This is an optimization exercise on Yosys and OpenROAD, whose aim is small area and a short achievable clock period, not a production implementation.
Where RTL was checked, it was by simulation tests only, not by an equivalence proof against the original.
Some runs may be left out. An edit can pass the tests and still lose a function that they never use.
Only the layout flow was run in runs 4 and 14; the RTL was not checked for function there.
Power figures rest on the tool's default switching activity, not on a simulated workload.

--- flow/design.v: outline only ---
// module computing_core: 1274 lines
module computing_core(
    input clk,
    input reset,
    input [31:0] data_kernel,
    input [31:0] data_in_0,
    output [31:0] data_out_0,
    output en,
    output reg done
    );
  // ...
==> flow/run.sh <==
#!/bin/bash
# synth_recipe.tcl (not shown) runs the flow's synth.tcl, then flattens the netlist and writes it again
# the make line also repeats each setting of config.mk as NAME=value (left out here)
make -C /OpenROAD-flow-scripts/flow DESIGN_CONFIG=/design/flow/config.mk WORK_HOME=/design/flow/orfs CLKGATE_MAP_FILE= SYNTH_SCRIPT=/design/flow/synth_recipe.tcl finish
==> flow/config.mk <==
export PLATFORM = sky130hd
export DESIGN_NAME = computing_core
export DESIGN_NICKNAME = computing_core
export VERILOG_FILES = /design/flow/design.v
export SDC_FILE = /design/flow/constraint.sdc
export NUM_CORES = 4
export LEC_CHECK = 0
export ABC_CLOCK_PERIOD_IN_PS = 2500
export CAP_MARGIN = 20
export CORE_MARGIN = 2
export CORE_UTILIZATION = 65
export CTS_CLUSTER_DIAMETER = 80
export CTS_CLUSTER_SIZE = 30
export SETUP_SLACK_MARGIN = 5
export SLEW_MARGIN = 20
==> flow/constraint.sdc <==
create_clock -name core_clock -period 8.0 [get_ports {clk}]
set_input_delay 1.6000 -clock core_clock [delete_from_list [all_inputs] [get_ports {clk}]]
set_output_delay 1.6000 -clock core_clock [all_outputs]
set_load 0.01 [all_outputs]
Run 1, signal wires by layer:
The bar under the picture is 50 µm long. Two of the layers only.
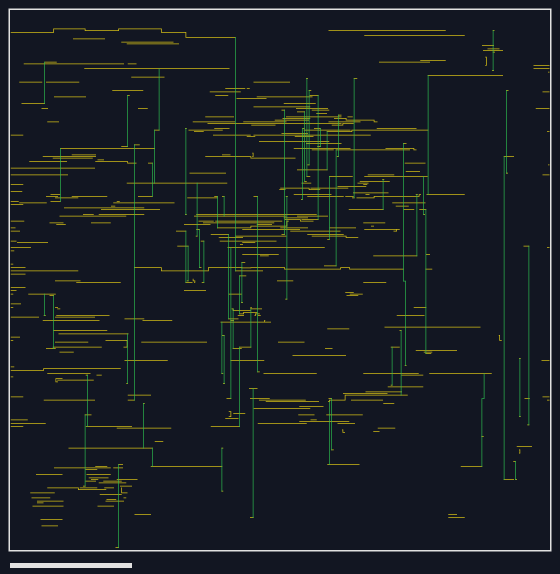
| layer | colour | wire length |
|---|---|---|
| metal 4 | green | 2110 µm |
| metal 3 | yellow | 4210 µm |

Run 1, CTS result over the die:
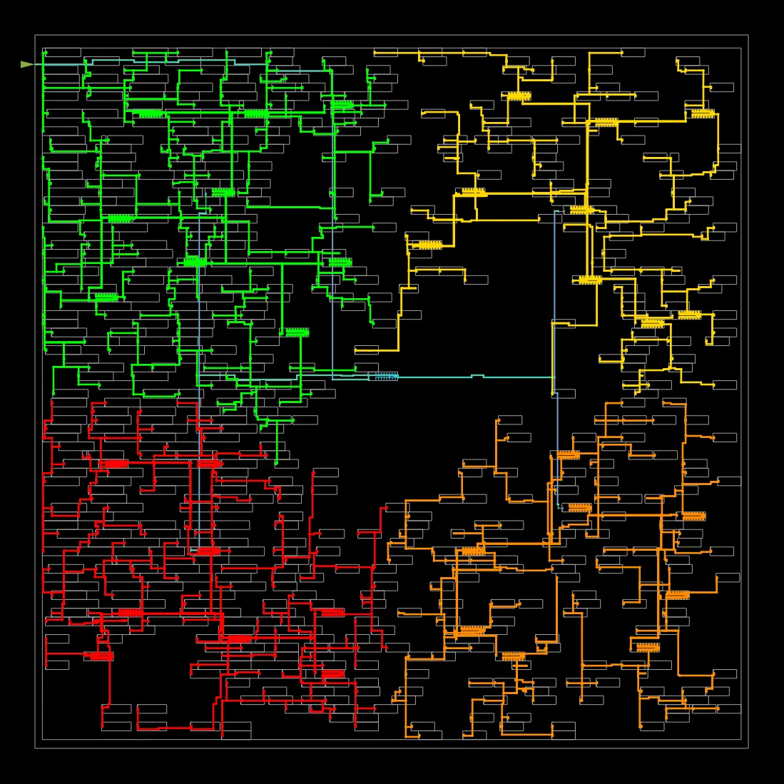
Root Driver: clkbuf_16
CTS Buf Count: 35
CTS sink count: 620
Max H-tree Level: 2
sequential cell count: 620

Run 1, routed metal per tile:
The bar under the picture is 50 µm long. The die is cut into 22 by 22 equal tiles; dark purple is low, yellow is high, scaled to the fullest tile. Values are wire area over tile area, all layers added.
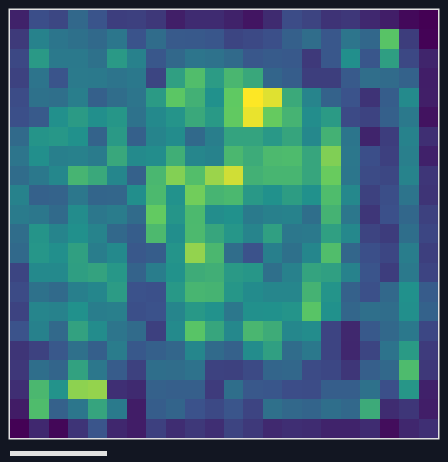
nearly empty tiles: 0.80%
fullest tile: 0.59
densest ninth of the die: middle
tiles over half the peak: 25%

Run 1, placement density heat map:
The bar under the picture is 50 µm long. The die is cut into 22 by 22 equal tiles; dark purple is low, yellow is high, 0 to 100% covered.
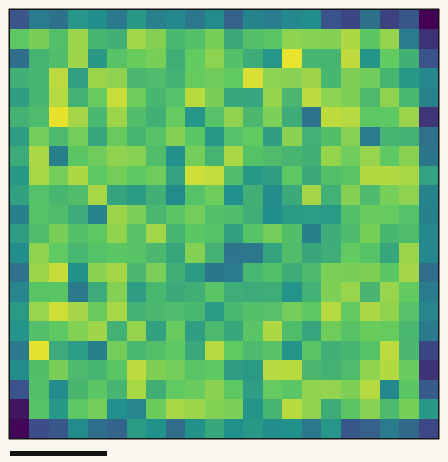
nearly empty tiles: 0.40%
mean over tiles: 66%
tiles over 75% full: 34%
fullest tile: 97%

==> run summary, run 1 <==
CTS clk-pin slew, worst paths 0.11 ns; Crit-path slowest cell dfxtp_1; WL met3 4207 µm; Non-clock inverters 349; Post CTS Setup Buffer Count 1; setup TNS 0 ns; Fill cells ~3400; die area slightly below 50000 µm²; P_clk 0.00205 W; period utilization 36.46%; GRT Overall Usage roughly 29%; Setup Crit Path Kind reg -> reg; status finished clean; grt met3 use roughly 3.6%; reg2reg setup slack 5.08 ns; worst slack, placed roughly 4.7 ns; antenna violations before repair 0; largest net degree at the start of global routing 63; Internal 0.007119 W; number of DRC markers in iteration 0 1576; Leading cell kind multi-input combinational cells; Max rail drop VDD ~0.32 mV; Logic pwr share 45.5%; Post-synth top cells dfxtp_1 (419), inv_1 (347), a22oi_1 (320), fa_1 (252), xnor2_1 (250); Worst Path Required 8.44 ns; number of I/O pins 100; Hold WS 0.3282 ns; post-layout net count slightly below 3000; CP top delay family adder cells; Tot Pwr 0.01155 W; mapped cell area a little over 30000 µm²; post-synth cell types 69; syn nets 2992; GPL Wtd Cong 0.8646; starting density of the core 66.00%; Diodes inserted 0; Tightest Pin Transition ~0.97 ns; fin cells ~3200; EDFF count, synth about 190; die height 221.7 µm; register bit total from synthesis 620; Hold Crit Class reg -> reg; reg2reg path depth 6; final setup fails 0; max cap viols 0; dpl hpwl 47330 µm; main combinational cell family by area after synthesis adder cells; Port Buf Inserts 99; WL met1 28250 µm; Multi-input comb cells 1463; cell area after layout 33300 µm²; Adder-Cell Fraction of Synth Area 19.15%; post_cts resized 52
Run 1, nets reached from selected ports:
The bar under the picture is 50 µm long.
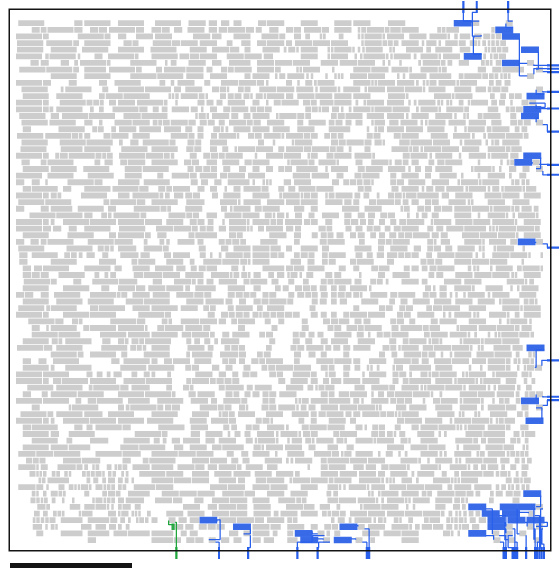

==> inputs of run 2 (changes only) <==
==> flow/flow/run.sh (new file) <==
#!/bin/bash
# Own flow: the standard layout, with two changes to how the layout is made:
# the port buffers are plain buffers (buf_2) instead of the delay cells
# buffer_ports picks by default, and timing repair aims at a tighter setup margin.
# Each step's full output goes to a log file in the work folder.
set -uo pipefail
bash standard.sh synth > synth.log 2>&1 || { tail -n 50 synth.log; exit 1; }
bash standard.sh "BUFFER_PORTS_ARGS=-buffer_cell sky130_fd_sc_hd__buf_2" SETUP_SLACK_MARGIN=5.25 finish > layout.log 2>&1 || { tail -n 50 layout.log; exit 1; }
==> flow/standard.sh (new file) <==
#!/bin/bash
# synth_recipe.tcl (not shown) runs the flow's synth.tcl, then flattens the netlist and writes it again
# the make line also repeats each setting of config.mk as NAME=value (left out here)
make -C /OpenROAD-flow-scripts/flow DESIGN_CONFIG=/design/flow/config.mk WORK_HOME=/design/flow/orfs CLKGATE_MAP_FILE= SYNTH_SCRIPT=/design/flow/synth_recipe.tcl "${@:-finish}"
--- a/flow/config.mk
+++ b/flow/config.mk
@@ -9,5 +9,5 @@
 export CAP_MARGIN = 20
 export CORE_MARGIN = 2
-export CORE_UTILIZATION = 65
+export CORE_UTILIZATION = 75
 export CTS_CLUSTER_DIAMETER = 80
 export CTS_CLUSTER_SIZE = 30
removed: flow/run.sh
Run 2, nets reached from selected ports:
The bar under the picture is 50 µm long.
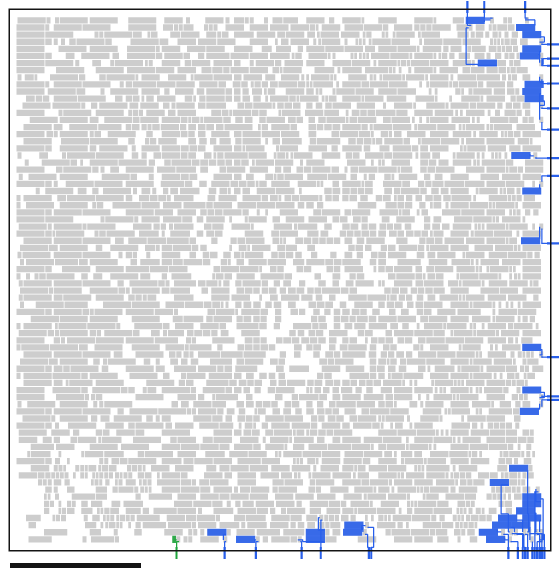
| port | colour | bits | direction | edge | end cells | buffers | wire |
|---|---|---|---|---|---|---|---|
| data_out_0 | blue | 32 | output | 17 bottom, 12 right, 3 top | 32 | 32 | 422 µm |
| en | green | 1 | output | bottom | 1 | 1 | 4.50 µm |

==> run summary, run 2 <==
mapped cell area 30790 µm² (unchanged); post_cts resized 43 (was 52); WL met3 4814 µm (was 4207 µm); Port Buf Inserts 99 (unchanged); EDFF count, synth 192 (unchanged); reg2reg path depth 8 (was 6); die area 42690 µm² (was 49130 µm²); GPL Wtd Cong 0.8810 (was 0.8646); Diodes inserted 2 (was 0); Hold WS 0.3359 ns (was 0.3282 ns); cell area after layout 32710 µm² (was 33300 µm²); CTS sink count 620 (unchanged); Non-clock inverters 349 (unchanged); syn nets 2992 (unchanged); CTS clk-pin slew, worst paths 0.11 ns (about the same); Post-synth top cells dfxtp_1 (419), inv_1 (347), a22oi_1 (320), fa_1 (252), xnor2_1 (250) (unchanged); CTS Buf Count 27 (was 35); status finished clean (unchanged); GRT Overall Usage 32.62% (was 28.87%); register bit total from synthesis 620 (unchanged); period utilization 34.48% (was 36.46%); Post CTS Setup Buffer Count 3 (was 1); Tightest Pin Transition 0.8505 ns (was 0.9658 ns); Setup Crit Path Kind reg -> out (was reg -> reg); number of I/O pins 100 (unchanged); Max rail drop VDD 0.3026 mV (was 0.3164 mV); dpl hpwl 47620 µm (was 47330 µm); die height 206.6 µm (was 221.7 µm); setup TNS 0 ns (unchanged); WL met1 26060 µm (was 28250 µm); worst slack, placed 4.705 ns (was 4.670 ns); sequential cell count 620 (unchanged); Leading cell kind multi-input combinational cells (unchanged); Worst Path Required 6.40 ns (was 8.44 ns); post-synth cell types 69 (unchanged); largest net degree at the start of global routing 64 (was 63); P_clk 0.00176 W (was 0.00205 W); Adder-Cell Fraction of Synth Area 19.15% (unchanged); CP top delay family flip-flops (was adder cells); Internal 0.007037 W (was 0.007119 W); Hold Crit Class reg -> reg (unchanged); final setup fails 0 (unchanged); antenna violations before repair 4 (was 0); grt met3 use 3.925% (was 3.578%); Root Driver clkbuf_16 (unchanged)
Run 2, placement density heat map:
The bar under the picture is 50 µm long. The die is cut into 21 by 21 equal tiles; dark purple is low, yellow is high, 0 to 100% covered.
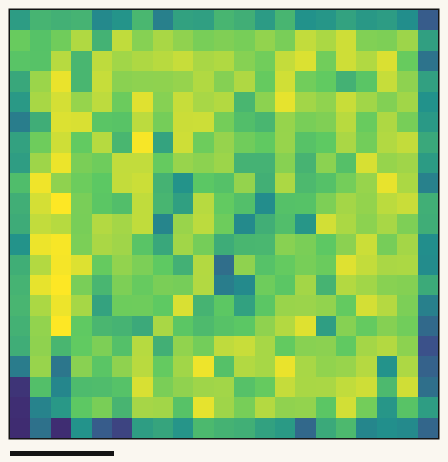
mean over tiles: 75%
tiles over 75% full: 61%
fullest tile: 100%

Run 2, routed metal per tile:
The bar under the picture is 50 µm long. The die is cut into 21 by 21 equal tiles; dark purple is low, yellow is high, scaled to the fullest tile. Values are wire area over tile area, all layers added.
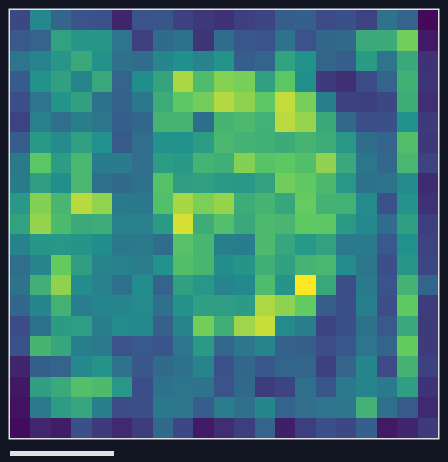

==> inputs of run 3 (changes only) <==
--- a/flow/config.mk
+++ b/flow/config.mk
@@ -9,5 +9,5 @@
 export CAP_MARGIN = 20
 export CORE_MARGIN = 2
-export CORE_UTILIZATION = 75
+export CORE_UTILIZATION = 65
 export CTS_CLUSTER_DIAMETER = 80
 export CTS_CLUSTER_SIZE = 30
Run 3, routed metal per tile:
The bar under the picture is 50 µm long. The die is cut into 22 by 22 equal tiles; dark purple is low, yellow is high, scaled to the fullest tile. Values are wire area over tile area, all layers added.
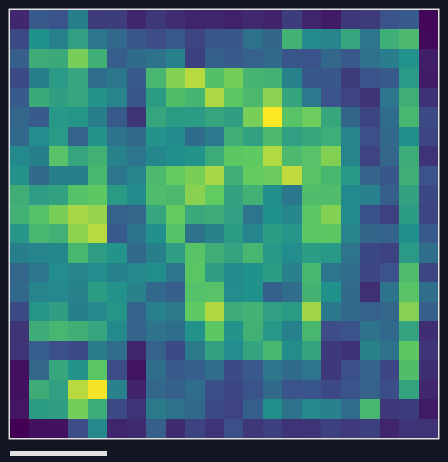
densest ninth of the die: middle
mean over tiles: 0.23
tiles over half the peak: 39%
nearly empty tiles: 0.40%
fullest tile: 0.52

Run 3, nets reached from selected ports:
The bar under the picture is 50 µm long.
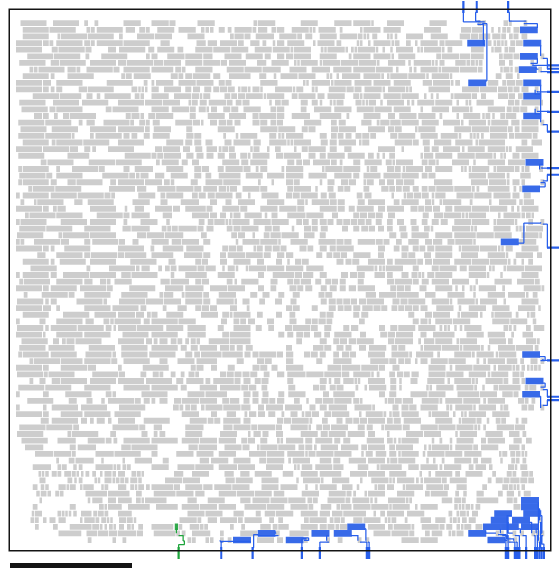
| port | colour | bits | direction | edge | end cells | buffers | wire |
|---|---|---|---|---|---|---|---|
| en | green | 1 | output | bottom | 1 | 1 | 12.1 µm |
| data_out_0 | blue | 32 | output | 17 bottom, 12 right, 3 top | 32 | 32 | 436 µm |

==> run summary, run 3 <==
WL met3 4175 µm (was 4814 µm); Hold WS 0.3373 ns (was 0.3359 ns); main combinational cell family by area after synthesis adder cells (unchanged); GPL Wtd Cong 0.8456 (was 0.8810); Max H-tree Level 1 (unchanged); Root Driver clkbuf_16 (unchanged); Fill cells 3418 (was 2423); post-layout net count 2981 (unchanged); WL met1 27470 µm (was 26060 µm); status finished clean (unchanged); Leading cell kind multi-input combinational cells (unchanged); reg2reg setup slack 5.31 ns (was 5.29 ns); grt met3 use 3.313% (was 3.925%); Setup Crit Path Kind reg -> out (unchanged); number of I/O pins 100 (unchanged); Worst Path Required 6.40 ns (about the same); syn nets 2992 (unchanged); cell area after layout 32820 µm² (was 32710 µm²); sequential cell count 620 (unchanged); Crit-path slowest cell dfrtp_1 (unchanged); Diodes inserted 5 (was 2); Max rail drop VDD 0.3002 mV (was 0.3026 mV); Post-synth top cells dfxtp_1 (419), inv_1 (347), a22oi_1 (320), fa_1 (252), xnor2_1 (250) (unchanged); Tot Pwr 0.01137 W (was 0.01151 W); CTS Buf Count 30 (was 27); Internal 0.007003 W (was 0.007037 W); max cap viols 0 (unchanged); fin cells 3230 (was 3148); Port Buf Inserts 99 (unchanged); post_cts resized 40 (was 43); mapped cell area 30790 µm² (unchanged); register bit total from synthesis 620 (unchanged); Hold Crit Class reg -> reg (unchanged); Adder-Cell Fraction of Synth Area 19.15% (unchanged); die area 49130 µm² (was 42690 µm²); worst slack, placed 4.590 ns (was 4.705 ns); starting density of the core 66.00% (was 75.76%); CTS clk-pin slew, worst paths 0.11 ns (about the same); largest net degree at the start of global routing 64 (unchanged)
Run 3, signal wires by layer:
The bar under the picture is 50 µm long. Two of the layers only.
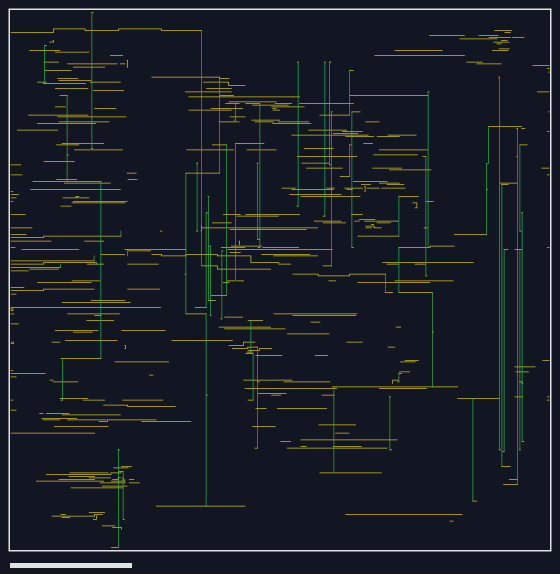

==> run 4: too many edits to list; what changed since run 3 <==
flow/design.v: 1275 -> 1291 lines; modules unchanged: 0
  computing_core: edited, 1274 -> 1290 lines
Run 4, signal wires by layer:
The bar under the picture is 50 µm long. Two of the layers only.
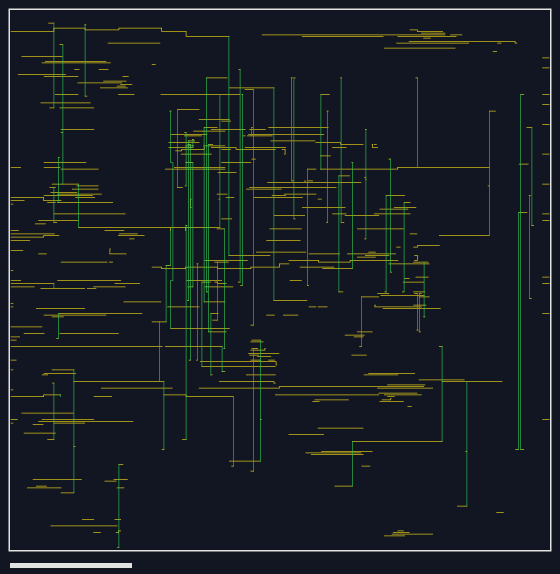
| layer | colour | wire length |
|---|---|---|
| metal 4 | green | 3000 µm |
| metal 3 | yellow | 3850 µm |

Run 4, CTS result over the die:
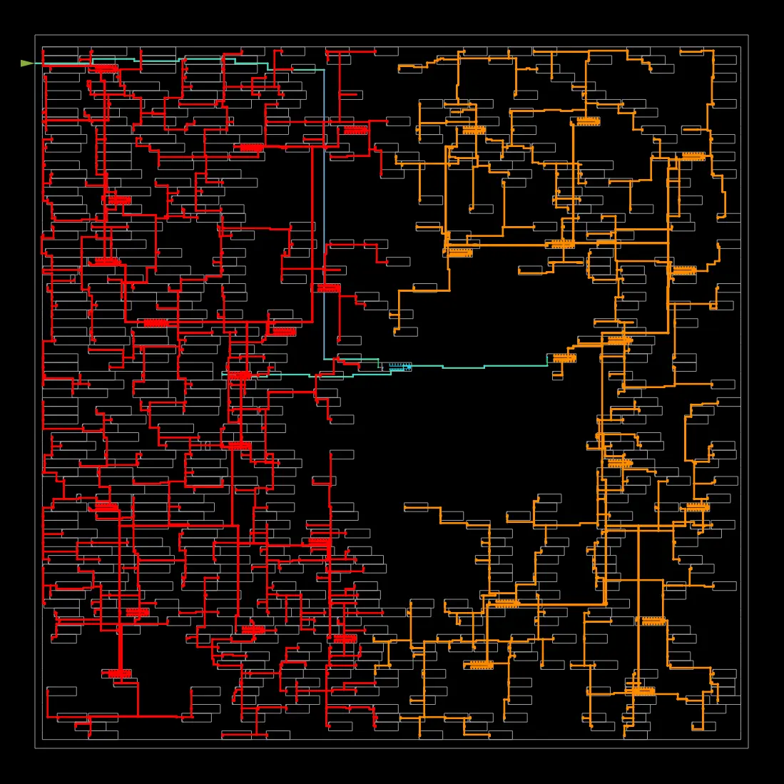
Max H-tree Level: 1
CTS Buf Count: 31

==> run summary, run 4 <==
status finished clean (unchanged); die area 48970 µm² (was 49130 µm²); Setup Crit Path Kind reg -> out (unchanged); starting density of the core 65.92% (was 66.00%); post-layout net count 2946 (was 2981); Crit-path slowest cell dfrtp_1 (unchanged); post_cts resized 24 (was 40); Multi-input comb cells 1461 (was 1463); Non-clock inverters 304 (was 349); area share of and/or/nand/nor cells after synthesis 4.713% (was 4.636%); CTS clk-pin slew, worst paths 0.10 ns (was 0.11 ns); reg2reg setup slack 5.34 ns (was 5.31 ns); syn nets 2945 (was 2992); final setup fails 0 (unchanged); Fill cells 3350 (was 3418); CTS sink count 620 (unchanged); Root Driver clkbuf_16 (unchanged); dpl hpwl 46850 µm (was 47040 µm); most frequent cells in the layout dfxtp_1 (383), a22oi_1 (323), inv_1 (301) (was dfxtp_1 (364), inv_1 (329), a22oi_1 (320)); Tot Pwr 0.01172 W (was 0.01137 W); Post CTS Setup Buffer Count 0 (was 1); Adder-Cell Fraction of Synth Area 19.21% (was 19.15%); CP top delay family flip-flops (unchanged); register bit total from synthesis 620 (unchanged); Leading cell kind multi-input combinational cells (unchanged); Hold WS 0.3375 ns (was 0.3373 ns); GRT Overall Usage 28.28% (was 28.01%); sequential cell count 620 (unchanged); post-synth cell types 78 (was 69); setup TNS 0 ns (unchanged); P_clk 0.00194 W (was 0.00183 W); Post-synth top cells dfxtp_1 (419), a22oi_1 (323), inv_1 (303), fa_1 (252), edfxtp_1 (192) (was dfxtp_1 (419), inv_1 (347), a22oi_1 (320), fa_1 (252), xnor2_1 (250)); Hold Crit Class reg -> reg (unchanged); Worst Path Required 6.40 ns (about the same); period utilization 34.29% (was 34.27%); EDFF count, synth 192 (unchanged); cell area after layout 32900 µm² (was 32820 µm²); die height 221.3 µm (was 221.7 µm); antenna violations before repair 3 (was 12); Logic pwr share 46.8% (was 46.6%); max cap viols 0 (unchanged); Diodes inserted 1 (was 5); WL met3 3846 µm (was 4175 µm); reg2reg path depth 11 (was 8); mapped cell area 30690 µm² (was 30790 µm²); fin cells 3192 (was 3230); crit path launch type flop (unchanged); worst slack, placed 4.814 ns (was 4.590 ns); grt met3 use 3.572% (was 3.313%); number of DRC markers in iteration 0 1760 (was 1817); number of I/O pins 100 (unchanged); Internal 0.007305 W (was 0.007003 W)
Run 4, routed metal per tile:
The bar under the picture is 50 µm long. The die is cut into 22 by 22 equal tiles; dark purple is low, yellow is high, scaled to the fullest tile. Values are wire area over tile area, all layers added.
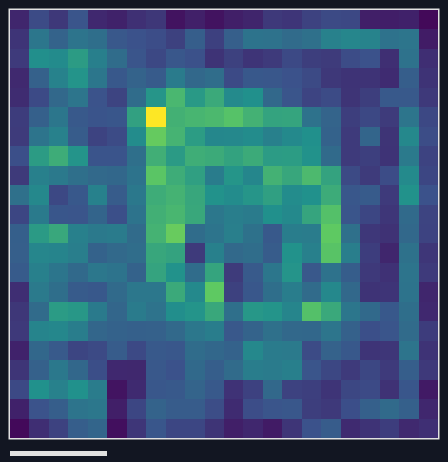

--- run 5: outline of the changes from run 4 ---
flow/design.v: 1291 -> 1209 lines; modules unchanged: 0
  computing_core: edited, 1290 -> 1208 lines
--- a/flow/config.mk
+++ b/flow/config.mk
@@ -9,5 +9,5 @@
 export CAP_MARGIN = 20
 export CORE_MARGIN = 2
-export CORE_UTILIZATION = 65
+export CORE_UTILIZATION = 55
 export CTS_CLUSTER_DIAMETER = 80
 export CTS_CLUSTER_SIZE = 30
Run 5, routed metal per tile:
The bar under the picture is 50 µm long. The die is cut into 23 by 23 equal tiles; dark purple is low, yellow is high, scaled to the fullest tile. Values are wire area over tile area, all layers added.
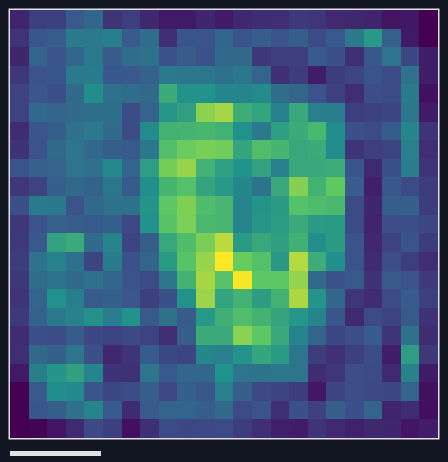
emptiest ninth of the die: bottom right
densest ninth of the die: middle
fullest tile: 0.63
tiles over half the peak: 23%

Run 5, CTS result over the die:
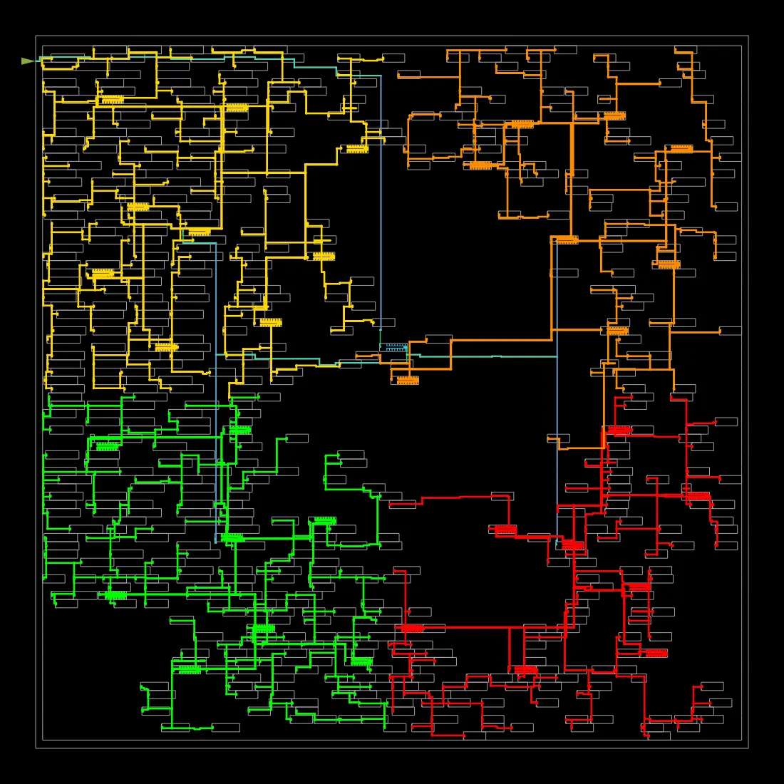
sequential cell count: 554
Max H-tree Level: 2
CTS sink count: 554

==> run summary, run 5 <==
status finished clean (unchanged); mapped cell area 29220 µm² (was 30690 µm²); antenna violations before repair 3 (unchanged); CTS clk-pin slew, worst paths 0.11 ns (was 0.10 ns); post-synth cell types 74 (was 78); main combinational cell family by area after synthesis adder cells (unchanged); Post CTS Setup Buffer Count 1 (was 0); Crit-path slowest cell fa_1 (was dfrtp_1); dpl hpwl 47800 µm (was 46850 µm); number of DRC markers in iteration 0 1893 (was 1760); GRT Overall Usage 26.84% (was 28.28%); most frequent cells in the layout a22oi_1 (302), dfxtp_1 (292), fa_1 (248) (was dfxtp_1 (383), a22oi_1 (323), inv_1 (301)); worst slack, placed 4.631 ns (was 4.814 ns); setup TNS 0 ns (unchanged); post-layout net count 2884 (was 2946); final setup fails 0 (unchanged); die area 54990 µm² (was 48970 µm²); WL met1 30350 µm (was 27390 µm); Hold WS 0.3275 ns (was 0.3375 ns); CP top delay family adder cells (was flip-flops); Worst Path Required 8.47 ns (was 6.40 ns); GPL Wtd Cong 0.8514 (was 0.8833); max cap viols 0 (unchanged); number of I/O pins 100 (unchanged); Leading cell kind multi-input combinational cells (unchanged); EDFF count, synth 192 (unchanged); cell area after layout 32530 µm² (was 32900 µm²); Max rail drop VDD 0.1713 mV (was 0.4530 mV); Setup Crit Path Kind reg -> reg (was reg -> out); Adder-Cell Fraction of Synth Area 19.90% (was 19.21%); syn nets 2851 (was 2945); Tot Pwr 0.01008 W (was 0.01172 W); register bit total from synthesis 554 (was 620); P_clk 0.00203 W (was 0.00194 W); area share of and/or/nand/nor cells after synthesis 4.826% (was 4.713%); Tightest Pin Transition 0.8995 ns (was 0.9013 ns); reg2reg path depth 7 (was 11); Post-synth top cells dfxtp_1 (353), a22oi_1 (320), fa_1 (248), inv_1 (247), xnor2_1 (229) (was dfxtp_1 (419), a22oi_1 (323), inv_1 (303), fa_1 (252), edfxtp_1 (192)); Root Driver clkbuf_16 (unchanged); WL met3 4583 µm (was 3846 µm); fin cells 3217 (was 3192); reg2reg setup slack 5.23 ns (was 5.34 ns); largest net degree at the start of global routing 39 (was 65)
Run 5, nets reached from selected ports:
The bar under the picture is 50 µm long.
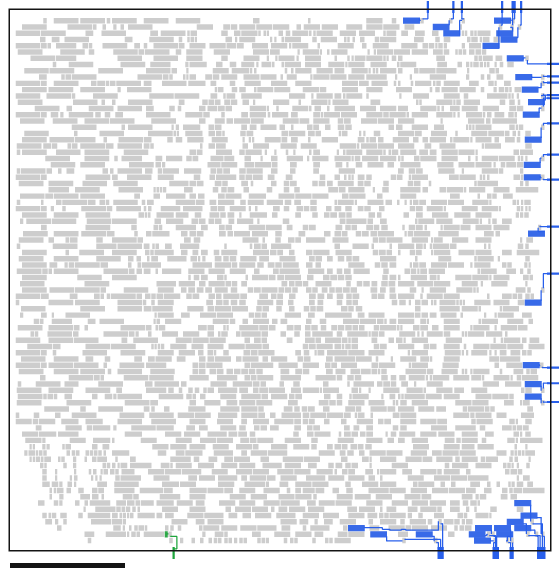

==> inputs of run 6 (changes only) <==
--- a/flow/config.mk
+++ b/flow/config.mk
@@ -9,5 +9,5 @@
 export CAP_MARGIN = 20
 export CORE_MARGIN = 2
-export CORE_UTILIZATION = 55
+export CORE_UTILIZATION = 65
 export CTS_CLUSTER_DIAMETER = 80
 export CTS_CLUSTER_SIZE = 30
Run 6, nets reached from selected ports:
The bar under the picture is 50 µm long.
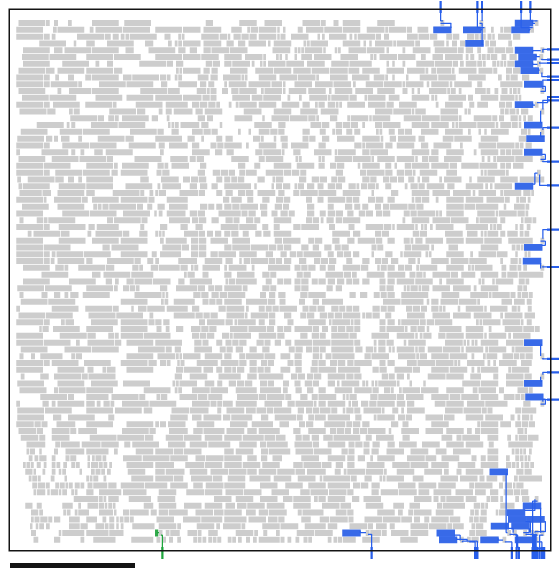
| port | colour | bits | direction | edge | end cells | buffers | wire |
|---|---|---|---|---|---|---|---|
| data_out_0 | blue | 32 | output | 15 right, 12 bottom, 5 top | 32 | 32 | 364 µm |
| en | green | 1 | output | bottom | 1 | 1 | 6.80 µm |

==> run summary, run 6 <==
Adder-Cell Fraction of Synth Area 19.90% (unchanged); Tot Pwr 0.009773 W (was 0.01008 W); Port Buf Inserts 99 (unchanged); CP top delay family flip-flops (was adder cells); mapped cell area 29220 µm² (unchanged); crit path launch type flop (unchanged); starting density of the core 65.94% (was 55.61%); dpl hpwl 45260 µm (was 47800 µm); Leading cell kind multi-input combinational cells (unchanged); count leader, synth dfxtp_1 (unchanged); GRT Overall Usage 29.43% (was 26.84%); Max H-tree Level 1 (was 2); post_cts resized 77 (was 88); WL met1 26990 µm (was 30350 µm); final setup fails 0 (unchanged); Tightest Pin Transition 0.8772 ns (was 0.8995 ns); Non-clock inverters 254 (unchanged); CTS clk-pin slew, worst paths 0.10 ns (was 0.11 ns); cell area after layout 31940 µm² (was 32530 µm²); Logic pwr share 43.2% (was 42.5%); setup TNS 0 ns (unchanged); P_clk 0.00179 W (was 0.00203 W); Setup Crit Path Kind reg -> out (was reg -> reg); largest net degree at the start of global routing 64 (was 39); Multi-input comb cells 1485 (unchanged); number of DRC markers in iteration 0 1868 (was 1893); syn nets 2851 (unchanged); max cap viols 0 (unchanged); Max rail drop VDD 0.2940 mV (was 0.1713 mV); fin cells 3102 (was 3217); Hold WS 0.3314 ns (was 0.3275 ns); Internal 0.006120 W (was 0.006341 W); status finished clean (unchanged); Fill cells 3110 (was 4251); multi-input combinational area share 45.84% (was 45.18%); reg2reg setup slack 5.26 ns (was 5.23 ns); Worst Path Required 6.40 ns (was 8.47 ns); register bit total from synthesis 554 (unchanged); die area 46670 µm² (was 54990 µm²); CTS sink count 554 (unchanged); main combinational cell family by area after synthesis adder cells (unchanged); GPL Wtd Cong 0.9125 (was 0.8514); area share of and/or/nand/nor cells after synthesis 4.826% (unchanged); die height 216.0 µm (was 234.5 µm); period utilization 34.47% (was 34.65%); EDFF count, synth 192 (unchanged); reg2reg path depth 9 (was 7); post-layout net count 2871 (was 2884); grt met3 use 4.186% (was 3.500%); Hold Crit Class reg -> reg (unchanged); post-synth cell types 74 (unchanged); most frequent cells in the layout a22oi_1 (310), dfxtp_1 (295), fa_1 (248) (was a22oi_1 (302), dfxtp_1 (292), fa_1 (248)); CTS Buf Count 28 (was 34); worst slack, placed 4.668 ns (was 4.631 ns); Diodes inserted 0 (was 2); wire per inst 22.59 µm (was 23.28 µm); Post CTS Setup Buffer Count 4 (was 1); number of I/O pins 100 (unchanged)
Run 6, routed metal per tile:
The bar under the picture is 50 µm long. The die is cut into 22 by 22 equal tiles; dark purple is low, yellow is high, scaled to the fullest tile. Values are wire area over tile area, all layers added.
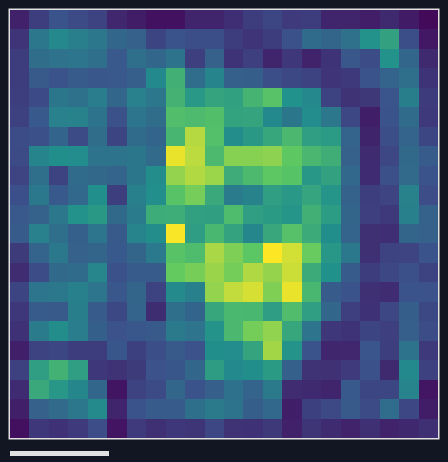
densest ninth of the die: middle
tiles over half the peak: 23%
fullest tile: 0.69
mean over tiles: 0.25
emptiest ninth of the die: bottom right

Run 6, signal wires by layer:
The bar under the picture is 50 µm long. Two of the layers only.
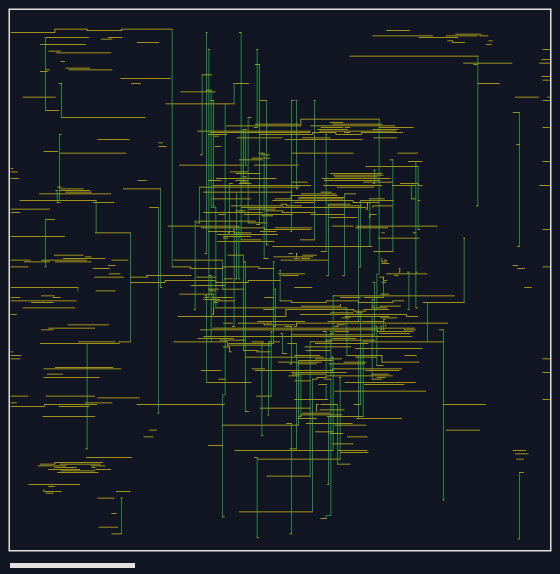

==> inputs of run 7 (changes only) <==
--- a/flow/flow/run.sh
+++ b/flow/flow/run.sh
@@ -6,3 +6,3 @@
 set -uo pipefail
 bash standard.sh synth > synth.log 2>&1 || { tail -n 50 synth.log; exit 1; }
-bash standard.sh "BUFFER_PORTS_ARGS=-buffer_cell sky130_fd_sc_hd__buf_2" SETUP_SLACK_MARGIN=5.25 finish > layout.log 2>&1 || { tail -n 50 layout.log; exit 1; }
+bash standard.sh "BUFFER_PORTS_ARGS=-buffer_cell sky130_fd_sc_hd__buf_2" SETUP_SLACK_MARGIN=5.2 finish > layout.log 2>&1 || { tail -n 50 layout.log; exit 1; }
Run 7, signal wires by layer:
The bar under the picture is 50 µm long. Two of the layers only.
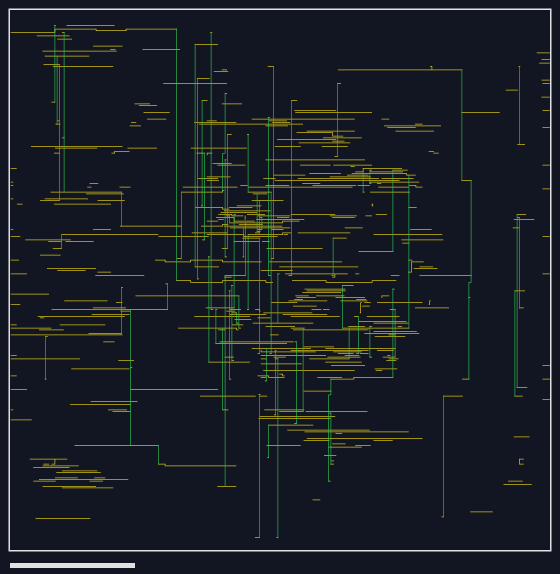
| layer | colour | wire length |
|---|---|---|
| metal 4 | green | 2590 µm |
| metal 3 | yellow | 4730 µm |

Run 7, routed metal per tile:
The bar under the picture is 50 µm long. The die is cut into 22 by 22 equal tiles; dark purple is low, yellow is high, scaled to the fullest tile. Values are wire area over tile area, all layers added.
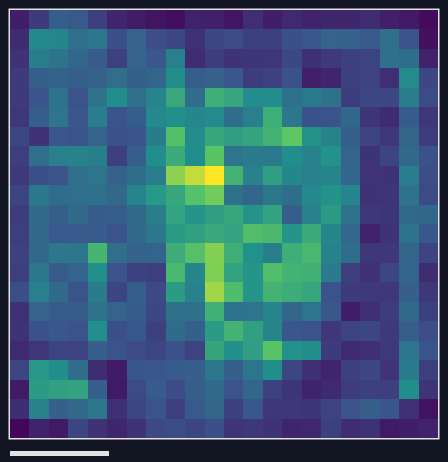
tiles over half the peak: 15%
fullest tile: 0.76
nearly empty tiles: 0.20%

==> run summary, run 7 <==
count leader, synth dfxtp_1 (unchanged); GPL Wtd Cong 0.9069 (was 0.9125); Diodes inserted 2 (was 0); Port Buf Inserts 99 (unchanged); post-synth cell types 74 (unchanged); WL met1 27320 µm (was 26990 µm); WL met3 4727 µm (was 5539 µm); die area 46670 µm² (unchanged); die height 216.0 µm (unchanged); largest net degree at the start of global routing 64 (unchanged); final setup fails 0 (unchanged); Max rail drop VDD 0.2700 mV (was 0.2940 mV); P_seq 0.00376 W (about the same); P_clk 0.00167 W (was 0.00179 W); Leading cell kind multi-input combinational cells (unchanged); fin cells 3077 (was 3102); Tot Pwr 0.009682 W (was 0.009773 W); Hold Crit Class reg -> reg (unchanged); Logic pwr share 43.9% (was 43.2%); most frequent cells in the layout a22oi_1 (318), dfxtp_1 (303), inv_1 (248), fa_1 (248), xnor2_1 (227) (was a22oi_1 (310), dfxtp_1 (295), fa_1 (248)); Internal 0.006036 W (was 0.006120 W); Adder-Cell Fraction of Synth Area 19.90% (unchanged); Crit-path slowest cell dfrtp_1 (unchanged); CTS sink count 554 (unchanged); grt met3 use 4.158% (was 4.186%); area share of and/or/nand/nor cells after synthesis 4.826% (unchanged); worst slack, placed 4.686 ns (was 4.668 ns); CTS Buf Count 27 (was 28); Root Driver clkbuf_16 (unchanged); period utilization 34.50% (was 34.47%); Max H-tree Level 1 (unchanged); number of DRC markers in iteration 0 1973 (was 1868); Fill cells 3182 (was 3110); Tightest Pin Transition 0.9043 ns (was 0.8772 ns); reg2reg setup slack 5.24 ns (was 5.26 ns); status finished clean (unchanged); starting density of the core 65.94% (unchanged); Hold WS 0.3347 ns (was 0.3314 ns); Setup Crit Path Kind reg -> out (unchanged); Multi-input comb cells 1485 (unchanged); Post CTS Setup Buffer Count 0 (was 4); sequential cell count 554 (unchanged); Worst Path Required 6.40 ns (about the same); antenna violations before repair 2 (was 1); post-layout net count 2846 (was 2871); CTS clk-pin slew, worst paths 0.10 ns (about the same); register bit total from synthesis 554 (unchanged); mapped cell area 29220 µm² (unchanged); CP top delay family flip-flops (unchanged); setup TNS 0 ns (unchanged); number of I/O pins 100 (unchanged); post_cts resized 59 (was 77); reg2reg path depth 9 (unchanged)
==> inputs of run 8 (changes only) <==
--- a/flow/config.mk
+++ b/flow/config.mk
@@ -7,5 +7,5 @@
 export LEC_CHECK = 0
 export ABC_CLOCK_PERIOD_IN_PS = 2500
-export CAP_MARGIN = 20
+export CAP_MARGIN = 5
 export CORE_MARGIN = 2
 export CORE_UTILIZATION = 65
@@ -13,3 +13,3 @@
 export CTS_CLUSTER_SIZE = 30
 export SETUP_SLACK_MARGIN = 5
-export SLEW_MARGIN = 20
+export SLEW_MARGIN = 5
Run 8, CTS result over the die:
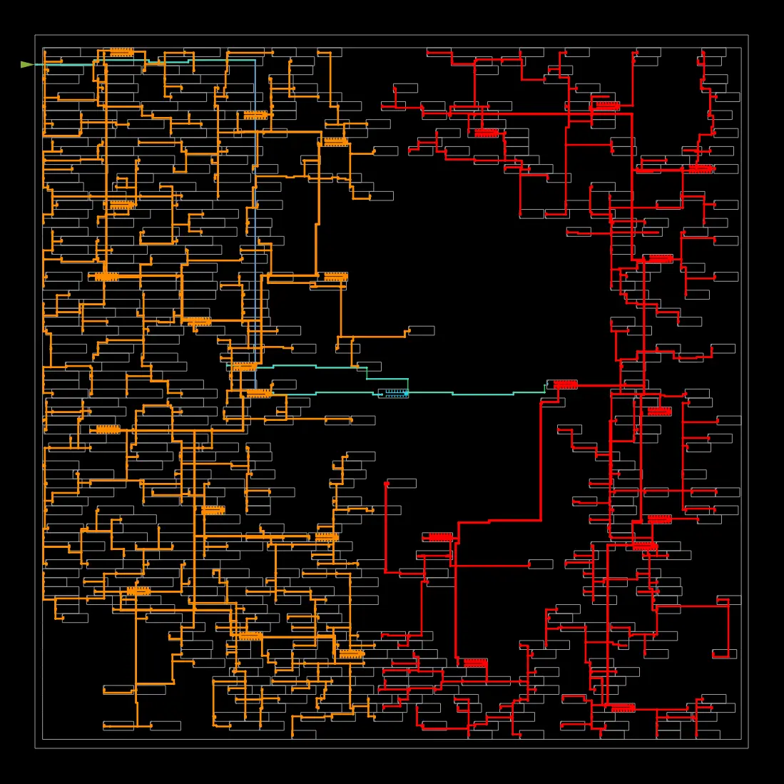
Max H-tree Level: 1
CTS Buf Count: 27

==> run summary, run 8 <==
status finished clean (unchanged); GRT Overall Usage 30.16% (unchanged); Root Driver clkbuf_16 (unchanged); Non-clock inverters 254 (unchanged); P_clk 0.00167 W (about the same); CTS clk-pin slew, worst paths 0.10 ns (about the same); Max rail drop VDD 0.2700 mV (unchanged); CP top delay family flip-flops (unchanged); post-synth cell types 74 (unchanged); number of I/O pins 100 (unchanged); fin cells 3077 (unchanged); GPL Wtd Cong 0.9069 (unchanged); syn nets 2851 (unchanged); area share of and/or/nand/nor cells after synthesis 4.826% (unchanged); period utilization 34.50% (unchanged); Hold Crit Class reg -> reg (unchanged); Tightest Pin Transition 0.9043 ns (unchanged); Adder-Cell Fraction of Synth Area 19.90% (unchanged); Crit-path slowest cell dfrtp_1 (unchanged); reg2reg path depth 9 (unchanged); setup TNS 0 ns (unchanged); WL met1 27320 µm (unchanged); Diodes inserted 2 (unchanged); die height 216.0 µm (unchanged); Fill cells 3182 (unchanged); starting density of the core 65.94% (unchanged); largest net degree at the start of global routing 64 (unchanged); CTS sink count 554 (unchanged); Hold WS 0.3347 ns (unchanged); Tot Pwr 0.009682 W (unchanged); post_cts resized 59 (unchanged); post-layout net count 2846 (unchanged); met1 GRT Util 38.99% (unchanged); Post CTS Setup Buffer Count 0 (unchanged); Multi-input comb cells 1485 (unchanged); Logic pwr share 43.9% (about the same); multi-input combinational area share 46.42% (unchanged); register bit total from synthesis 554 (unchanged); antenna violations before repair 2 (unchanged); Post-synth top cells dfxtp_1 (353), a22oi_1 (320), fa_1 (248), inv_1 (247), xnor2_1 (229) (unchanged); grt met3 use 4.158% (unchanged); dpl hpwl 46090 µm (unchanged); Worst Path Required 6.40 ns (about the same); Setup Crit Path Kind reg -> out (unchanged); crit path launch type flop (unchanged); main combinational cell family by area after synthesis adder cells (unchanged); reg2reg setup slack 5.24 ns (about the same); count leader, synth dfxtp_1 (unchanged); worst slack, placed 4.686 ns (unchanged); cell area after layout 31430 µm² (unchanged); WL met3 4727 µm (unchanged); die area 46670 µm² (unchanged)
Run 8, placement density heat map:
The bar under the picture is 50 µm long. The die is cut into 22 by 22 equal tiles; dark purple is low, yellow is high, 0 to 100% covered.
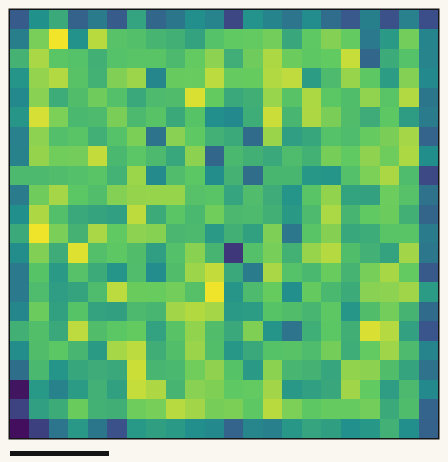
tiles over 75% full: 32%
fullest tile: 98%
mean over tiles: 66%

Run 8, nets reached from selected ports:
The bar under the picture is 50 µm long.
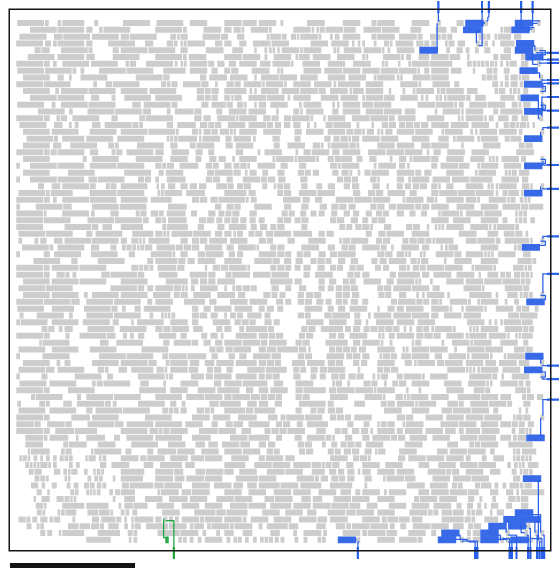

==> inputs of run 9 (changes only) <==
==> flow/flow/run.sh (replaced) <==
#!/bin/bash
# Own flow: the standard layout with these changes to how the layout is made:
#  - after the standard synthesis, flow/faopt.py re-chooses the polarity of the
#    full-adder cells (a full adder is self-dual) to drop most of the inverters
#    Yosys's extract_fa leaves between them; registers and other cells are kept;
#  - the port buffers are plain buffers (buf_2) instead of the delay cells
#    buffer_ports picks by default;
#  - timing repair aims at a tighter setup margin.
# Each step's full output goes to a log file in the work folder.
set -uo pipefail
R=orfs/results/sky130hd/computing_core/base
bash standard.sh synth > synth.log 2>&1 || { tail -n 50 synth.log; exit 1; }
cp $R/1_2_yosys.v $R/1_2_yosys_standard.v
python3 flow/faopt.py $R/1_2_yosys_standard.v $R/1_2_yosys.v > faopt.log 2>&1 || { tail -n 20 faopt.log; exit 1; }
rm -f $R/1_synth.odb $R/1_synth.sdc
bash standard.sh "BUFFER_PORTS_ARGS=-buffer_cell sky130_fd_sc_hd__buf_2" SETUP_SLACK_MARGIN=5.25 finish > layout.log 2>&1 || { tail -n 50 layout.log; exit 1; }
==> flow/flow/faopt.py (new file) <==
#!/usr/bin/env python3
"""Full-adder polarity clean-up of a synthesized sky130 netlist.

Yosys's extract_fa leaves inverters on many full-adder pins. A full adder is
self-dual: fa(~a, ~b, ~c) = (~sum, ~cout). This script chooses, for each
sky130_fd_sc_hd__fa_* cell, whether it works on complemented signals, so that
as few inverters as possible are needed, and rewrites the netlist. Registers
and all other cells are kept; only inverters are removed or added and
full-adder pins reconnected.
usage: faopt.py IN.v OUT.v"""
import re, sys, random

src = open(sys.argv[1]).read()
m = re.search(r'^module\s+(\w+)\s*\((.*?)\);', src, re.S | re.M)
body_start = m.end()
endm = src.rindex('endmodule')
body = src[body_start:endm]
inst_re = re.compile(r'^\s*(sky130_fd_sc_hd__\w+)\s+(\S+)\s*\((.*?)\);\s*$', re.S | re.M)
pin_re = re.compile(r'\.(\w+)\((.*?)\)\s*(?:,|$)', re.S)
insts = []
first = None
for mm in inst_re.finditer(body):
    if first is None: first = mm.start()
    pins = [(p, n.strip()) for p, n in pin_re.findall(mm.group(3))]
    insts.append([mm.group(1), mm.group(2), pins])
decls = body[:first]
rest = body[first:]
# everything in the body after the declarations must be instances
leftover = inst_re.sub('', rest).strip()
if leftover:
    sys.exit("unexpected netlist content: " + leftover[:200])

OUTS = {'X', 'Y', 'Q', 'Q_N', 'SUM', 'COUT', 'HI', 'LO'}
ports = set()
for d in re.findall(r'^\s*(input|output|inout)\s+(\[[^\]]*\]\s*)?(.*?);', decls, re.M):
    for nm in d[2].split(','):
        nm = nm.strip()
        if d[1]:
            hi, lo = [int(x) for x in d[1].strip()[1:-1].split(':')]
            for i in range(min(hi, lo), max(hi, lo) + 1): ports.add('%s[%d]' % (nm, i))
        ports.add(nm)

driver = {}
loads = {}
for k, (t, nm, pins) in enumerate(insts):
    for p, n in pins:
        if p in OUTS: driver[n] = (k, p)
        else: loads.setdefault(n, []).append((k, p))
isinv = lambda k: re.match(r'sky130_fd_sc_hd__inv_\d+$', insts[k][0]) is not None
isfa = lambda k: re.match(r'sky130_fd_sc_hd__fa_\d+$', insts[k][0]) is not None

def pin(k, p):
    for q, n in insts[k][2]:
        if q == p: return n
    return None

# resolve each net to (base net, relative polarity) through chains of inverters
base = {}
def resolve(n):
    if n in base: return base[n]
    seen = []
    r = 0
    cur = n
    while cur in driver and isinv(driver[cur][0]):
        seen.append(cur)
        cur = pin(driver[cur][0], 'A')
        r ^= 1
        if len(seen) > 50: sys.exit("inverter loop")
    base[n] = (cur, r)
    return base[n]

nets = set(driver) | set(loads)
classes = {}
for n in nets:
    b, r = resolve(n)
    classes.setdefault(b, set()).add(n)
frozen = set()
for b, members in classes.items():
    if members & ports or b not in driver:
        frozen.add(b)
fa_ids = [k for k in range(len(insts)) if isfa(k)]
flippable = set()
for k in fa_ids:
    ok = True
    for p, n in insts[k][2]:
        if resolve(n)[0] in frozen: ok = False
    if ok: flippable.add(k)

# loads of each class: (inst, pin, rel) for non-inverter loads
cl_loads = {}
for b, members in classes.items():
    L = []
    for n in members:
        r = resolve(n)[1]
        for k, p in loads.get(n, []):
            if isinv(k): continue
            L.append((k, p, r))
    cl_loads[b] = L
flip = {k: 0 for k in fa_ids}
def dp(b):
    k, p = driver[b]
    return flip.get(k, 0) if isfa(k) else 0
def need_flags(b):
    d = dp(b)
    pos = neg = False
    for k, p, r in cl_loads[b]:
        w = r ^ (flip.get(k, 0) if isfa(k) else 0)
        if w == d: pos = True
        else: neg = True
    return pos, neg
def cost(b):
    if b in frozen: return 0
    return 1 if need_flags(b)[1] else 0
fa_classes = {}
for k in fa_ids:
    s = set(resolve(n)[0] for p, n in insts[k][2])
    fa_classes[k] = [b for b in s if b not in frozen]
def total():
    return sum(cost(b) for b in classes if b not in frozen)
start = total()
import math
random.seed(1)
order = sorted(flippable)
cur = start
best = cur
best_flip = dict(flip)
T = 2.0
steps = 200000
for it in range(steps):
    k = order[random.randrange(len(order))]
    cs = fa_classes[k]
    before = sum(cost(b) for b in cs)
    flip[k] ^= 1
    delta = sum(cost(b) for b in cs) - before
    if delta <= 0 or random.random() < math.exp(-delta / T):
        cur += delta
        if cur < best:
            best = cur
            best_flip = dict(flip)
    else:
        flip[k] ^= 1
    T = max(0.02, 2.0 * (1 - it / steps))
flip = best_flip
end = total()

# rewrite
remove = set()
newwires = []
newinsts = []
conn = {}   # (inst, pin) -> net
cnt = 0
for b, members in classes.items():
    if b in frozen: continue
    pos, neg = need_flags(b)
    for n in members:
        if n in driver and isinv(driver[n][0]): remove.add(driver[n][0])
    if neg:
        cnt += 1
        cn = "_faopt_n%d_" % cnt
        newwires.append(cn)
        newinsts.append(("sky130_fd_sc_hd__inv_1", "_faopt_i%d_" % cnt, [("A", b), ("Y", cn)]))
    d = dp(b)
    for k, p, r in cl_loads[b]:
        w = r ^ (flip.get(k, 0) if isfa(k) else 0)
        conn[(k, p)] = b if w == d else cn
out = []
for k, (t, nm, pins) in enumerate(insts):
    if k in remove: continue
    ps = [(p, conn.get((k, p), n)) for p, n in pins]
    out.append((t, nm, ps))
out += newinsts
def esc(n):
    return n + " " if n.startswith("\\") else n
def fmt(t, nm, ps):
    return "  %s %s (\n%s\n  );\n" % (t, esc(nm), ",\n".join("    .%s(%s)" % (p, esc(n)) for p, n in ps))
text = src[:body_start] + decls + "".join("  wire %s;\n" % w for w in newwires) + "".join(fmt(*x) for x in out) + "endmodule\n"
open(sys.argv[2], 'w').write(text)
ninv0 = sum(1 for k in range(len(insts)) if isinv(k))
ninv1 = sum(1 for t, nm, ps in out if re.match(r'sky130_fd_sc_hd__inv_\d+$', t))
print("faopt: %d full adders (%d may flip, %d flipped); inverters %d -> %d" % (
    len(fa_ids), len(flippable), sum(flip.values()), ninv0, ninv1))
--- a/flow/config.mk
+++ b/flow/config.mk
@@ -7,5 +7,5 @@
 export LEC_CHECK = 0
 export ABC_CLOCK_PERIOD_IN_PS = 2500
-export CAP_MARGIN = 5
+export CAP_MARGIN = 20
 export CORE_MARGIN = 2
 export CORE_UTILIZATION = 65
@@ -13,3 +13,3 @@
 export CTS_CLUSTER_SIZE = 30
 export SETUP_SLACK_MARGIN = 5
-export SLEW_MARGIN = 5
+export SLEW_MARGIN = 20
Run 9, nets reached from selected ports:
The bar under the picture is 50 µm long.
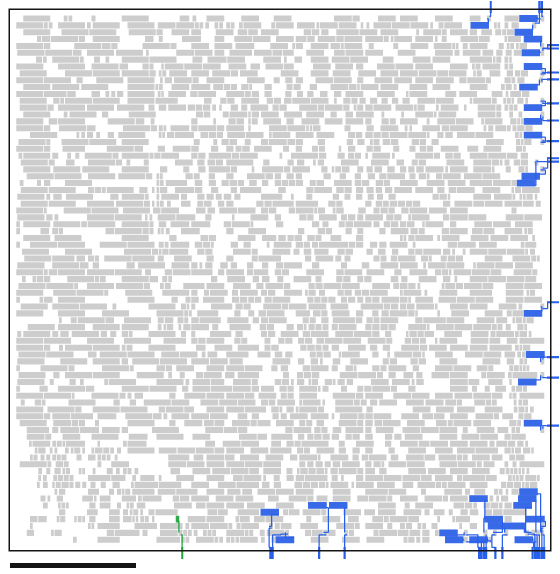
| port | colour | bits | direction | edge | end cells | buffers | wire |
|---|---|---|---|---|---|---|---|
| en | green | 1 | output | bottom | 1 | 1 | 10.7 µm |
| data_out_0 | blue | 32 | output | 16 bottom, 13 right, 3 top | 32 | 32 | 365 µm |

==> run summary, run 9 <==
status finished clean (unchanged); cell area after layout 31320 µm² (was 31430 µm²); Non-clock inverters 118 (was 254); Hold Crit Class reg -> reg (unchanged); crit path launch type flop (unchanged); final setup fails 0 (unchanged); Max H-tree Level 1 (unchanged); CTS Buf Count 29 (was 27); Critical Path Fanout Max 26 (was 1); post-layout net count 2727 (was 2846); Diodes inserted 2 (unchanged); wire per inst 24.29 µm (was 22.63 µm); Logic pwr share 43.1% (was 43.9%); number of I/O pins 100 (unchanged); number of DRC markers in iteration 0 2114 (was 1973); setup TNS 0 ns (unchanged); CP top delay family adder cells (was flip-flops); Fill cells 3098 (was 3182); met1 GRT Util 40.70% (was 38.99%); reg2reg path depth 7 (was 9); P_clk 0.00178 W (was 0.00167 W); largest net degree at the start of global routing 64 (unchanged); cts hold-fix bufs 0 (unchanged); most frequent cells in the layout a22oi_1 (319), dfxtp_1 (307), fa_1 (248) (was a22oi_1 (318), dfxtp_1 (303), inv_1 (248), fa_1 (248), xnor2_1 (227)); Tot Pwr 0.009794 W (was 0.009682 W); Max rail drop VDD 0.3215 mV (was 0.2700 mV); grt met3 use 5.078% (was 4.158%); WL met1 27860 µm (was 27320 µm); Tightest Pin Transition 0.8677 ns (was 0.9043 ns); Setup Crit Path Kind reg -> reg (was reg -> out); dpl hpwl 46150 µm (was 46090 µm); WL met3 5974 µm (was 4727 µm); Hold WS 0.3281 ns (was 0.3347 ns); fin cells 2960 (was 3077); post_cts resized 65 (was 59); Leading cell kind multi-input combinational cells (unchanged); antenna violations before repair 4 (was 2); period utilization 35.00% (was 34.50%); die area 45870 µm² (was 46670 µm²); worst slack, placed 4.632 ns (was 4.686 ns); max cap viols 0 (unchanged); mapped cell area 28710 µm² (was 29220 µm²); GRT met2 Usage 52.76% (was 52.43%); P_seq 0.00379 W (was 0.00376 W); GPL Wtd Cong 0.9428 (was 0.9069); syn nets 2715 (was 2851); Multi-input comb cells 1485 (unchanged); Worst Path Required 8.49 ns (was 6.40 ns); Root Driver clkbuf_16 (unchanged); CTS clk-pin slew, worst paths 0.11 ns (was 0.10 ns); die height 214.2 µm (was 216.0 µm); Crit-path slowest cell fa_1 (was dfrtp_1); sequential cell count 554 (unchanged); CTS sink count 554 (unchanged)
Run 9, placement density heat map:
The bar under the picture is 50 µm long. The die is cut into 21 by 21 equal tiles; dark purple is low, yellow is high, 0 to 100% covered.
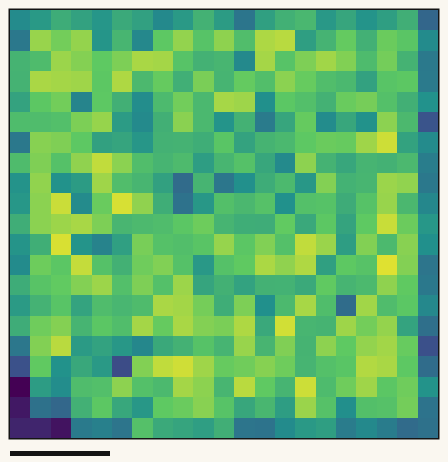
emptiest ninth of the die: bottom left
tiles over 75% full: 33%
fullest tile: 95%

Run 9, signal wires by layer:
The bar under the picture is 50 µm long. Two of the layers only.
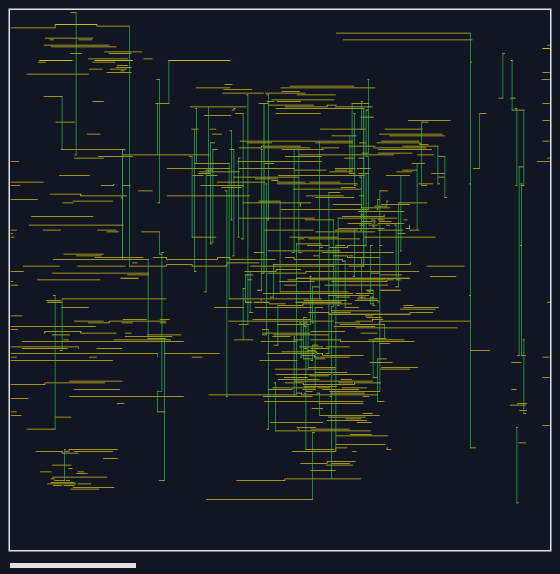

==> inputs of run 10 (changes only) <==
--- a/flow/flow/run.sh
+++ b/flow/flow/run.sh
@@ -14,3 +14,3 @@
 python3 flow/faopt.py $R/1_2_yosys_standard.v $R/1_2_yosys.v > faopt.log 2>&1 || { tail -n 20 faopt.log; exit 1; }
 rm -f $R/1_synth.odb $R/1_synth.sdc
-bash standard.sh "BUFFER_PORTS_ARGS=-buffer_cell sky130_fd_sc_hd__buf_2" SETUP_SLACK_MARGIN=5.25 finish > layout.log 2>&1 || { tail -n 50 layout.log; exit 1; }
+bash standard.sh "BUFFER_PORTS_ARGS=-buffer_cell sky130_fd_sc_hd__buf_2" SETUP_SLACK_MARGIN=5.35 finish > layout.log 2>&1 || { tail -n 50 layout.log; exit 1; }
Run 10, signal wires by layer:
The bar under the picture is 50 µm long. Two of the layers only.
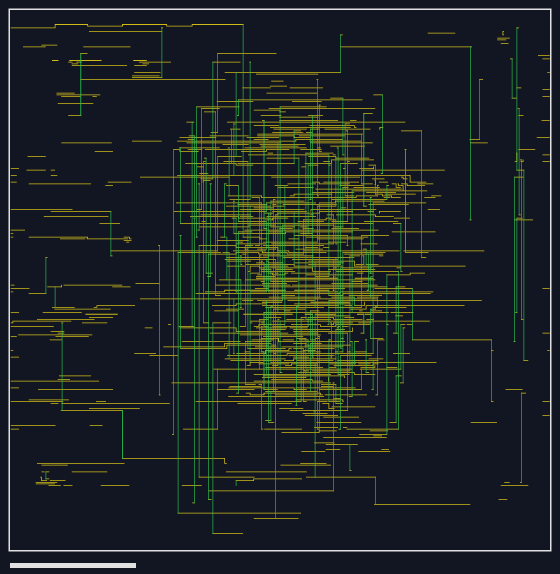
| layer | colour | wire length |
|---|---|---|
| metal 4 | green | 5620 µm |
| metal 3 | yellow | 8730 µm |

==> run summary, run 10 <==
Tot Pwr 0.009926 W (was 0.009794 W); max cap viols 0 (unchanged); P_seq 0.00379 W (about the same); GPL Wtd Cong 0.9014 (was 0.9428); multi-input combinational area share 45.66% (was 46.71%); Hold Crit Class reg -> reg (unchanged); Logic pwr share 43.6% (was 43.1%); crit path launch type flop (unchanged); CTS sink count 554 (unchanged); Crit-path slowest cell dfrtp_1 (was fa_1); GRT Overall Usage 30.88% (was 31.53%); P_clk 0.00181 W (was 0.00178 W); status finished clean (unchanged); WL met3 8725 µm (was 5974 µm); reg2reg setup slack 5.24 ns (was 5.20 ns); starting density of the core 65.35% (unchanged); fin cells 3037 (was 2960); CTS Buf Count 29 (unchanged); cell area after layout 32900 µm² (was 31320 µm²); Post CTS Setup Buffer Count 17 (was 9); cts hold-fix bufs 0 (unchanged); GRT met2 Usage 52.13% (was 52.76%); WL met1 29250 µm (was 27860 µm); Non-clock inverters 118 (unchanged); met1 GRT Util 39.73% (was 40.70%)
Run 10, placement density heat map:
The bar under the picture is 50 µm long. The die is cut into 21 by 21 equal tiles; dark purple is low, yellow is high, 0 to 100% covered.
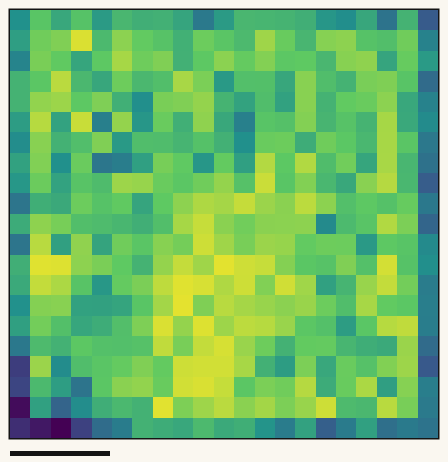
mean over tiles: 70%
fullest tile: 96%
tiles over 75% full: 46%

Run 10, routed metal per tile:
The bar under the picture is 50 µm long. The die is cut into 21 by 21 equal tiles; dark purple is low, yellow is high, scaled to the fullest tile. Values are wire area over tile area, all layers added.
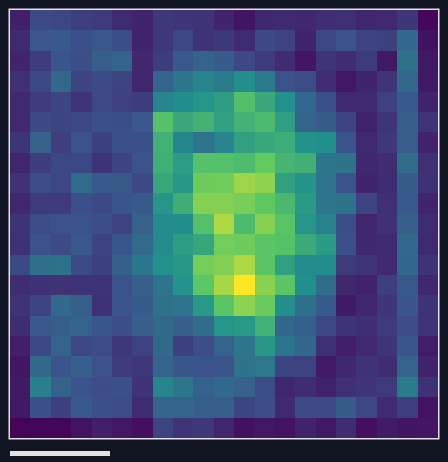

==> inputs of run 11 (changes only) <==
--- a/flow/flow/run.sh
+++ b/flow/flow/run.sh
@@ -14,3 +14,3 @@
 python3 flow/faopt.py $R/1_2_yosys_standard.v $R/1_2_yosys.v > faopt.log 2>&1 || { tail -n 20 faopt.log; exit 1; }
 rm -f $R/1_synth.odb $R/1_synth.sdc
-bash standard.sh "BUFFER_PORTS_ARGS=-buffer_cell sky130_fd_sc_hd__buf_2" SETUP_SLACK_MARGIN=5.35 finish > layout.log 2>&1 || { tail -n 50 layout.log; exit 1; }
+bash standard.sh "BUFFER_PORTS_ARGS=-buffer_cell sky130_fd_sc_hd__buf_2" SETUP_SLACK_MARGIN=5.2 finish > layout.log 2>&1 || { tail -n 50 layout.log; exit 1; }
--- a/flow/config.mk
+++ b/flow/config.mk
@@ -12,4 +12,5 @@
 export CTS_CLUSTER_DIAMETER = 80
 export CTS_CLUSTER_SIZE = 30
+export PLACE_DENSITY = 0.75
 export SETUP_SLACK_MARGIN = 5
 export SLEW_MARGIN = 20
Run 11, routed metal per tile:
The bar under the picture is 50 µm long. The die is cut into 21 by 21 equal tiles; dark purple is low, yellow is high, scaled to the fullest tile. Values are wire area over tile area, all layers added.
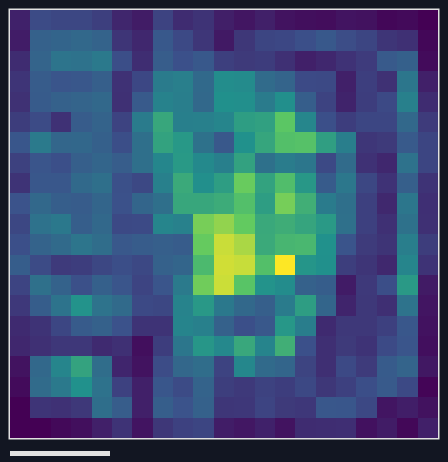
nearly empty tiles: 1.6%
fullest tile: 0.86
densest ninth of the die: middle

Run 11, nets reached from selected ports:
The bar under the picture is 50 µm long.
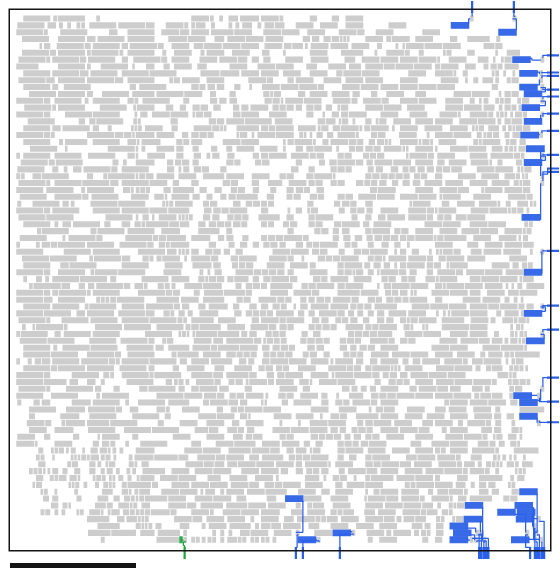
| port | colour | bits | direction | edge | end cells | buffers | wire |
|---|---|---|---|---|---|---|---|
| data_out_0 | blue | 32 | output | 16 right, 14 bottom, 2 top | 32 | 32 | 363 µm |
| en | green | 1 | output | bottom | 1 | 1 | 5.00 µm |

==> run summary, run 11 <==
status finished clean (unchanged); number of DRC markers in iteration 0 2163 (was 2333); wire per inst 23.54 µm (was 26.39 µm); crit path launch type flop (unchanged); Root Driver clkbuf_16 (unchanged); syn nets 2715 (unchanged); WL met1 27480 µm (was 29250 µm); grt met3 use 4.511% (was 4.894%); Port Buf Inserts 99 (unchanged); Tightest Pin Transition 0.8494 ns (was 0.8957 ns); Critical Path Fanout Max 14 (was 1); antenna violations before repair 1 (was 2); multi-input combinational area share 47.07% (was 45.66%); Hold WS 0.3348 ns (was 0.3361 ns); reg2reg path depth 6 (unchanged); CTS clk-pin slew, worst paths 0.11 ns (about the same); fin cells 2956 (was 3037); Hold Crit Class reg -> reg (unchanged); die height 214.2 µm (unchanged); period utilization 35.26% (was 34.61%); GRT Overall Usage 30.44% (was 30.88%); cell area after layout 30980 µm² (was 32900 µm²); Worst Path Required 8.49 ns (was 6.40 ns); Fill cells 3120 (was 2854); Non-clock inverters 118 (unchanged); Setup Crit Path Kind reg -> reg (was reg -> out); Leading cell kind multi-input combinational cells (unchanged); most frequent cells in the layout a22oi_1 (319), dfxtp_1 (306), fa_1 (248) (was dfxtp_1 (282), a22oi_1 (260), fa_1 (245)); Worst path most repeated cell fa_1; max cap viols 0 (unchanged); largest net degree at the start of global routing 64 (was 63); Post CTS Setup Buffer Count 14 (was 17); number of I/O pins 100 (unchanged); post-layout net count 2724 (was 2804); dpl hpwl 45280 µm (was 45770 µm); met1 GRT Util 39.88% (was 39.73%); Max rail drop VDD 0.2844 mV (was 0.2561 mV); P_clk 0.00168 W (was 0.00181 W); worst slack, placed 4.602 ns (was 4.701 ns); Diodes inserted 1 (was 0); Logic pwr share 43.0% (was 43.6%); GPL Wtd Cong 0.8792 (was 0.9014); reg2reg setup slack 5.18 ns (was 5.24 ns); Max H-tree Level 1 (unchanged); sequential cell count 554 (unchanged); die area 45870 µm² (unchanged); final setup fails 0 (unchanged); Internal 0.006151 W (was 0.006285 W); Crit-path slowest cell dfxtp_2 (was dfrtp_1)
Run 11, signal wires by layer:
The bar under the picture is 50 µm long. Two of the layers only.
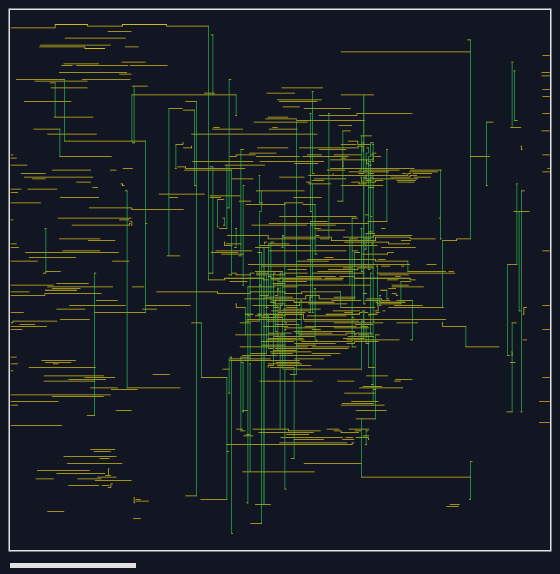

==> inputs of run 12 (changes only) <==
--- a/flow/config.mk
+++ b/flow/config.mk
@@ -12,5 +12,4 @@
 export CTS_CLUSTER_DIAMETER = 80
 export CTS_CLUSTER_SIZE = 30
-export PLACE_DENSITY = 0.75
 export SETUP_SLACK_MARGIN = 5
 export SLEW_MARGIN = 20
Run 12, signal wires by layer:
The bar under the picture is 50 µm long. Two of the layers only.
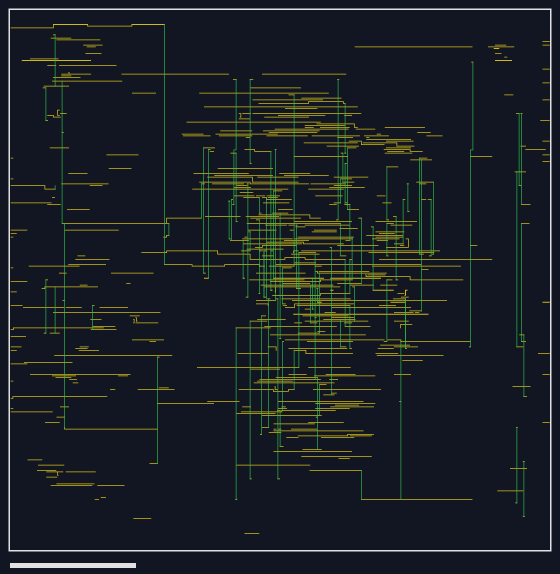
| layer | colour | wire length |
|---|---|---|
| metal 3 | yellow | 5440 µm |
| metal 4 | green | 2740 µm |

Run 12, CTS result over the die:
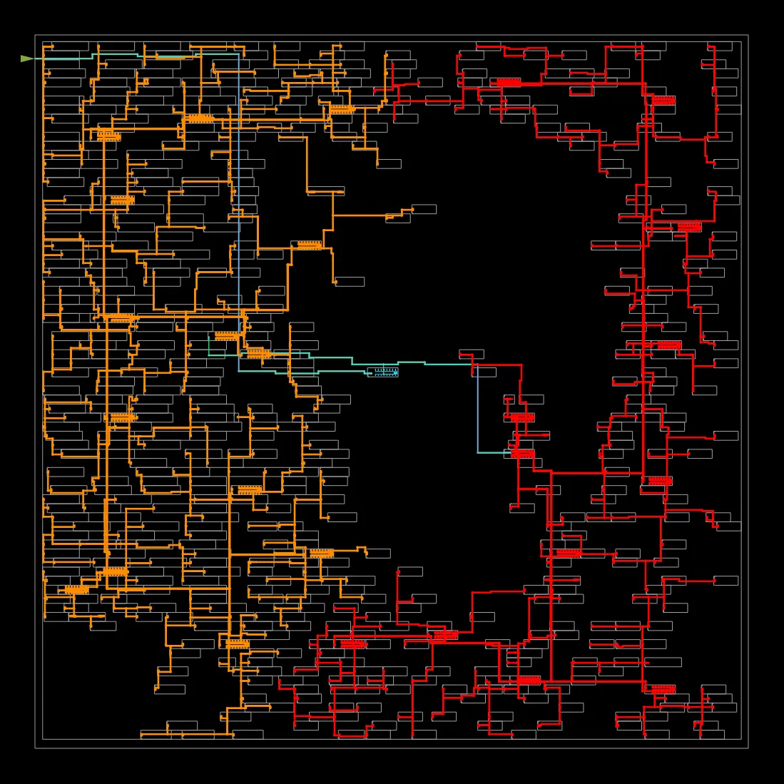

==> run summary, run 12 <==
Max H-tree Level 1 (unchanged); crit path launch type flop (unchanged); Diodes inserted 1 (unchanged); max cap viols 0 (unchanged); wire per inst 23.74 µm (was 23.54 µm); WL met1 27570 µm (was 27480 µm); Hold Crit Class reg -> reg (unchanged); CP top delay family adder cells (unchanged); grt met3 use 4.738% (was 4.511%); dpl hpwl 45440 µm (was 45280 µm); number of I/O pins 100 (unchanged); post-layout net count 2714 (was 2724); cell area after layout 30960 µm² (was 30980 µm²); GRT Overall Usage 30.70% (was 30.44%); sequential cell count 554 (unchanged); Setup Crit Path Kind reg -> reg (unchanged); Max rail drop VDD 0.2860 mV (was 0.2844 mV); die area 45870 µm² (unchanged); Root Driver clkbuf_16 (unchanged); Post CTS Setup Buffer Count 9 (was 14); Non-clock inverters 118 (unchanged); CTS sink count 554 (unchanged); die height 214.2 µm (unchanged); largest net degree at the start of global routing 64 (unchanged); Leading cell kind multi-input combinational cells (unchanged); Worst path most repeated cell fa_1 (unchanged); reg2reg path depth 7 (was 6); status finished clean (unchanged)
Run 12, nets reached from selected ports:
The bar under the picture is 50 µm long.
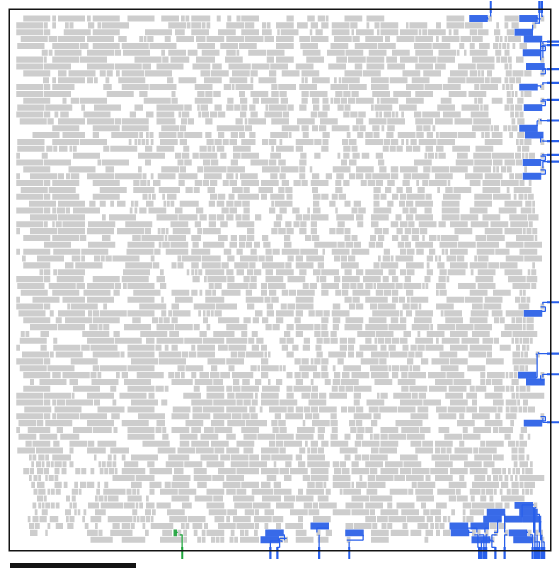

==> inputs of run 13 (changes only) <==
--- a/flow/flow/run.sh
+++ b/flow/flow/run.sh
@@ -14,3 +14,3 @@
 python3 flow/faopt.py $R/1_2_yosys_standard.v $R/1_2_yosys.v > faopt.log 2>&1 || { tail -n 20 faopt.log; exit 1; }
 rm -f $R/1_synth.odb $R/1_synth.sdc
-bash standard.sh "BUFFER_PORTS_ARGS=-buffer_cell sky130_fd_sc_hd__buf_2" SETUP_SLACK_MARGIN=5.2 finish > layout.log 2>&1 || { tail -n 50 layout.log; exit 1; }
+bash standard.sh "BUFFER_PORTS_ARGS=-buffer_cell sky130_fd_sc_hd__buf_2" SETUP_SLACK_MARGIN=5.2 "CTS_ARGS=-sink_clustering_enable -repair_clock_nets -sink_clustering_size 30 -sink_clustering_max_diameter 80 -dont_use_dummy_load" finish > layout.log 2>&1 || { tail -n 50 layout.log; exit 1; }
Run 13, nets reached from selected ports:
The bar under the picture is 50 µm long.
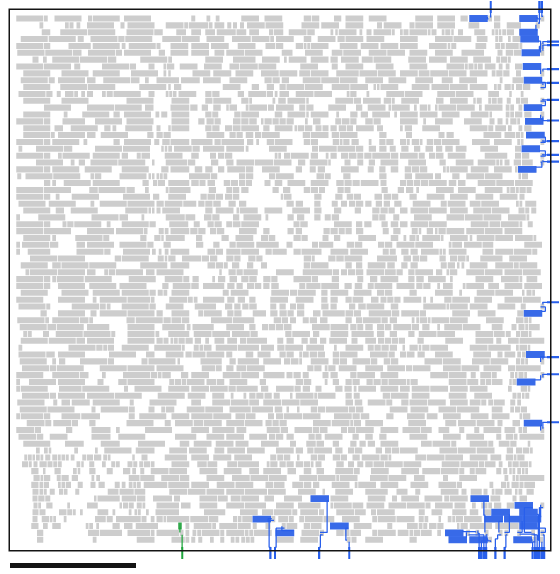
| port | colour | bits | direction | edge | end cells | buffers | wire |
|---|---|---|---|---|---|---|---|
| data_out_0 | blue | 32 | output | 16 bottom, 13 right, 3 top | 32 | 32 | 363 µm |
| en | green | 1 | output | bottom | 1 | 1 | 7.50 µm |

==> run summary, run 13 <==
Diodes inserted 3 (was 1); grt met3 use 6.057% (was 4.738%); Multi-input comb cells 1485 (unchanged); Post CTS Setup Buffer Count 10 (was 9); most frequent cells in the layout a22oi_1 (317), dfxtp_1 (303), fa_1 (245) (was a22oi_1 (318), dfxtp_1 (305), fa_1 (248)); status finished clean (unchanged); Crit-path slowest cell dfrtp_1 (was fa_1); fin cells 2948 (was 2945); multi-input combinational area share 47.14% (was 47.26%); mapped cell area 28710 µm² (unchanged); Tightest Pin Transition 0.8518 ns (was 0.8716 ns); cell area after layout 31070 µm² (was 30960 µm²); largest net degree at the start of global routing 64 (unchanged); starting density of the core 65.35% (unchanged); P_seq 0.00379 W (about the same); CP top delay family flip-flops (was adder cells); final setup fails 0 (unchanged); GRT met2 Usage 52.58% (was 51.85%); GRT Overall Usage 31.25% (was 30.70%); post-layout net count 2737 (was 2714); period utilization 34.44% (was 34.55%); Root Driver clkbuf_16 (unchanged); Logic pwr share 44.1% (was 43.0%); met1 GRT Util 40.22% (was 40.35%); number of I/O pins 100 (unchanged); die height 214.2 µm (unchanged); dpl hpwl 45560 µm (was 45440 µm); Non-clock inverters 119 (was 118); Max rail drop VDD 0.2439 mV (was 0.2860 mV); Via density 6.353 (was 6.274); max cap viols 0 (unchanged); sequential cell count 554 (unchanged); post_cts resized 70 (was 49); Hold Crit Class reg -> reg (unchanged); CTS clk-pin slew, worst paths 0.11 ns (about the same); setup TNS 0 ns (unchanged); reg2reg path depth 6 (was 7); critical path depth 2 (was 7); GPL Wtd Cong 0.9208 (was 0.8784); Tot Pwr 0.009361 W (was 0.009598 W); CTS sink count 554 (unchanged); Worst Path Required 6.40 ns (was 8.48 ns); Fill cells 3125 (was 3146); Setup Crit Path Kind reg -> out (was reg -> reg); WL met3 6289 µm (was 5439 µm); syn nets 2715 (unchanged); WL met1 28010 µm (was 27570 µm); wire per inst 24.57 µm (was 23.74 µm); P_clk 0.00145 W (was 0.00168 W); reg2reg setup slack 5.24 ns (about the same); number of DRC markers in iteration 0 2135 (was 2003); highest metal used met5 (unchanged); die area 45870 µm² (unchanged); antenna violations before repair 3 (was 2); cts hold-fix bufs 0 (unchanged)
Run 13, CTS result over the die:
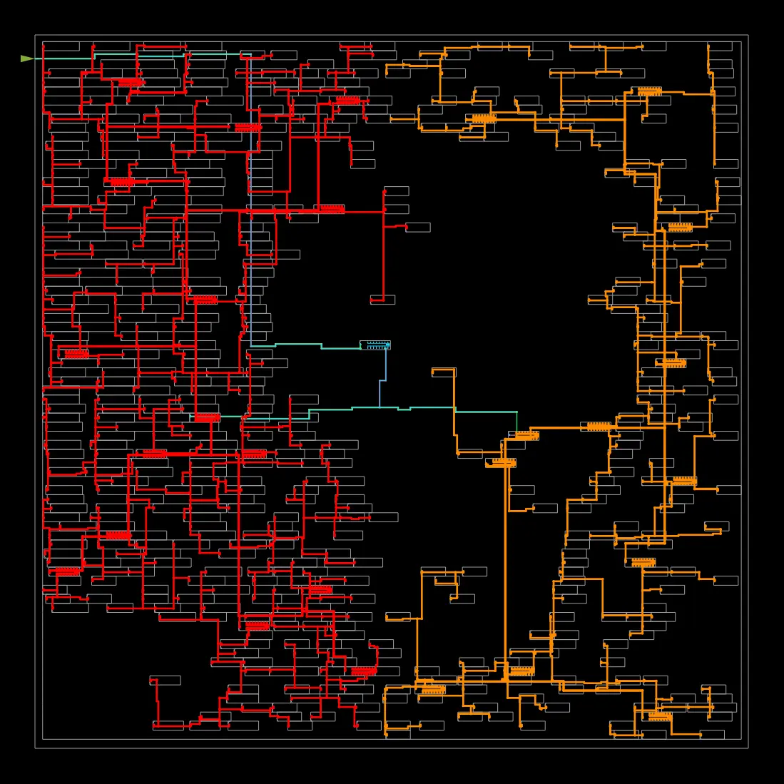
CTS Buf Count: 28

Run 13, signal wires by layer:
The bar under the picture is 50 µm long. Two of the layers only.
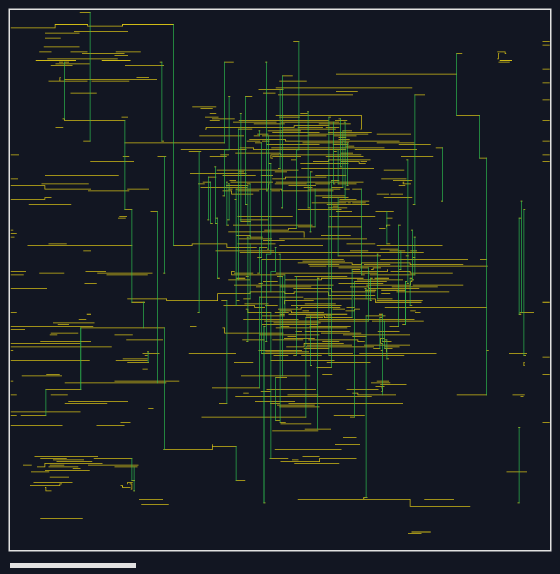

==> inputs of run 14 (changes only) <==
--- a/flow/design.v
+++ b/flow/design.v
@@ -160,4 +160,5 @@
     wire [32:0] xe = {xs, 1'b0};
     reg [15:0] b_one, b_two, b_neg;
+    reg [3:0] b_onen, b_twon, b_negn;
     integer i;
     always @(posedge clk)
@@ -167,4 +168,10 @@
             b_two[i] <= (xe[2*i+2] & ~xe[2*i+1] & ~xe[2*i]) | (~xe[2*i+2] & xe[2*i+1] & xe[2*i]);
         end
+    always @(posedge clk)
+        for (i = 0; i < 4; i = i + 1) begin
+            b_negn[i] <= ~xe[2*i+2];
+            b_onen[i] <= ~(xe[2*i+1] ^ xe[2*i]);
+            b_twon[i] <= ~((xe[2*i+2] & ~xe[2*i+1] & ~xe[2*i]) | (~xe[2*i+2] & xe[2*i+1] & xe[2*i]));
+        end
     wire pp0_0 = (((b_one[0] & kr0[0]) | (b_two[0] & 1'b0)) ^ b_neg[0]);
     wire pp0_1 = (((b_one[0] & kr0[1]) | (b_two[0] & kr0[0])) ^ b_neg[0]);
@@ -183,20 +190,20 @@
     wire pp0_14 = (((b_one[0] & kr0[14]) | (b_two[0] & kr0[13])) ^ b_neg[0]);
     wire pp0_15 = (((b_one[0] & kr0[15]) | (b_two[0] & kr0[14])) ^ b_neg[0]);
-    wire pp0_16 = (((b_one[0] & kr0[16]) | (b_two[0] & kr0[15])) ^ b_neg[0]);
-    wire pp0_17 = (((b_one[0] & kr0[17]) | (b_two[0] & kr0[16])) ^ b_neg[0]);
-    wire pp0_18 = (((b_one[0] & kr0[18]) | (b_two[0] & kr0[17])) ^ b_neg[0]);
-    wire pp0_19 = (((b_one[0] & kr0[19]) | (b_two[0] & kr0[18])) ^ b_neg[0]);
-    wire pp0_20 = (((b_one[0] & kr0[20]) | (b_two[0] & kr0[19])) ^ b_neg[0]);
-    wire pp0_21 = (((b_one[0] & kr0[21]) | (b_two[0] & kr0[20])) ^ b_neg[0]);
-    wire pp0_22 = (((b_one[0] & kr0[22]) | (b_two[0] & kr0[21])) ^ b_neg[0]);
-    wire pp0_23 = (((b_one[0] & kr0[23]) | (b_two[0] & kr0[22])) ^ b_neg[0]);
-    wire pp0_24 = (((b_one[0] & kr0[24]) | (b_two[0] & kr0[23])) ^ b_neg[0]);
-    wire pp0_25 = (((b_one[0] & kr0[25]) | (b_two[0] & kr0[24])) ^ b_neg[0]);
-    wire pp0_26 = (((b_one[0] & kr0[26]) | (b_two[0] & kr0[25])) ^ b_neg[0]);
-    wire pp0_27 = (((b_one[0] & kr0[27]) | (b_two[0] & kr0[26])) ^ b_neg[0]);
-    wire pp0_28 = (((b_one[0] & kr0[28]) | (b_two[0] & kr0[27])) ^ b_neg[0]);
-    wire pp0_29 = (((b_one[0] & kr0[29]) | (b_two[0] & kr0[28])) ^ b_neg[0]);
-    wire pp0_30 = (((b_one[0] & kr0[30]) | (b_two[0] & kr0[29])) ^ b_neg[0]);
-    wire pp0_31 = (((b_one[0] & kr0[31]) | (b_two[0] & kr0[30])) ^ b_neg[0]);
+    wire pp0_16 = (((~b_onen[0] & kr0[16]) | (~b_twon[0] & kr0[15])) ^ ~b_negn[0]);
+    wire pp0_17 = (((~b_onen[0] & kr0[17]) | (~b_twon[0] & kr0[16])) ^ ~b_negn[0]);
+    wire pp0_18 = (((~b_onen[0] & kr0[18]) | (~b_twon[0] & kr0[17])) ^ ~b_negn[0]);
+    wire pp0_19 = (((~b_onen[0] & kr0[19]) | (~b_twon[0] & kr0[18])) ^ ~b_negn[0]);
+    wire pp0_20 = (((~b_onen[0] & kr0[20]) | (~b_twon[0] & kr0[19])) ^ ~b_negn[0]);
+    wire pp0_21 = (((~b_onen[0] & kr0[21]) | (~b_twon[0] & kr0[20])) ^ ~b_negn[0]);
+    wire pp0_22 = (((~b_onen[0] & kr0[22]) | (~b_twon[0] & kr0[21])) ^ ~b_negn[0]);
+    wire pp0_23 = (((~b_onen[0] & kr0[23]) | (~b_twon[0] & kr0[22])) ^ ~b_negn[0]);
+    wire pp0_24 = (((~b_onen[0] & kr0[24]) | (~b_twon[0] & kr0[23])) ^ ~b_negn[0]);
+    wire pp0_25 = (((~b_onen[0] & kr0[25]) | (~b_twon[0] & kr0[24])) ^ ~b_negn[0]);
+    wire pp0_26 = (((~b_onen[0] & kr0[26]) | (~b_twon[0] & kr0[25])) ^ ~b_negn[0]);
+    wire pp0_27 = (((~b_onen[0] & kr0[27]) | (~b_twon[0] & kr0[26])) ^ ~b_negn[0]);
+    wire pp0_28 = (((~b_onen[0] & kr0[28]) | (~b_twon[0] & kr0[27])) ^ ~b_negn[0]);
+    wire pp0_29 = (((~b_onen[0] & kr0[29]) | (~b_twon[0] & kr0[28])) ^ ~b_negn[0]);
+    wire pp0_30 = (((~b_onen[0] & kr0[30]) | (~b_twon[0] & kr0[29])) ^ ~b_negn[0]);
+    wire pp0_31 = (((~b_onen[0] & kr0[31]) | (~b_twon[0] & kr0[30])) ^ ~b_negn[0]);
     wire pp1_0 = (((b_one[1] & kr0[0]) | (b_two[1] & 1'b0)) ^ b_neg[1]);
     wire pp1_1 = (((b_one[1] & kr0[1]) | (b_two[1] & kr0[0])) ^ b_neg[1]);
@@ -214,19 +221,19 @@
     wire pp1_13 = (((b_one[1] & kr0[13]) | (b_two[1] & kr0[12])) ^ b_neg[1]);
     wire pp1_14 = (((b_one[1] & kr0[14]) | (b_two[1] & kr0[13])) ^ b_neg[1]);
-    wire pp1_15 = (((b_one[1] & kr0[15]) | (b_two[1] & kr0[14])) ^ b_neg[1]);
-    wire pp1_16 = (((b_one[1] & kr0[16]) | (b_two[1] & kr0[15])) ^ b_neg[1]);
-    wire pp1_17 = (((b_one[1] & kr0[17]) | (b_two[1] & kr0[16])) ^ b_neg[1]);
-    wire pp1_18 = (((b_one[1] & kr0[18]) | (b_two[1] & kr0[17])) ^ b_neg[1]);
-    wire pp1_19 = (((b_one[1] & kr0[19]) | (b_two[1] & kr0[18])) ^ b_neg[1]);
-    wire pp1_20 = (((b_one[1] & kr0[20]) | (b_two[1] & kr0[19])) ^ b_neg[1]);
-    wire pp1_21 = (((b_one[1] & kr0[21]) | (b_two[1] & kr0[20])) ^ b_neg[1]);
-    wire pp1_22 = (((b_one[1] & kr0[22]) | (b_two[1] & kr0[21])) ^ b_neg[1]);
-    wire pp1_23 = (((b_one[1] & kr0[23]) | (b_two[1] & kr0[22])) ^ b_neg[1]);
-    wire pp1_24 = (((b_one[1] & kr0[24]) | (b_two[1] & kr0[23])) ^ b_neg[1]);
-    wire pp1_25 = (((b_one[1] & kr0[25]) | (b_two[1] & kr0[24])) ^ b_neg[1]);
-    wire pp1_26 = (((b_one[1] & kr0[26]) | (b_two[1] & kr0[25])) ^ b_neg[1]);
-    wire pp1_27 = (((b_one[1] & kr0[27]) | (b_two[1] & kr0[26])) ^ b_neg[1]);
-    wire pp1_28 = (((b_one[1] & kr0[28]) | (b_two[1] & kr0[27])) ^ b_neg[1]);
-    wire pp1_29 = (((b_one[1] & kr0[29]) | (b_two[1] & kr0[28])) ^ b_neg[1]);
+    wire pp1_15 = (((~b_onen[1] & kr0[15]) | (~b_twon[1] & kr0[14])) ^ ~b_negn[1]);
+    wire pp1_16 = (((~b_onen[1] & kr0[16]) | (~b_twon[1] & kr0[15])) ^ ~b_negn[1]);
+    wire pp1_17 = (((~b_onen[1] & kr0[17]) | (~b_twon[1] & kr0[16])) ^ ~b_negn[1]);
+    wire pp1_18 = (((~b_onen[1] & kr0[18]) | (~b_twon[1] & kr0[17])) ^ ~b_negn[1]);
+    wire pp1_19 = (((~b_onen[1] & kr0[19]) | (~b_twon[1] & kr0[18])) ^ ~b_negn[1]);
+    wire pp1_20 = (((~b_onen[1] & kr0[20]) | (~b_twon[1] & kr0[19])) ^ ~b_negn[1]);
+    wire pp1_21 = (((~b_onen[1] & kr0[21]) | (~b_twon[1] & kr0[20])) ^ ~b_negn[1]);
+    wire pp1_22 = (((~b_onen[1] & kr0[22]) | (~b_twon[1] & kr0[21])) ^ ~b_negn[1]);
+    wire pp1_23 = (((~b_onen[1] & kr0[23]) | (~b_twon[1] & kr0[22])) ^ ~b_negn[1]);
+    wire pp1_24 = (((~b_onen[1] & kr0[24]) | (~b_twon[1] & kr0[23])) ^ ~b_negn[1]);
+    wire pp1_25 = (((~b_onen[1] & kr0[25]) | (~b_twon[1] & kr0[24])) ^ ~b_negn[1]);
+    wire pp1_26 = (((~b_onen[1] & kr0[26]) | (~b_twon[1] & kr0[25])) ^ ~b_negn[1]);
+    wire pp1_27 = (((~b_onen[1] & kr0[27]) | (~b_twon[1] & kr0[26])) ^ ~b_negn[1]);
+    wire pp1_28 = (((~b_onen[1] & kr0[28]) | (~b_twon[1] & kr0[27])) ^ ~b_negn[1]);
+    wire pp1_29 = (((~b_onen[1] & kr0[29]) | (~b_twon[1] & kr0[28])) ^ ~b_negn[1]);
     wire pp2_0 = (((b_one[2] & kr0[0]) | (b_two[2] & 1'b0)) ^ b_neg[2]);
     wire pp2_1 = (((b_one[2] & kr0[1]) | (b_two[2] & kr0[0])) ^ b_neg[2]);
@@ -243,18 +250,18 @@
     wire pp2_12 = (((b_one[2] & kr0[12]) | (b_two[2] & kr0[11])) ^ b_neg[2]);
     wire pp2_13 = (((b_one[2] & kr0[13]) | (b_two[2] & kr0[12])) ^ b_neg[2]);
-    wire pp2_14 = (((b_one[2] & kr0[14]) | (b_two[2] & kr0[13])) ^ b_neg[2]);
-    wire pp2_15 = (((b_one[2] & kr0[15]) | (b_two[2] & kr0[14])) ^ b_neg[2]);
-    wire pp2_16 = (((b_one[2] & kr0[16]) | (b_two[2] & kr0[15])) ^ b_neg[2]);
-    wire pp2_17 = (((b_one[2] & kr0[17]) | (b_two[2] & kr0[16])) ^ b_neg[2]);
-    wire pp2_18 = (((b_one[2] & kr0[18]) | (b_two[2] & kr0[17])) ^ b_neg[2]);
-    wire pp2_19 = (((b_one[2] & kr0[19]) | (b_two[2] & kr0[18])) ^ b_neg[2]);
-    wire pp2_20 = (((b_one[2] & kr0[20]) | (b_two[2] & kr0[19])) ^ b_neg[2]);
-    wire pp2_21 = (((b_one[2] & kr0[21]) | (b_two[2] & kr0[20])) ^ b_neg[2]);
-    wire pp2_22 = (((b_one[2] & kr0[22]) | (b_two[2] & kr0[21])) ^ b_neg[2]);
-    wire pp2_23 = (((b_one[2] & kr0[23]) | (b_two[2] & kr0[22])) ^ b_neg[2]);
-    wire pp2_24 = (((b_one[2] & kr0[24]) | (b_two[2] & kr0[23])) ^ b_neg[2]);
-    wire pp2_25 = (((b_one[2] & kr0[25]) | (b_two[2] & kr0[24])) ^ b_neg[2]);
-    wire pp2_26 = (((b_one[2] & kr0[26]) | (b_two[2] & kr0[25])) ^ b_neg[2]);
-    wire pp2_27 = (((b_one[2] & kr0[27]) | (b_two[2] & kr0[26])) ^ b_neg[2]);
+    wire pp2_14 = (((~b_onen[2] & kr0[14]) | (~b_twon[2] & kr0[13])) ^ ~b_negn[2]);
+    wire pp2_15 = (((~b_onen[2] & kr0[15]) | (~b_twon[2] & kr0[14])) ^ ~b_negn[2]);
+    wire pp2_16 = (((~b_onen[2] & kr0[16]) | (~b_twon[2] & kr0[15])) ^ ~b_negn[2]);
+    wire pp2_17 = (((~b_onen[2] & kr0[17]) | (~b_twon[2] & kr0[16])) ^ ~b_negn[2]);
+    wire pp2_18 = (((~b_onen[2] & kr0[18]) | (~b_twon[2] & kr0[17])) ^ ~b_negn[2]);
+    wire pp2_19 = (((~b_onen[2] & kr0[19]) | (~b_twon[2] & kr0[18])) ^ ~b_negn[2]);
+    wire pp2_20 = (((~b_onen[2] & kr0[20]) | (~b_twon[2] & kr0[19])) ^ ~b_negn[2]);
+    wire pp2_21 = (((~b_onen[2] & kr0[21]) | (~b_twon[2] & kr0[20])) ^ ~b_negn[2]);
+    wire pp2_22 = (((~b_onen[2] & kr0[22]) | (~b_twon[2] & kr0[21])) ^ ~b_negn[2]);
+    wire pp2_23 = (((~b_onen[2] & kr0[23]) | (~b_twon[2] & kr0[22])) ^ ~b_negn[2]);
+    wire pp2_24 = (((~b_onen[2] & kr0[24]) | (~b_twon[2] & kr0[23])) ^ ~b_negn[2]);
+    wire pp2_25 = (((~b_onen[2] & kr0[25]) | (~b_twon[2] & kr0[24])) ^ ~b_negn[2]);
+    wire pp2_26 = (((~b_onen[2] & kr0[26]) | (~b_twon[2] & kr0[25])) ^ ~b_negn[2]);
+    wire pp2_27 = (((~b_onen[2] & kr0[27]) | (~b_twon[2] & kr0[26])) ^ ~b_negn[2]);
     wire pp3_0 = (((b_one[3] & kr0[0]) | (b_two[3] & 1'b0)) ^ b_neg[3]);
     wire pp3_1 = (((b_one[3] & kr0[1]) | (b_two[3] & kr0[0])) ^ b_neg[3]);
@@ -270,17 +277,17 @@
     wire pp3_11 = (((b_one[3] & kr0[11]) | (b_two[3] & kr0[10])) ^ b_neg[3]);
     wire pp3_12 = (((b_one[3] & kr0[12]) | (b_two[3] & kr0[11])) ^ b_neg[3]);
-    wire pp3_13 = (((b_one[3] & kr0[13]) | (b_two[3] & kr0[12])) ^ b_neg[3]);
-    wire pp3_14 = (((b_one[3] & kr0[14]) | (b_two[3] & kr0[13])) ^ b_neg[3]);
-    wire pp3_15 = (((b_one[3] & kr0[15]) | (b_two[3] & kr0[14])) ^ b_neg[3]);
-    wire pp3_16 = (((b_one[3] & kr0[16]) | (b_two[3] & kr0[15])) ^ b_neg[3]);
-    wire pp3_17 = (((b_one[3] & kr0[17]) | (b_two[3] & kr0[16])) ^ b_neg[3]);
-    wire pp3_18 = (((b_one[3] & kr0[18]) | (b_two[3] & kr0[17])) ^ b_neg[3]);
-    wire pp3_19 = (((b_one[3] & kr0[19]) | (b_two[3] & kr0[18])) ^ b_neg[3]);
-    wire pp3_20 = (((b_one[3] & kr0[20]) | (b_two[3] & kr0[19])) ^ b_neg[3]);
-    wire pp3_21 = (((b_one[3] & kr0[21]) | (b_two[3] & kr0[20])) ^ b_neg[3]);
-    wire pp3_22 = (((b_one[3] & kr0[22]) | (b_two[3] & kr0[21])) ^ b_neg[3]);
-    wire pp3_23 = (((b_one[3] & kr0[23]) | (b_two[3] & kr0[22])) ^ b_neg[3]);
-    wire pp3_24 = (((b_one[3] & kr0[24]) | (b_two[3] & kr0[23])) ^ b_neg[3]);
-    wire pp3_25 = (((b_one[3] & kr0[25]) | (b_two[3] & kr0[24])) ^ b_neg[3]);
+    wire pp3_13 = (((~b_onen[3] & kr0[13]) | (~b_twon[3] & kr0[12])) ^ ~b_negn[3]);
+    wire pp3_14 = (((~b_onen[3] & kr0[14]) | (~b_twon[3] & kr0[13])) ^ ~b_negn[3]);
+    wire pp3_15 = (((~b_onen[3] & kr0[15]) | (~b_twon[3] & kr0[14])) ^ ~b_negn[3]);
+    wire pp3_16 = (((~b_onen[3] & kr0[16]) | (~b_twon[3] & kr0[15])) ^ ~b_negn[3]);
+    wire pp3_17 = (((~b_onen[3] & kr0[17]) | (~b_twon[3] & kr0[16])) ^ ~b_negn[3]);
+    wire pp3_18 = (((~b_onen[3] & kr0[18]) | (~b_twon[3] & kr0[17])) ^ ~b_negn[3]);
+    wire pp3_19 = (((~b_onen[3] & kr0[19]) | (~b_twon[3] & kr0[18])) ^ ~b_negn[3]);
+    wire pp3_20 = (((~b_onen[3] & kr0[20]) | (~b_twon[3] & kr0[19])) ^ ~b_negn[3]);
+    wire pp3_21 = (((~b_onen[3] & kr0[21]) | (~b_twon[3] & kr0[20])) ^ ~b_negn[3]);
+    wire pp3_22 = (((~b_onen[3] & kr0[22]) | (~b_twon[3] & kr0[21])) ^ ~b_negn[3]);
+    wire pp3_23 = (((~b_onen[3] & kr0[23]) | (~b_twon[3] & kr0[22])) ^ ~b_negn[3]);
+    wire pp3_24 = (((~b_onen[3] & kr0[24]) | (~b_twon[3] & kr0[23])) ^ ~b_negn[3]);
+    wire pp3_25 = (((~b_onen[3] & kr0[25]) | (~b_twon[3] & kr0[24])) ^ ~b_negn[3]);
     wire pp4_0 = (((b_one[4] & kr0[0]) | (b_two[4] & 1'b0)) ^ b_neg[4]);
     wire pp4_1 = (((b_one[4] & kr0[1]) | (b_two[4] & kr0[0])) ^ b_neg[4]);
--- a/flow/flow/run.sh
+++ b/flow/flow/run.sh
@@ -14,3 +14,3 @@
 python3 flow/faopt.py $R/1_2_yosys_standard.v $R/1_2_yosys.v > faopt.log 2>&1 || { tail -n 20 faopt.log; exit 1; }
 rm -f $R/1_synth.odb $R/1_synth.sdc
-bash standard.sh "BUFFER_PORTS_ARGS=-buffer_cell sky130_fd_sc_hd__buf_2" SETUP_SLACK_MARGIN=5.2 "CTS_ARGS=-sink_clustering_enable -repair_clock_nets -sink_clustering_size 30 -sink_clustering_max_diameter 80 -dont_use_dummy_load" finish > layout.log 2>&1 || { tail -n 50 layout.log; exit 1; }
+bash standard.sh "BUFFER_PORTS_ARGS=-buffer_cell sky130_fd_sc_hd__buf_2" SETUP_SLACK_MARGIN=5.2 finish > layout.log 2>&1 || { tail -n 50 layout.log; exit 1; }
Run 14, signal wires by layer:
The bar under the picture is 50 µm long. Two of the layers only.
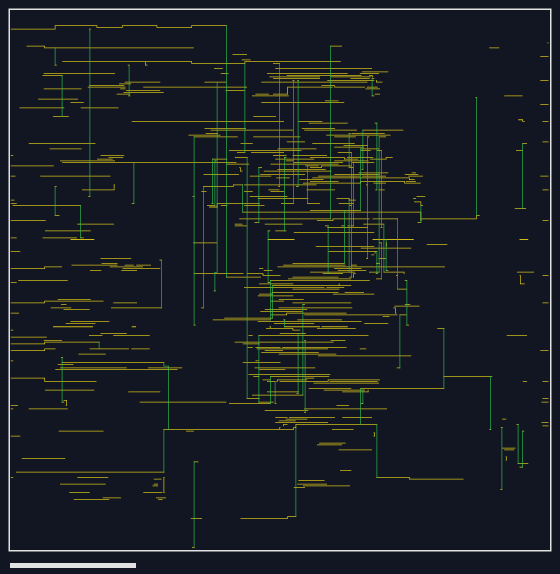
| layer | colour | wire length |
|---|---|---|
| metal 3 | yellow | 5480 µm |
| metal 4 | green | 1940 µm |

==> run summary, run 14 <==
post-layout net count 2735 (was 2737); Non-clock inverters 147 (was 119); CP top delay family adder cells (was flip-flops); Worst path most repeated cell fa_1; WL met1 28430 µm (was 28010 µm); highest metal used met5 (unchanged); GPL Wtd Cong 0.9293 (was 0.9208); multi-input combinational area share 46.39% (was 47.14%); starting density of the core 65.51% (was 65.35%); reg2reg setup slack 5.23 ns (was 5.24 ns); Diodes inserted 0 (was 3); Via density 6.190 (was 6.353); Setup Crit Path Kind reg -> reg (was reg -> out); P_clk 0.00179 W (was 0.00145 W); dpl hpwl 46800 µm (was 45560 µm); cts hold-fix bufs 0 (unchanged); die area 46070 µm² (was 45870 µm²); Leading cell kind multi-input combinational cells (unchanged); Multi-input comb cells 1476 (was 1485); number of I/O pins 100 (unchanged); die height 214.6 µm (was 214.2 µm); cell area after layout 31000 µm² (was 31070 µm²); Crit-path slowest cell dfxtp_1 (was dfrtp_1); status finished clean (unchanged); setup TNS 0 ns (unchanged); grt met3 use 4.851% (was 6.057%); period utilization 34.67% (was 34.44%); crit path launch type flop (unchanged); Worst Path Required 8.53 ns (was 6.40 ns); Hold Crit Class reg -> reg (unchanged); post_cts resized 51 (was 70); Port Buf Inserts 99 (unchanged); WL met3 5484 µm (was 6289 µm); largest net degree at the start of global routing 64 (unchanged); Max rail drop VDD 0.2663 mV (was 0.2439 mV); CTS Buf Count 29 (was 28); GRT Overall Usage 30.47% (was 31.25%); P_seq 0.00383 W (was 0.00379 W); Fill cells 3198 (was 3125)
Run 14, placement density heat map:
The bar under the picture is 50 µm long. The die is cut into 21 by 21 equal tiles; dark purple is low, yellow is high, 0 to 100% covered.
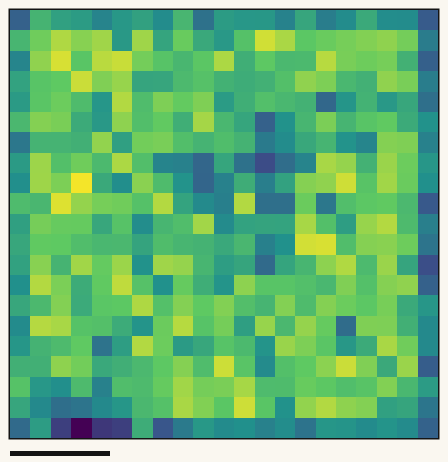
nearly empty tiles: 0.20%
fullest tile: 99%
tiles over 75% full: 34%
mean over tiles: 66%


==> notes/layouts.md <==
Pictures saved along the way, in no particular order.

Placement density heat map.
panel A
The bar under the picture is 50 µm long. The die is cut into 21 by 21 equal tiles; dark purple is low, yellow is high, 0 to 100% covered.
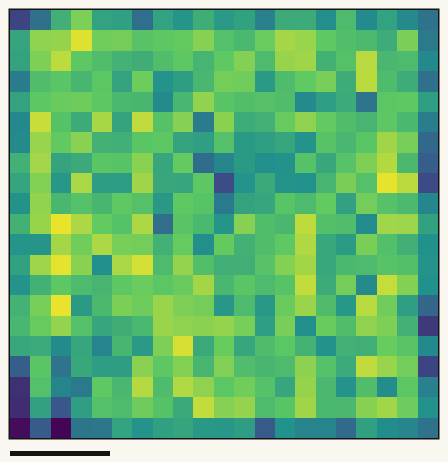
panel B
The bar under the picture is 50 µm long. The die is cut into 22 by 22 equal tiles; dark purple is low, yellow is high, 0 to 100% covered.
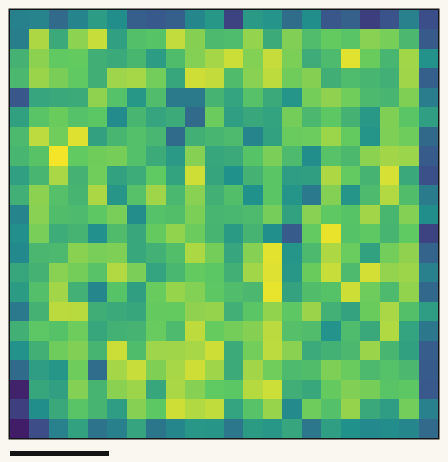
panel C
The bar under the picture is 50 µm long. The die is cut into 22 by 22 equal tiles; dark purple is low, yellow is high, 0 to 100% covered.
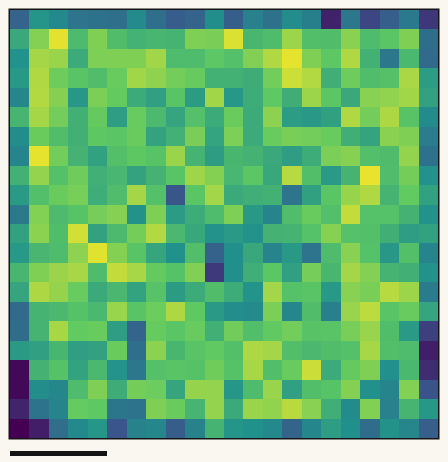
panel D
The bar under the picture is 50 µm long. The die is cut into 22 by 22 equal tiles; dark purple is low, yellow is high, 0 to 100% covered.
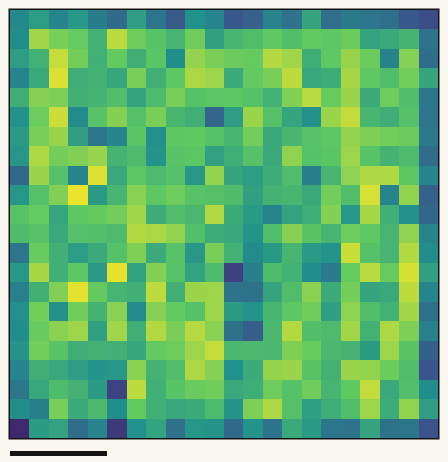
panel E
The bar under the picture is 50 µm long. The die is cut into 21 by 21 equal tiles; dark purple is low, yellow is high, 0 to 100% covered.
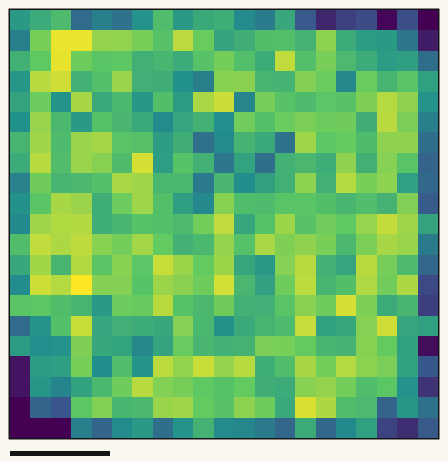
panel F
The bar under the picture is 50 µm long. The die is cut into 23 by 23 equal tiles; dark purple is low, yellow is high, 0 to 100% covered.
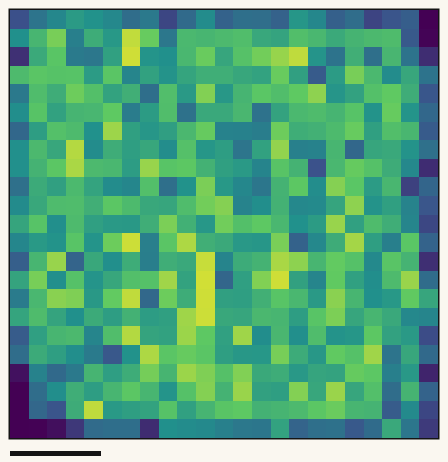
| from | picture |
|---|---|
| run 3 | panel C |
| run 5 | panel F |
| run 4 | panel D |
| run 13 | panel A |
| run 11 | panel E |
| run 6 | panel B |

Key to panel A:
fullest tile: 97%
tiles over 75% full: 31%
mean over tiles: 66%
nearly empty tiles: 0.20%


==> screenshots <==
Nets reached from selected ports.
The bar under the picture is 50 µm long.
shot_01.png
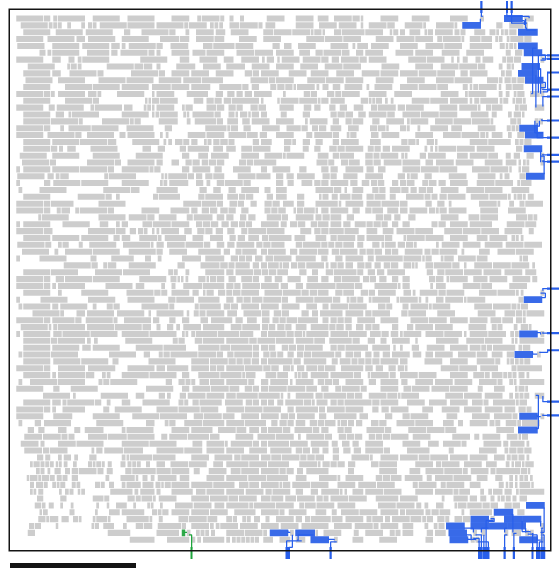
shot_02.png
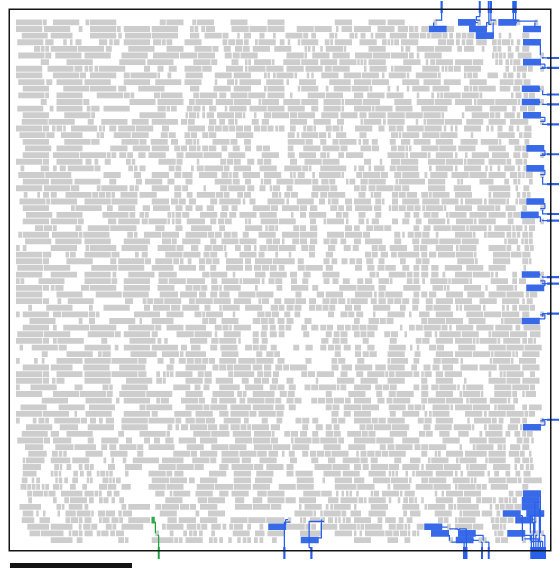
shot_01.png: run 10
shot_02.png: run 4

## static timing again, ports no longer ideal
The results above use ideal ports. As a check the final layouts listed here were re-extracted and re-timed, cells and wires unchanged.
Step 1 assumes that a clkbuf_16 drives the clock port and a buf_2 every other input.
Step 2 moves the port delays by t, midway between the first and last clock arrival at a register: inputs arrive t later, outputs are due t later. That takes back most of the time a late clock gives input paths.
Slacks: no drivers / after step 1 / after step 2; pairs: no drivers / after step 1.
run | t, ns | setup WS [ns] | worst hold slack (ns)
run 1 | 0.628 | 5.083 / 5.083 / 4.749 | 0.328 / 0.328 / 0.328
run 2 | 0.665 | 5.242 / 5.184 / 5.171 | 0.336 / 0.336 / 0.336
run 3 | 0.662 | 5.259 / 5.200 / 5.176 | 0.337 / 0.337 / 0.337
run 4 | 0.666 | 5.257 / 5.198 / 5.195 | 0.338 / 0.338 / 0.338
run 5 | 0.637 | 5.228 / 5.228 / 5.154 | 0.327 / 0.327 / 0.327
run 6 | 0.673 | 5.242 / 5.182 / 5.124 | 0.331 / 0.331 / 0.331
run 7 | 0.667 | 5.240 / 5.178 / 5.148 | 0.335 / 0.335 / 0.335
run 8 | 0.667 | 5.240 / 5.178 / 5.148 | 0.335 / 0.335 / 0.335
run 9 | 0.649 | 5.200 / 5.200 / 4.908 | 0.328 / 0.328 / 0.328
run 10 | 0.689 | 5.231 / 5.174 / 5.057 | 0.336 / 0.336 / 0.336
run 11 | 0.653 | 5.179 / 5.179 / 5.095 | 0.335 / 0.335 / 0.335
run 12 | 0.643 | 5.236 / 5.215 / 5.149 | 0.336 / 0.336 / 0.336
run 13 | 0.632 | 5.245 / 5.190 / 5.155 | 0.334 / 0.334 / 0.334
run 14 | 0.671 | 5.226 / 5.180 / 4.931 | 0.336 / 0.336 / 0.336
After both steps every run listed still meets setup and hold. For run 1, which loses most, drivers alone change the setup slack by 0.000 ns; drivers and shift together by -0.334 ns.
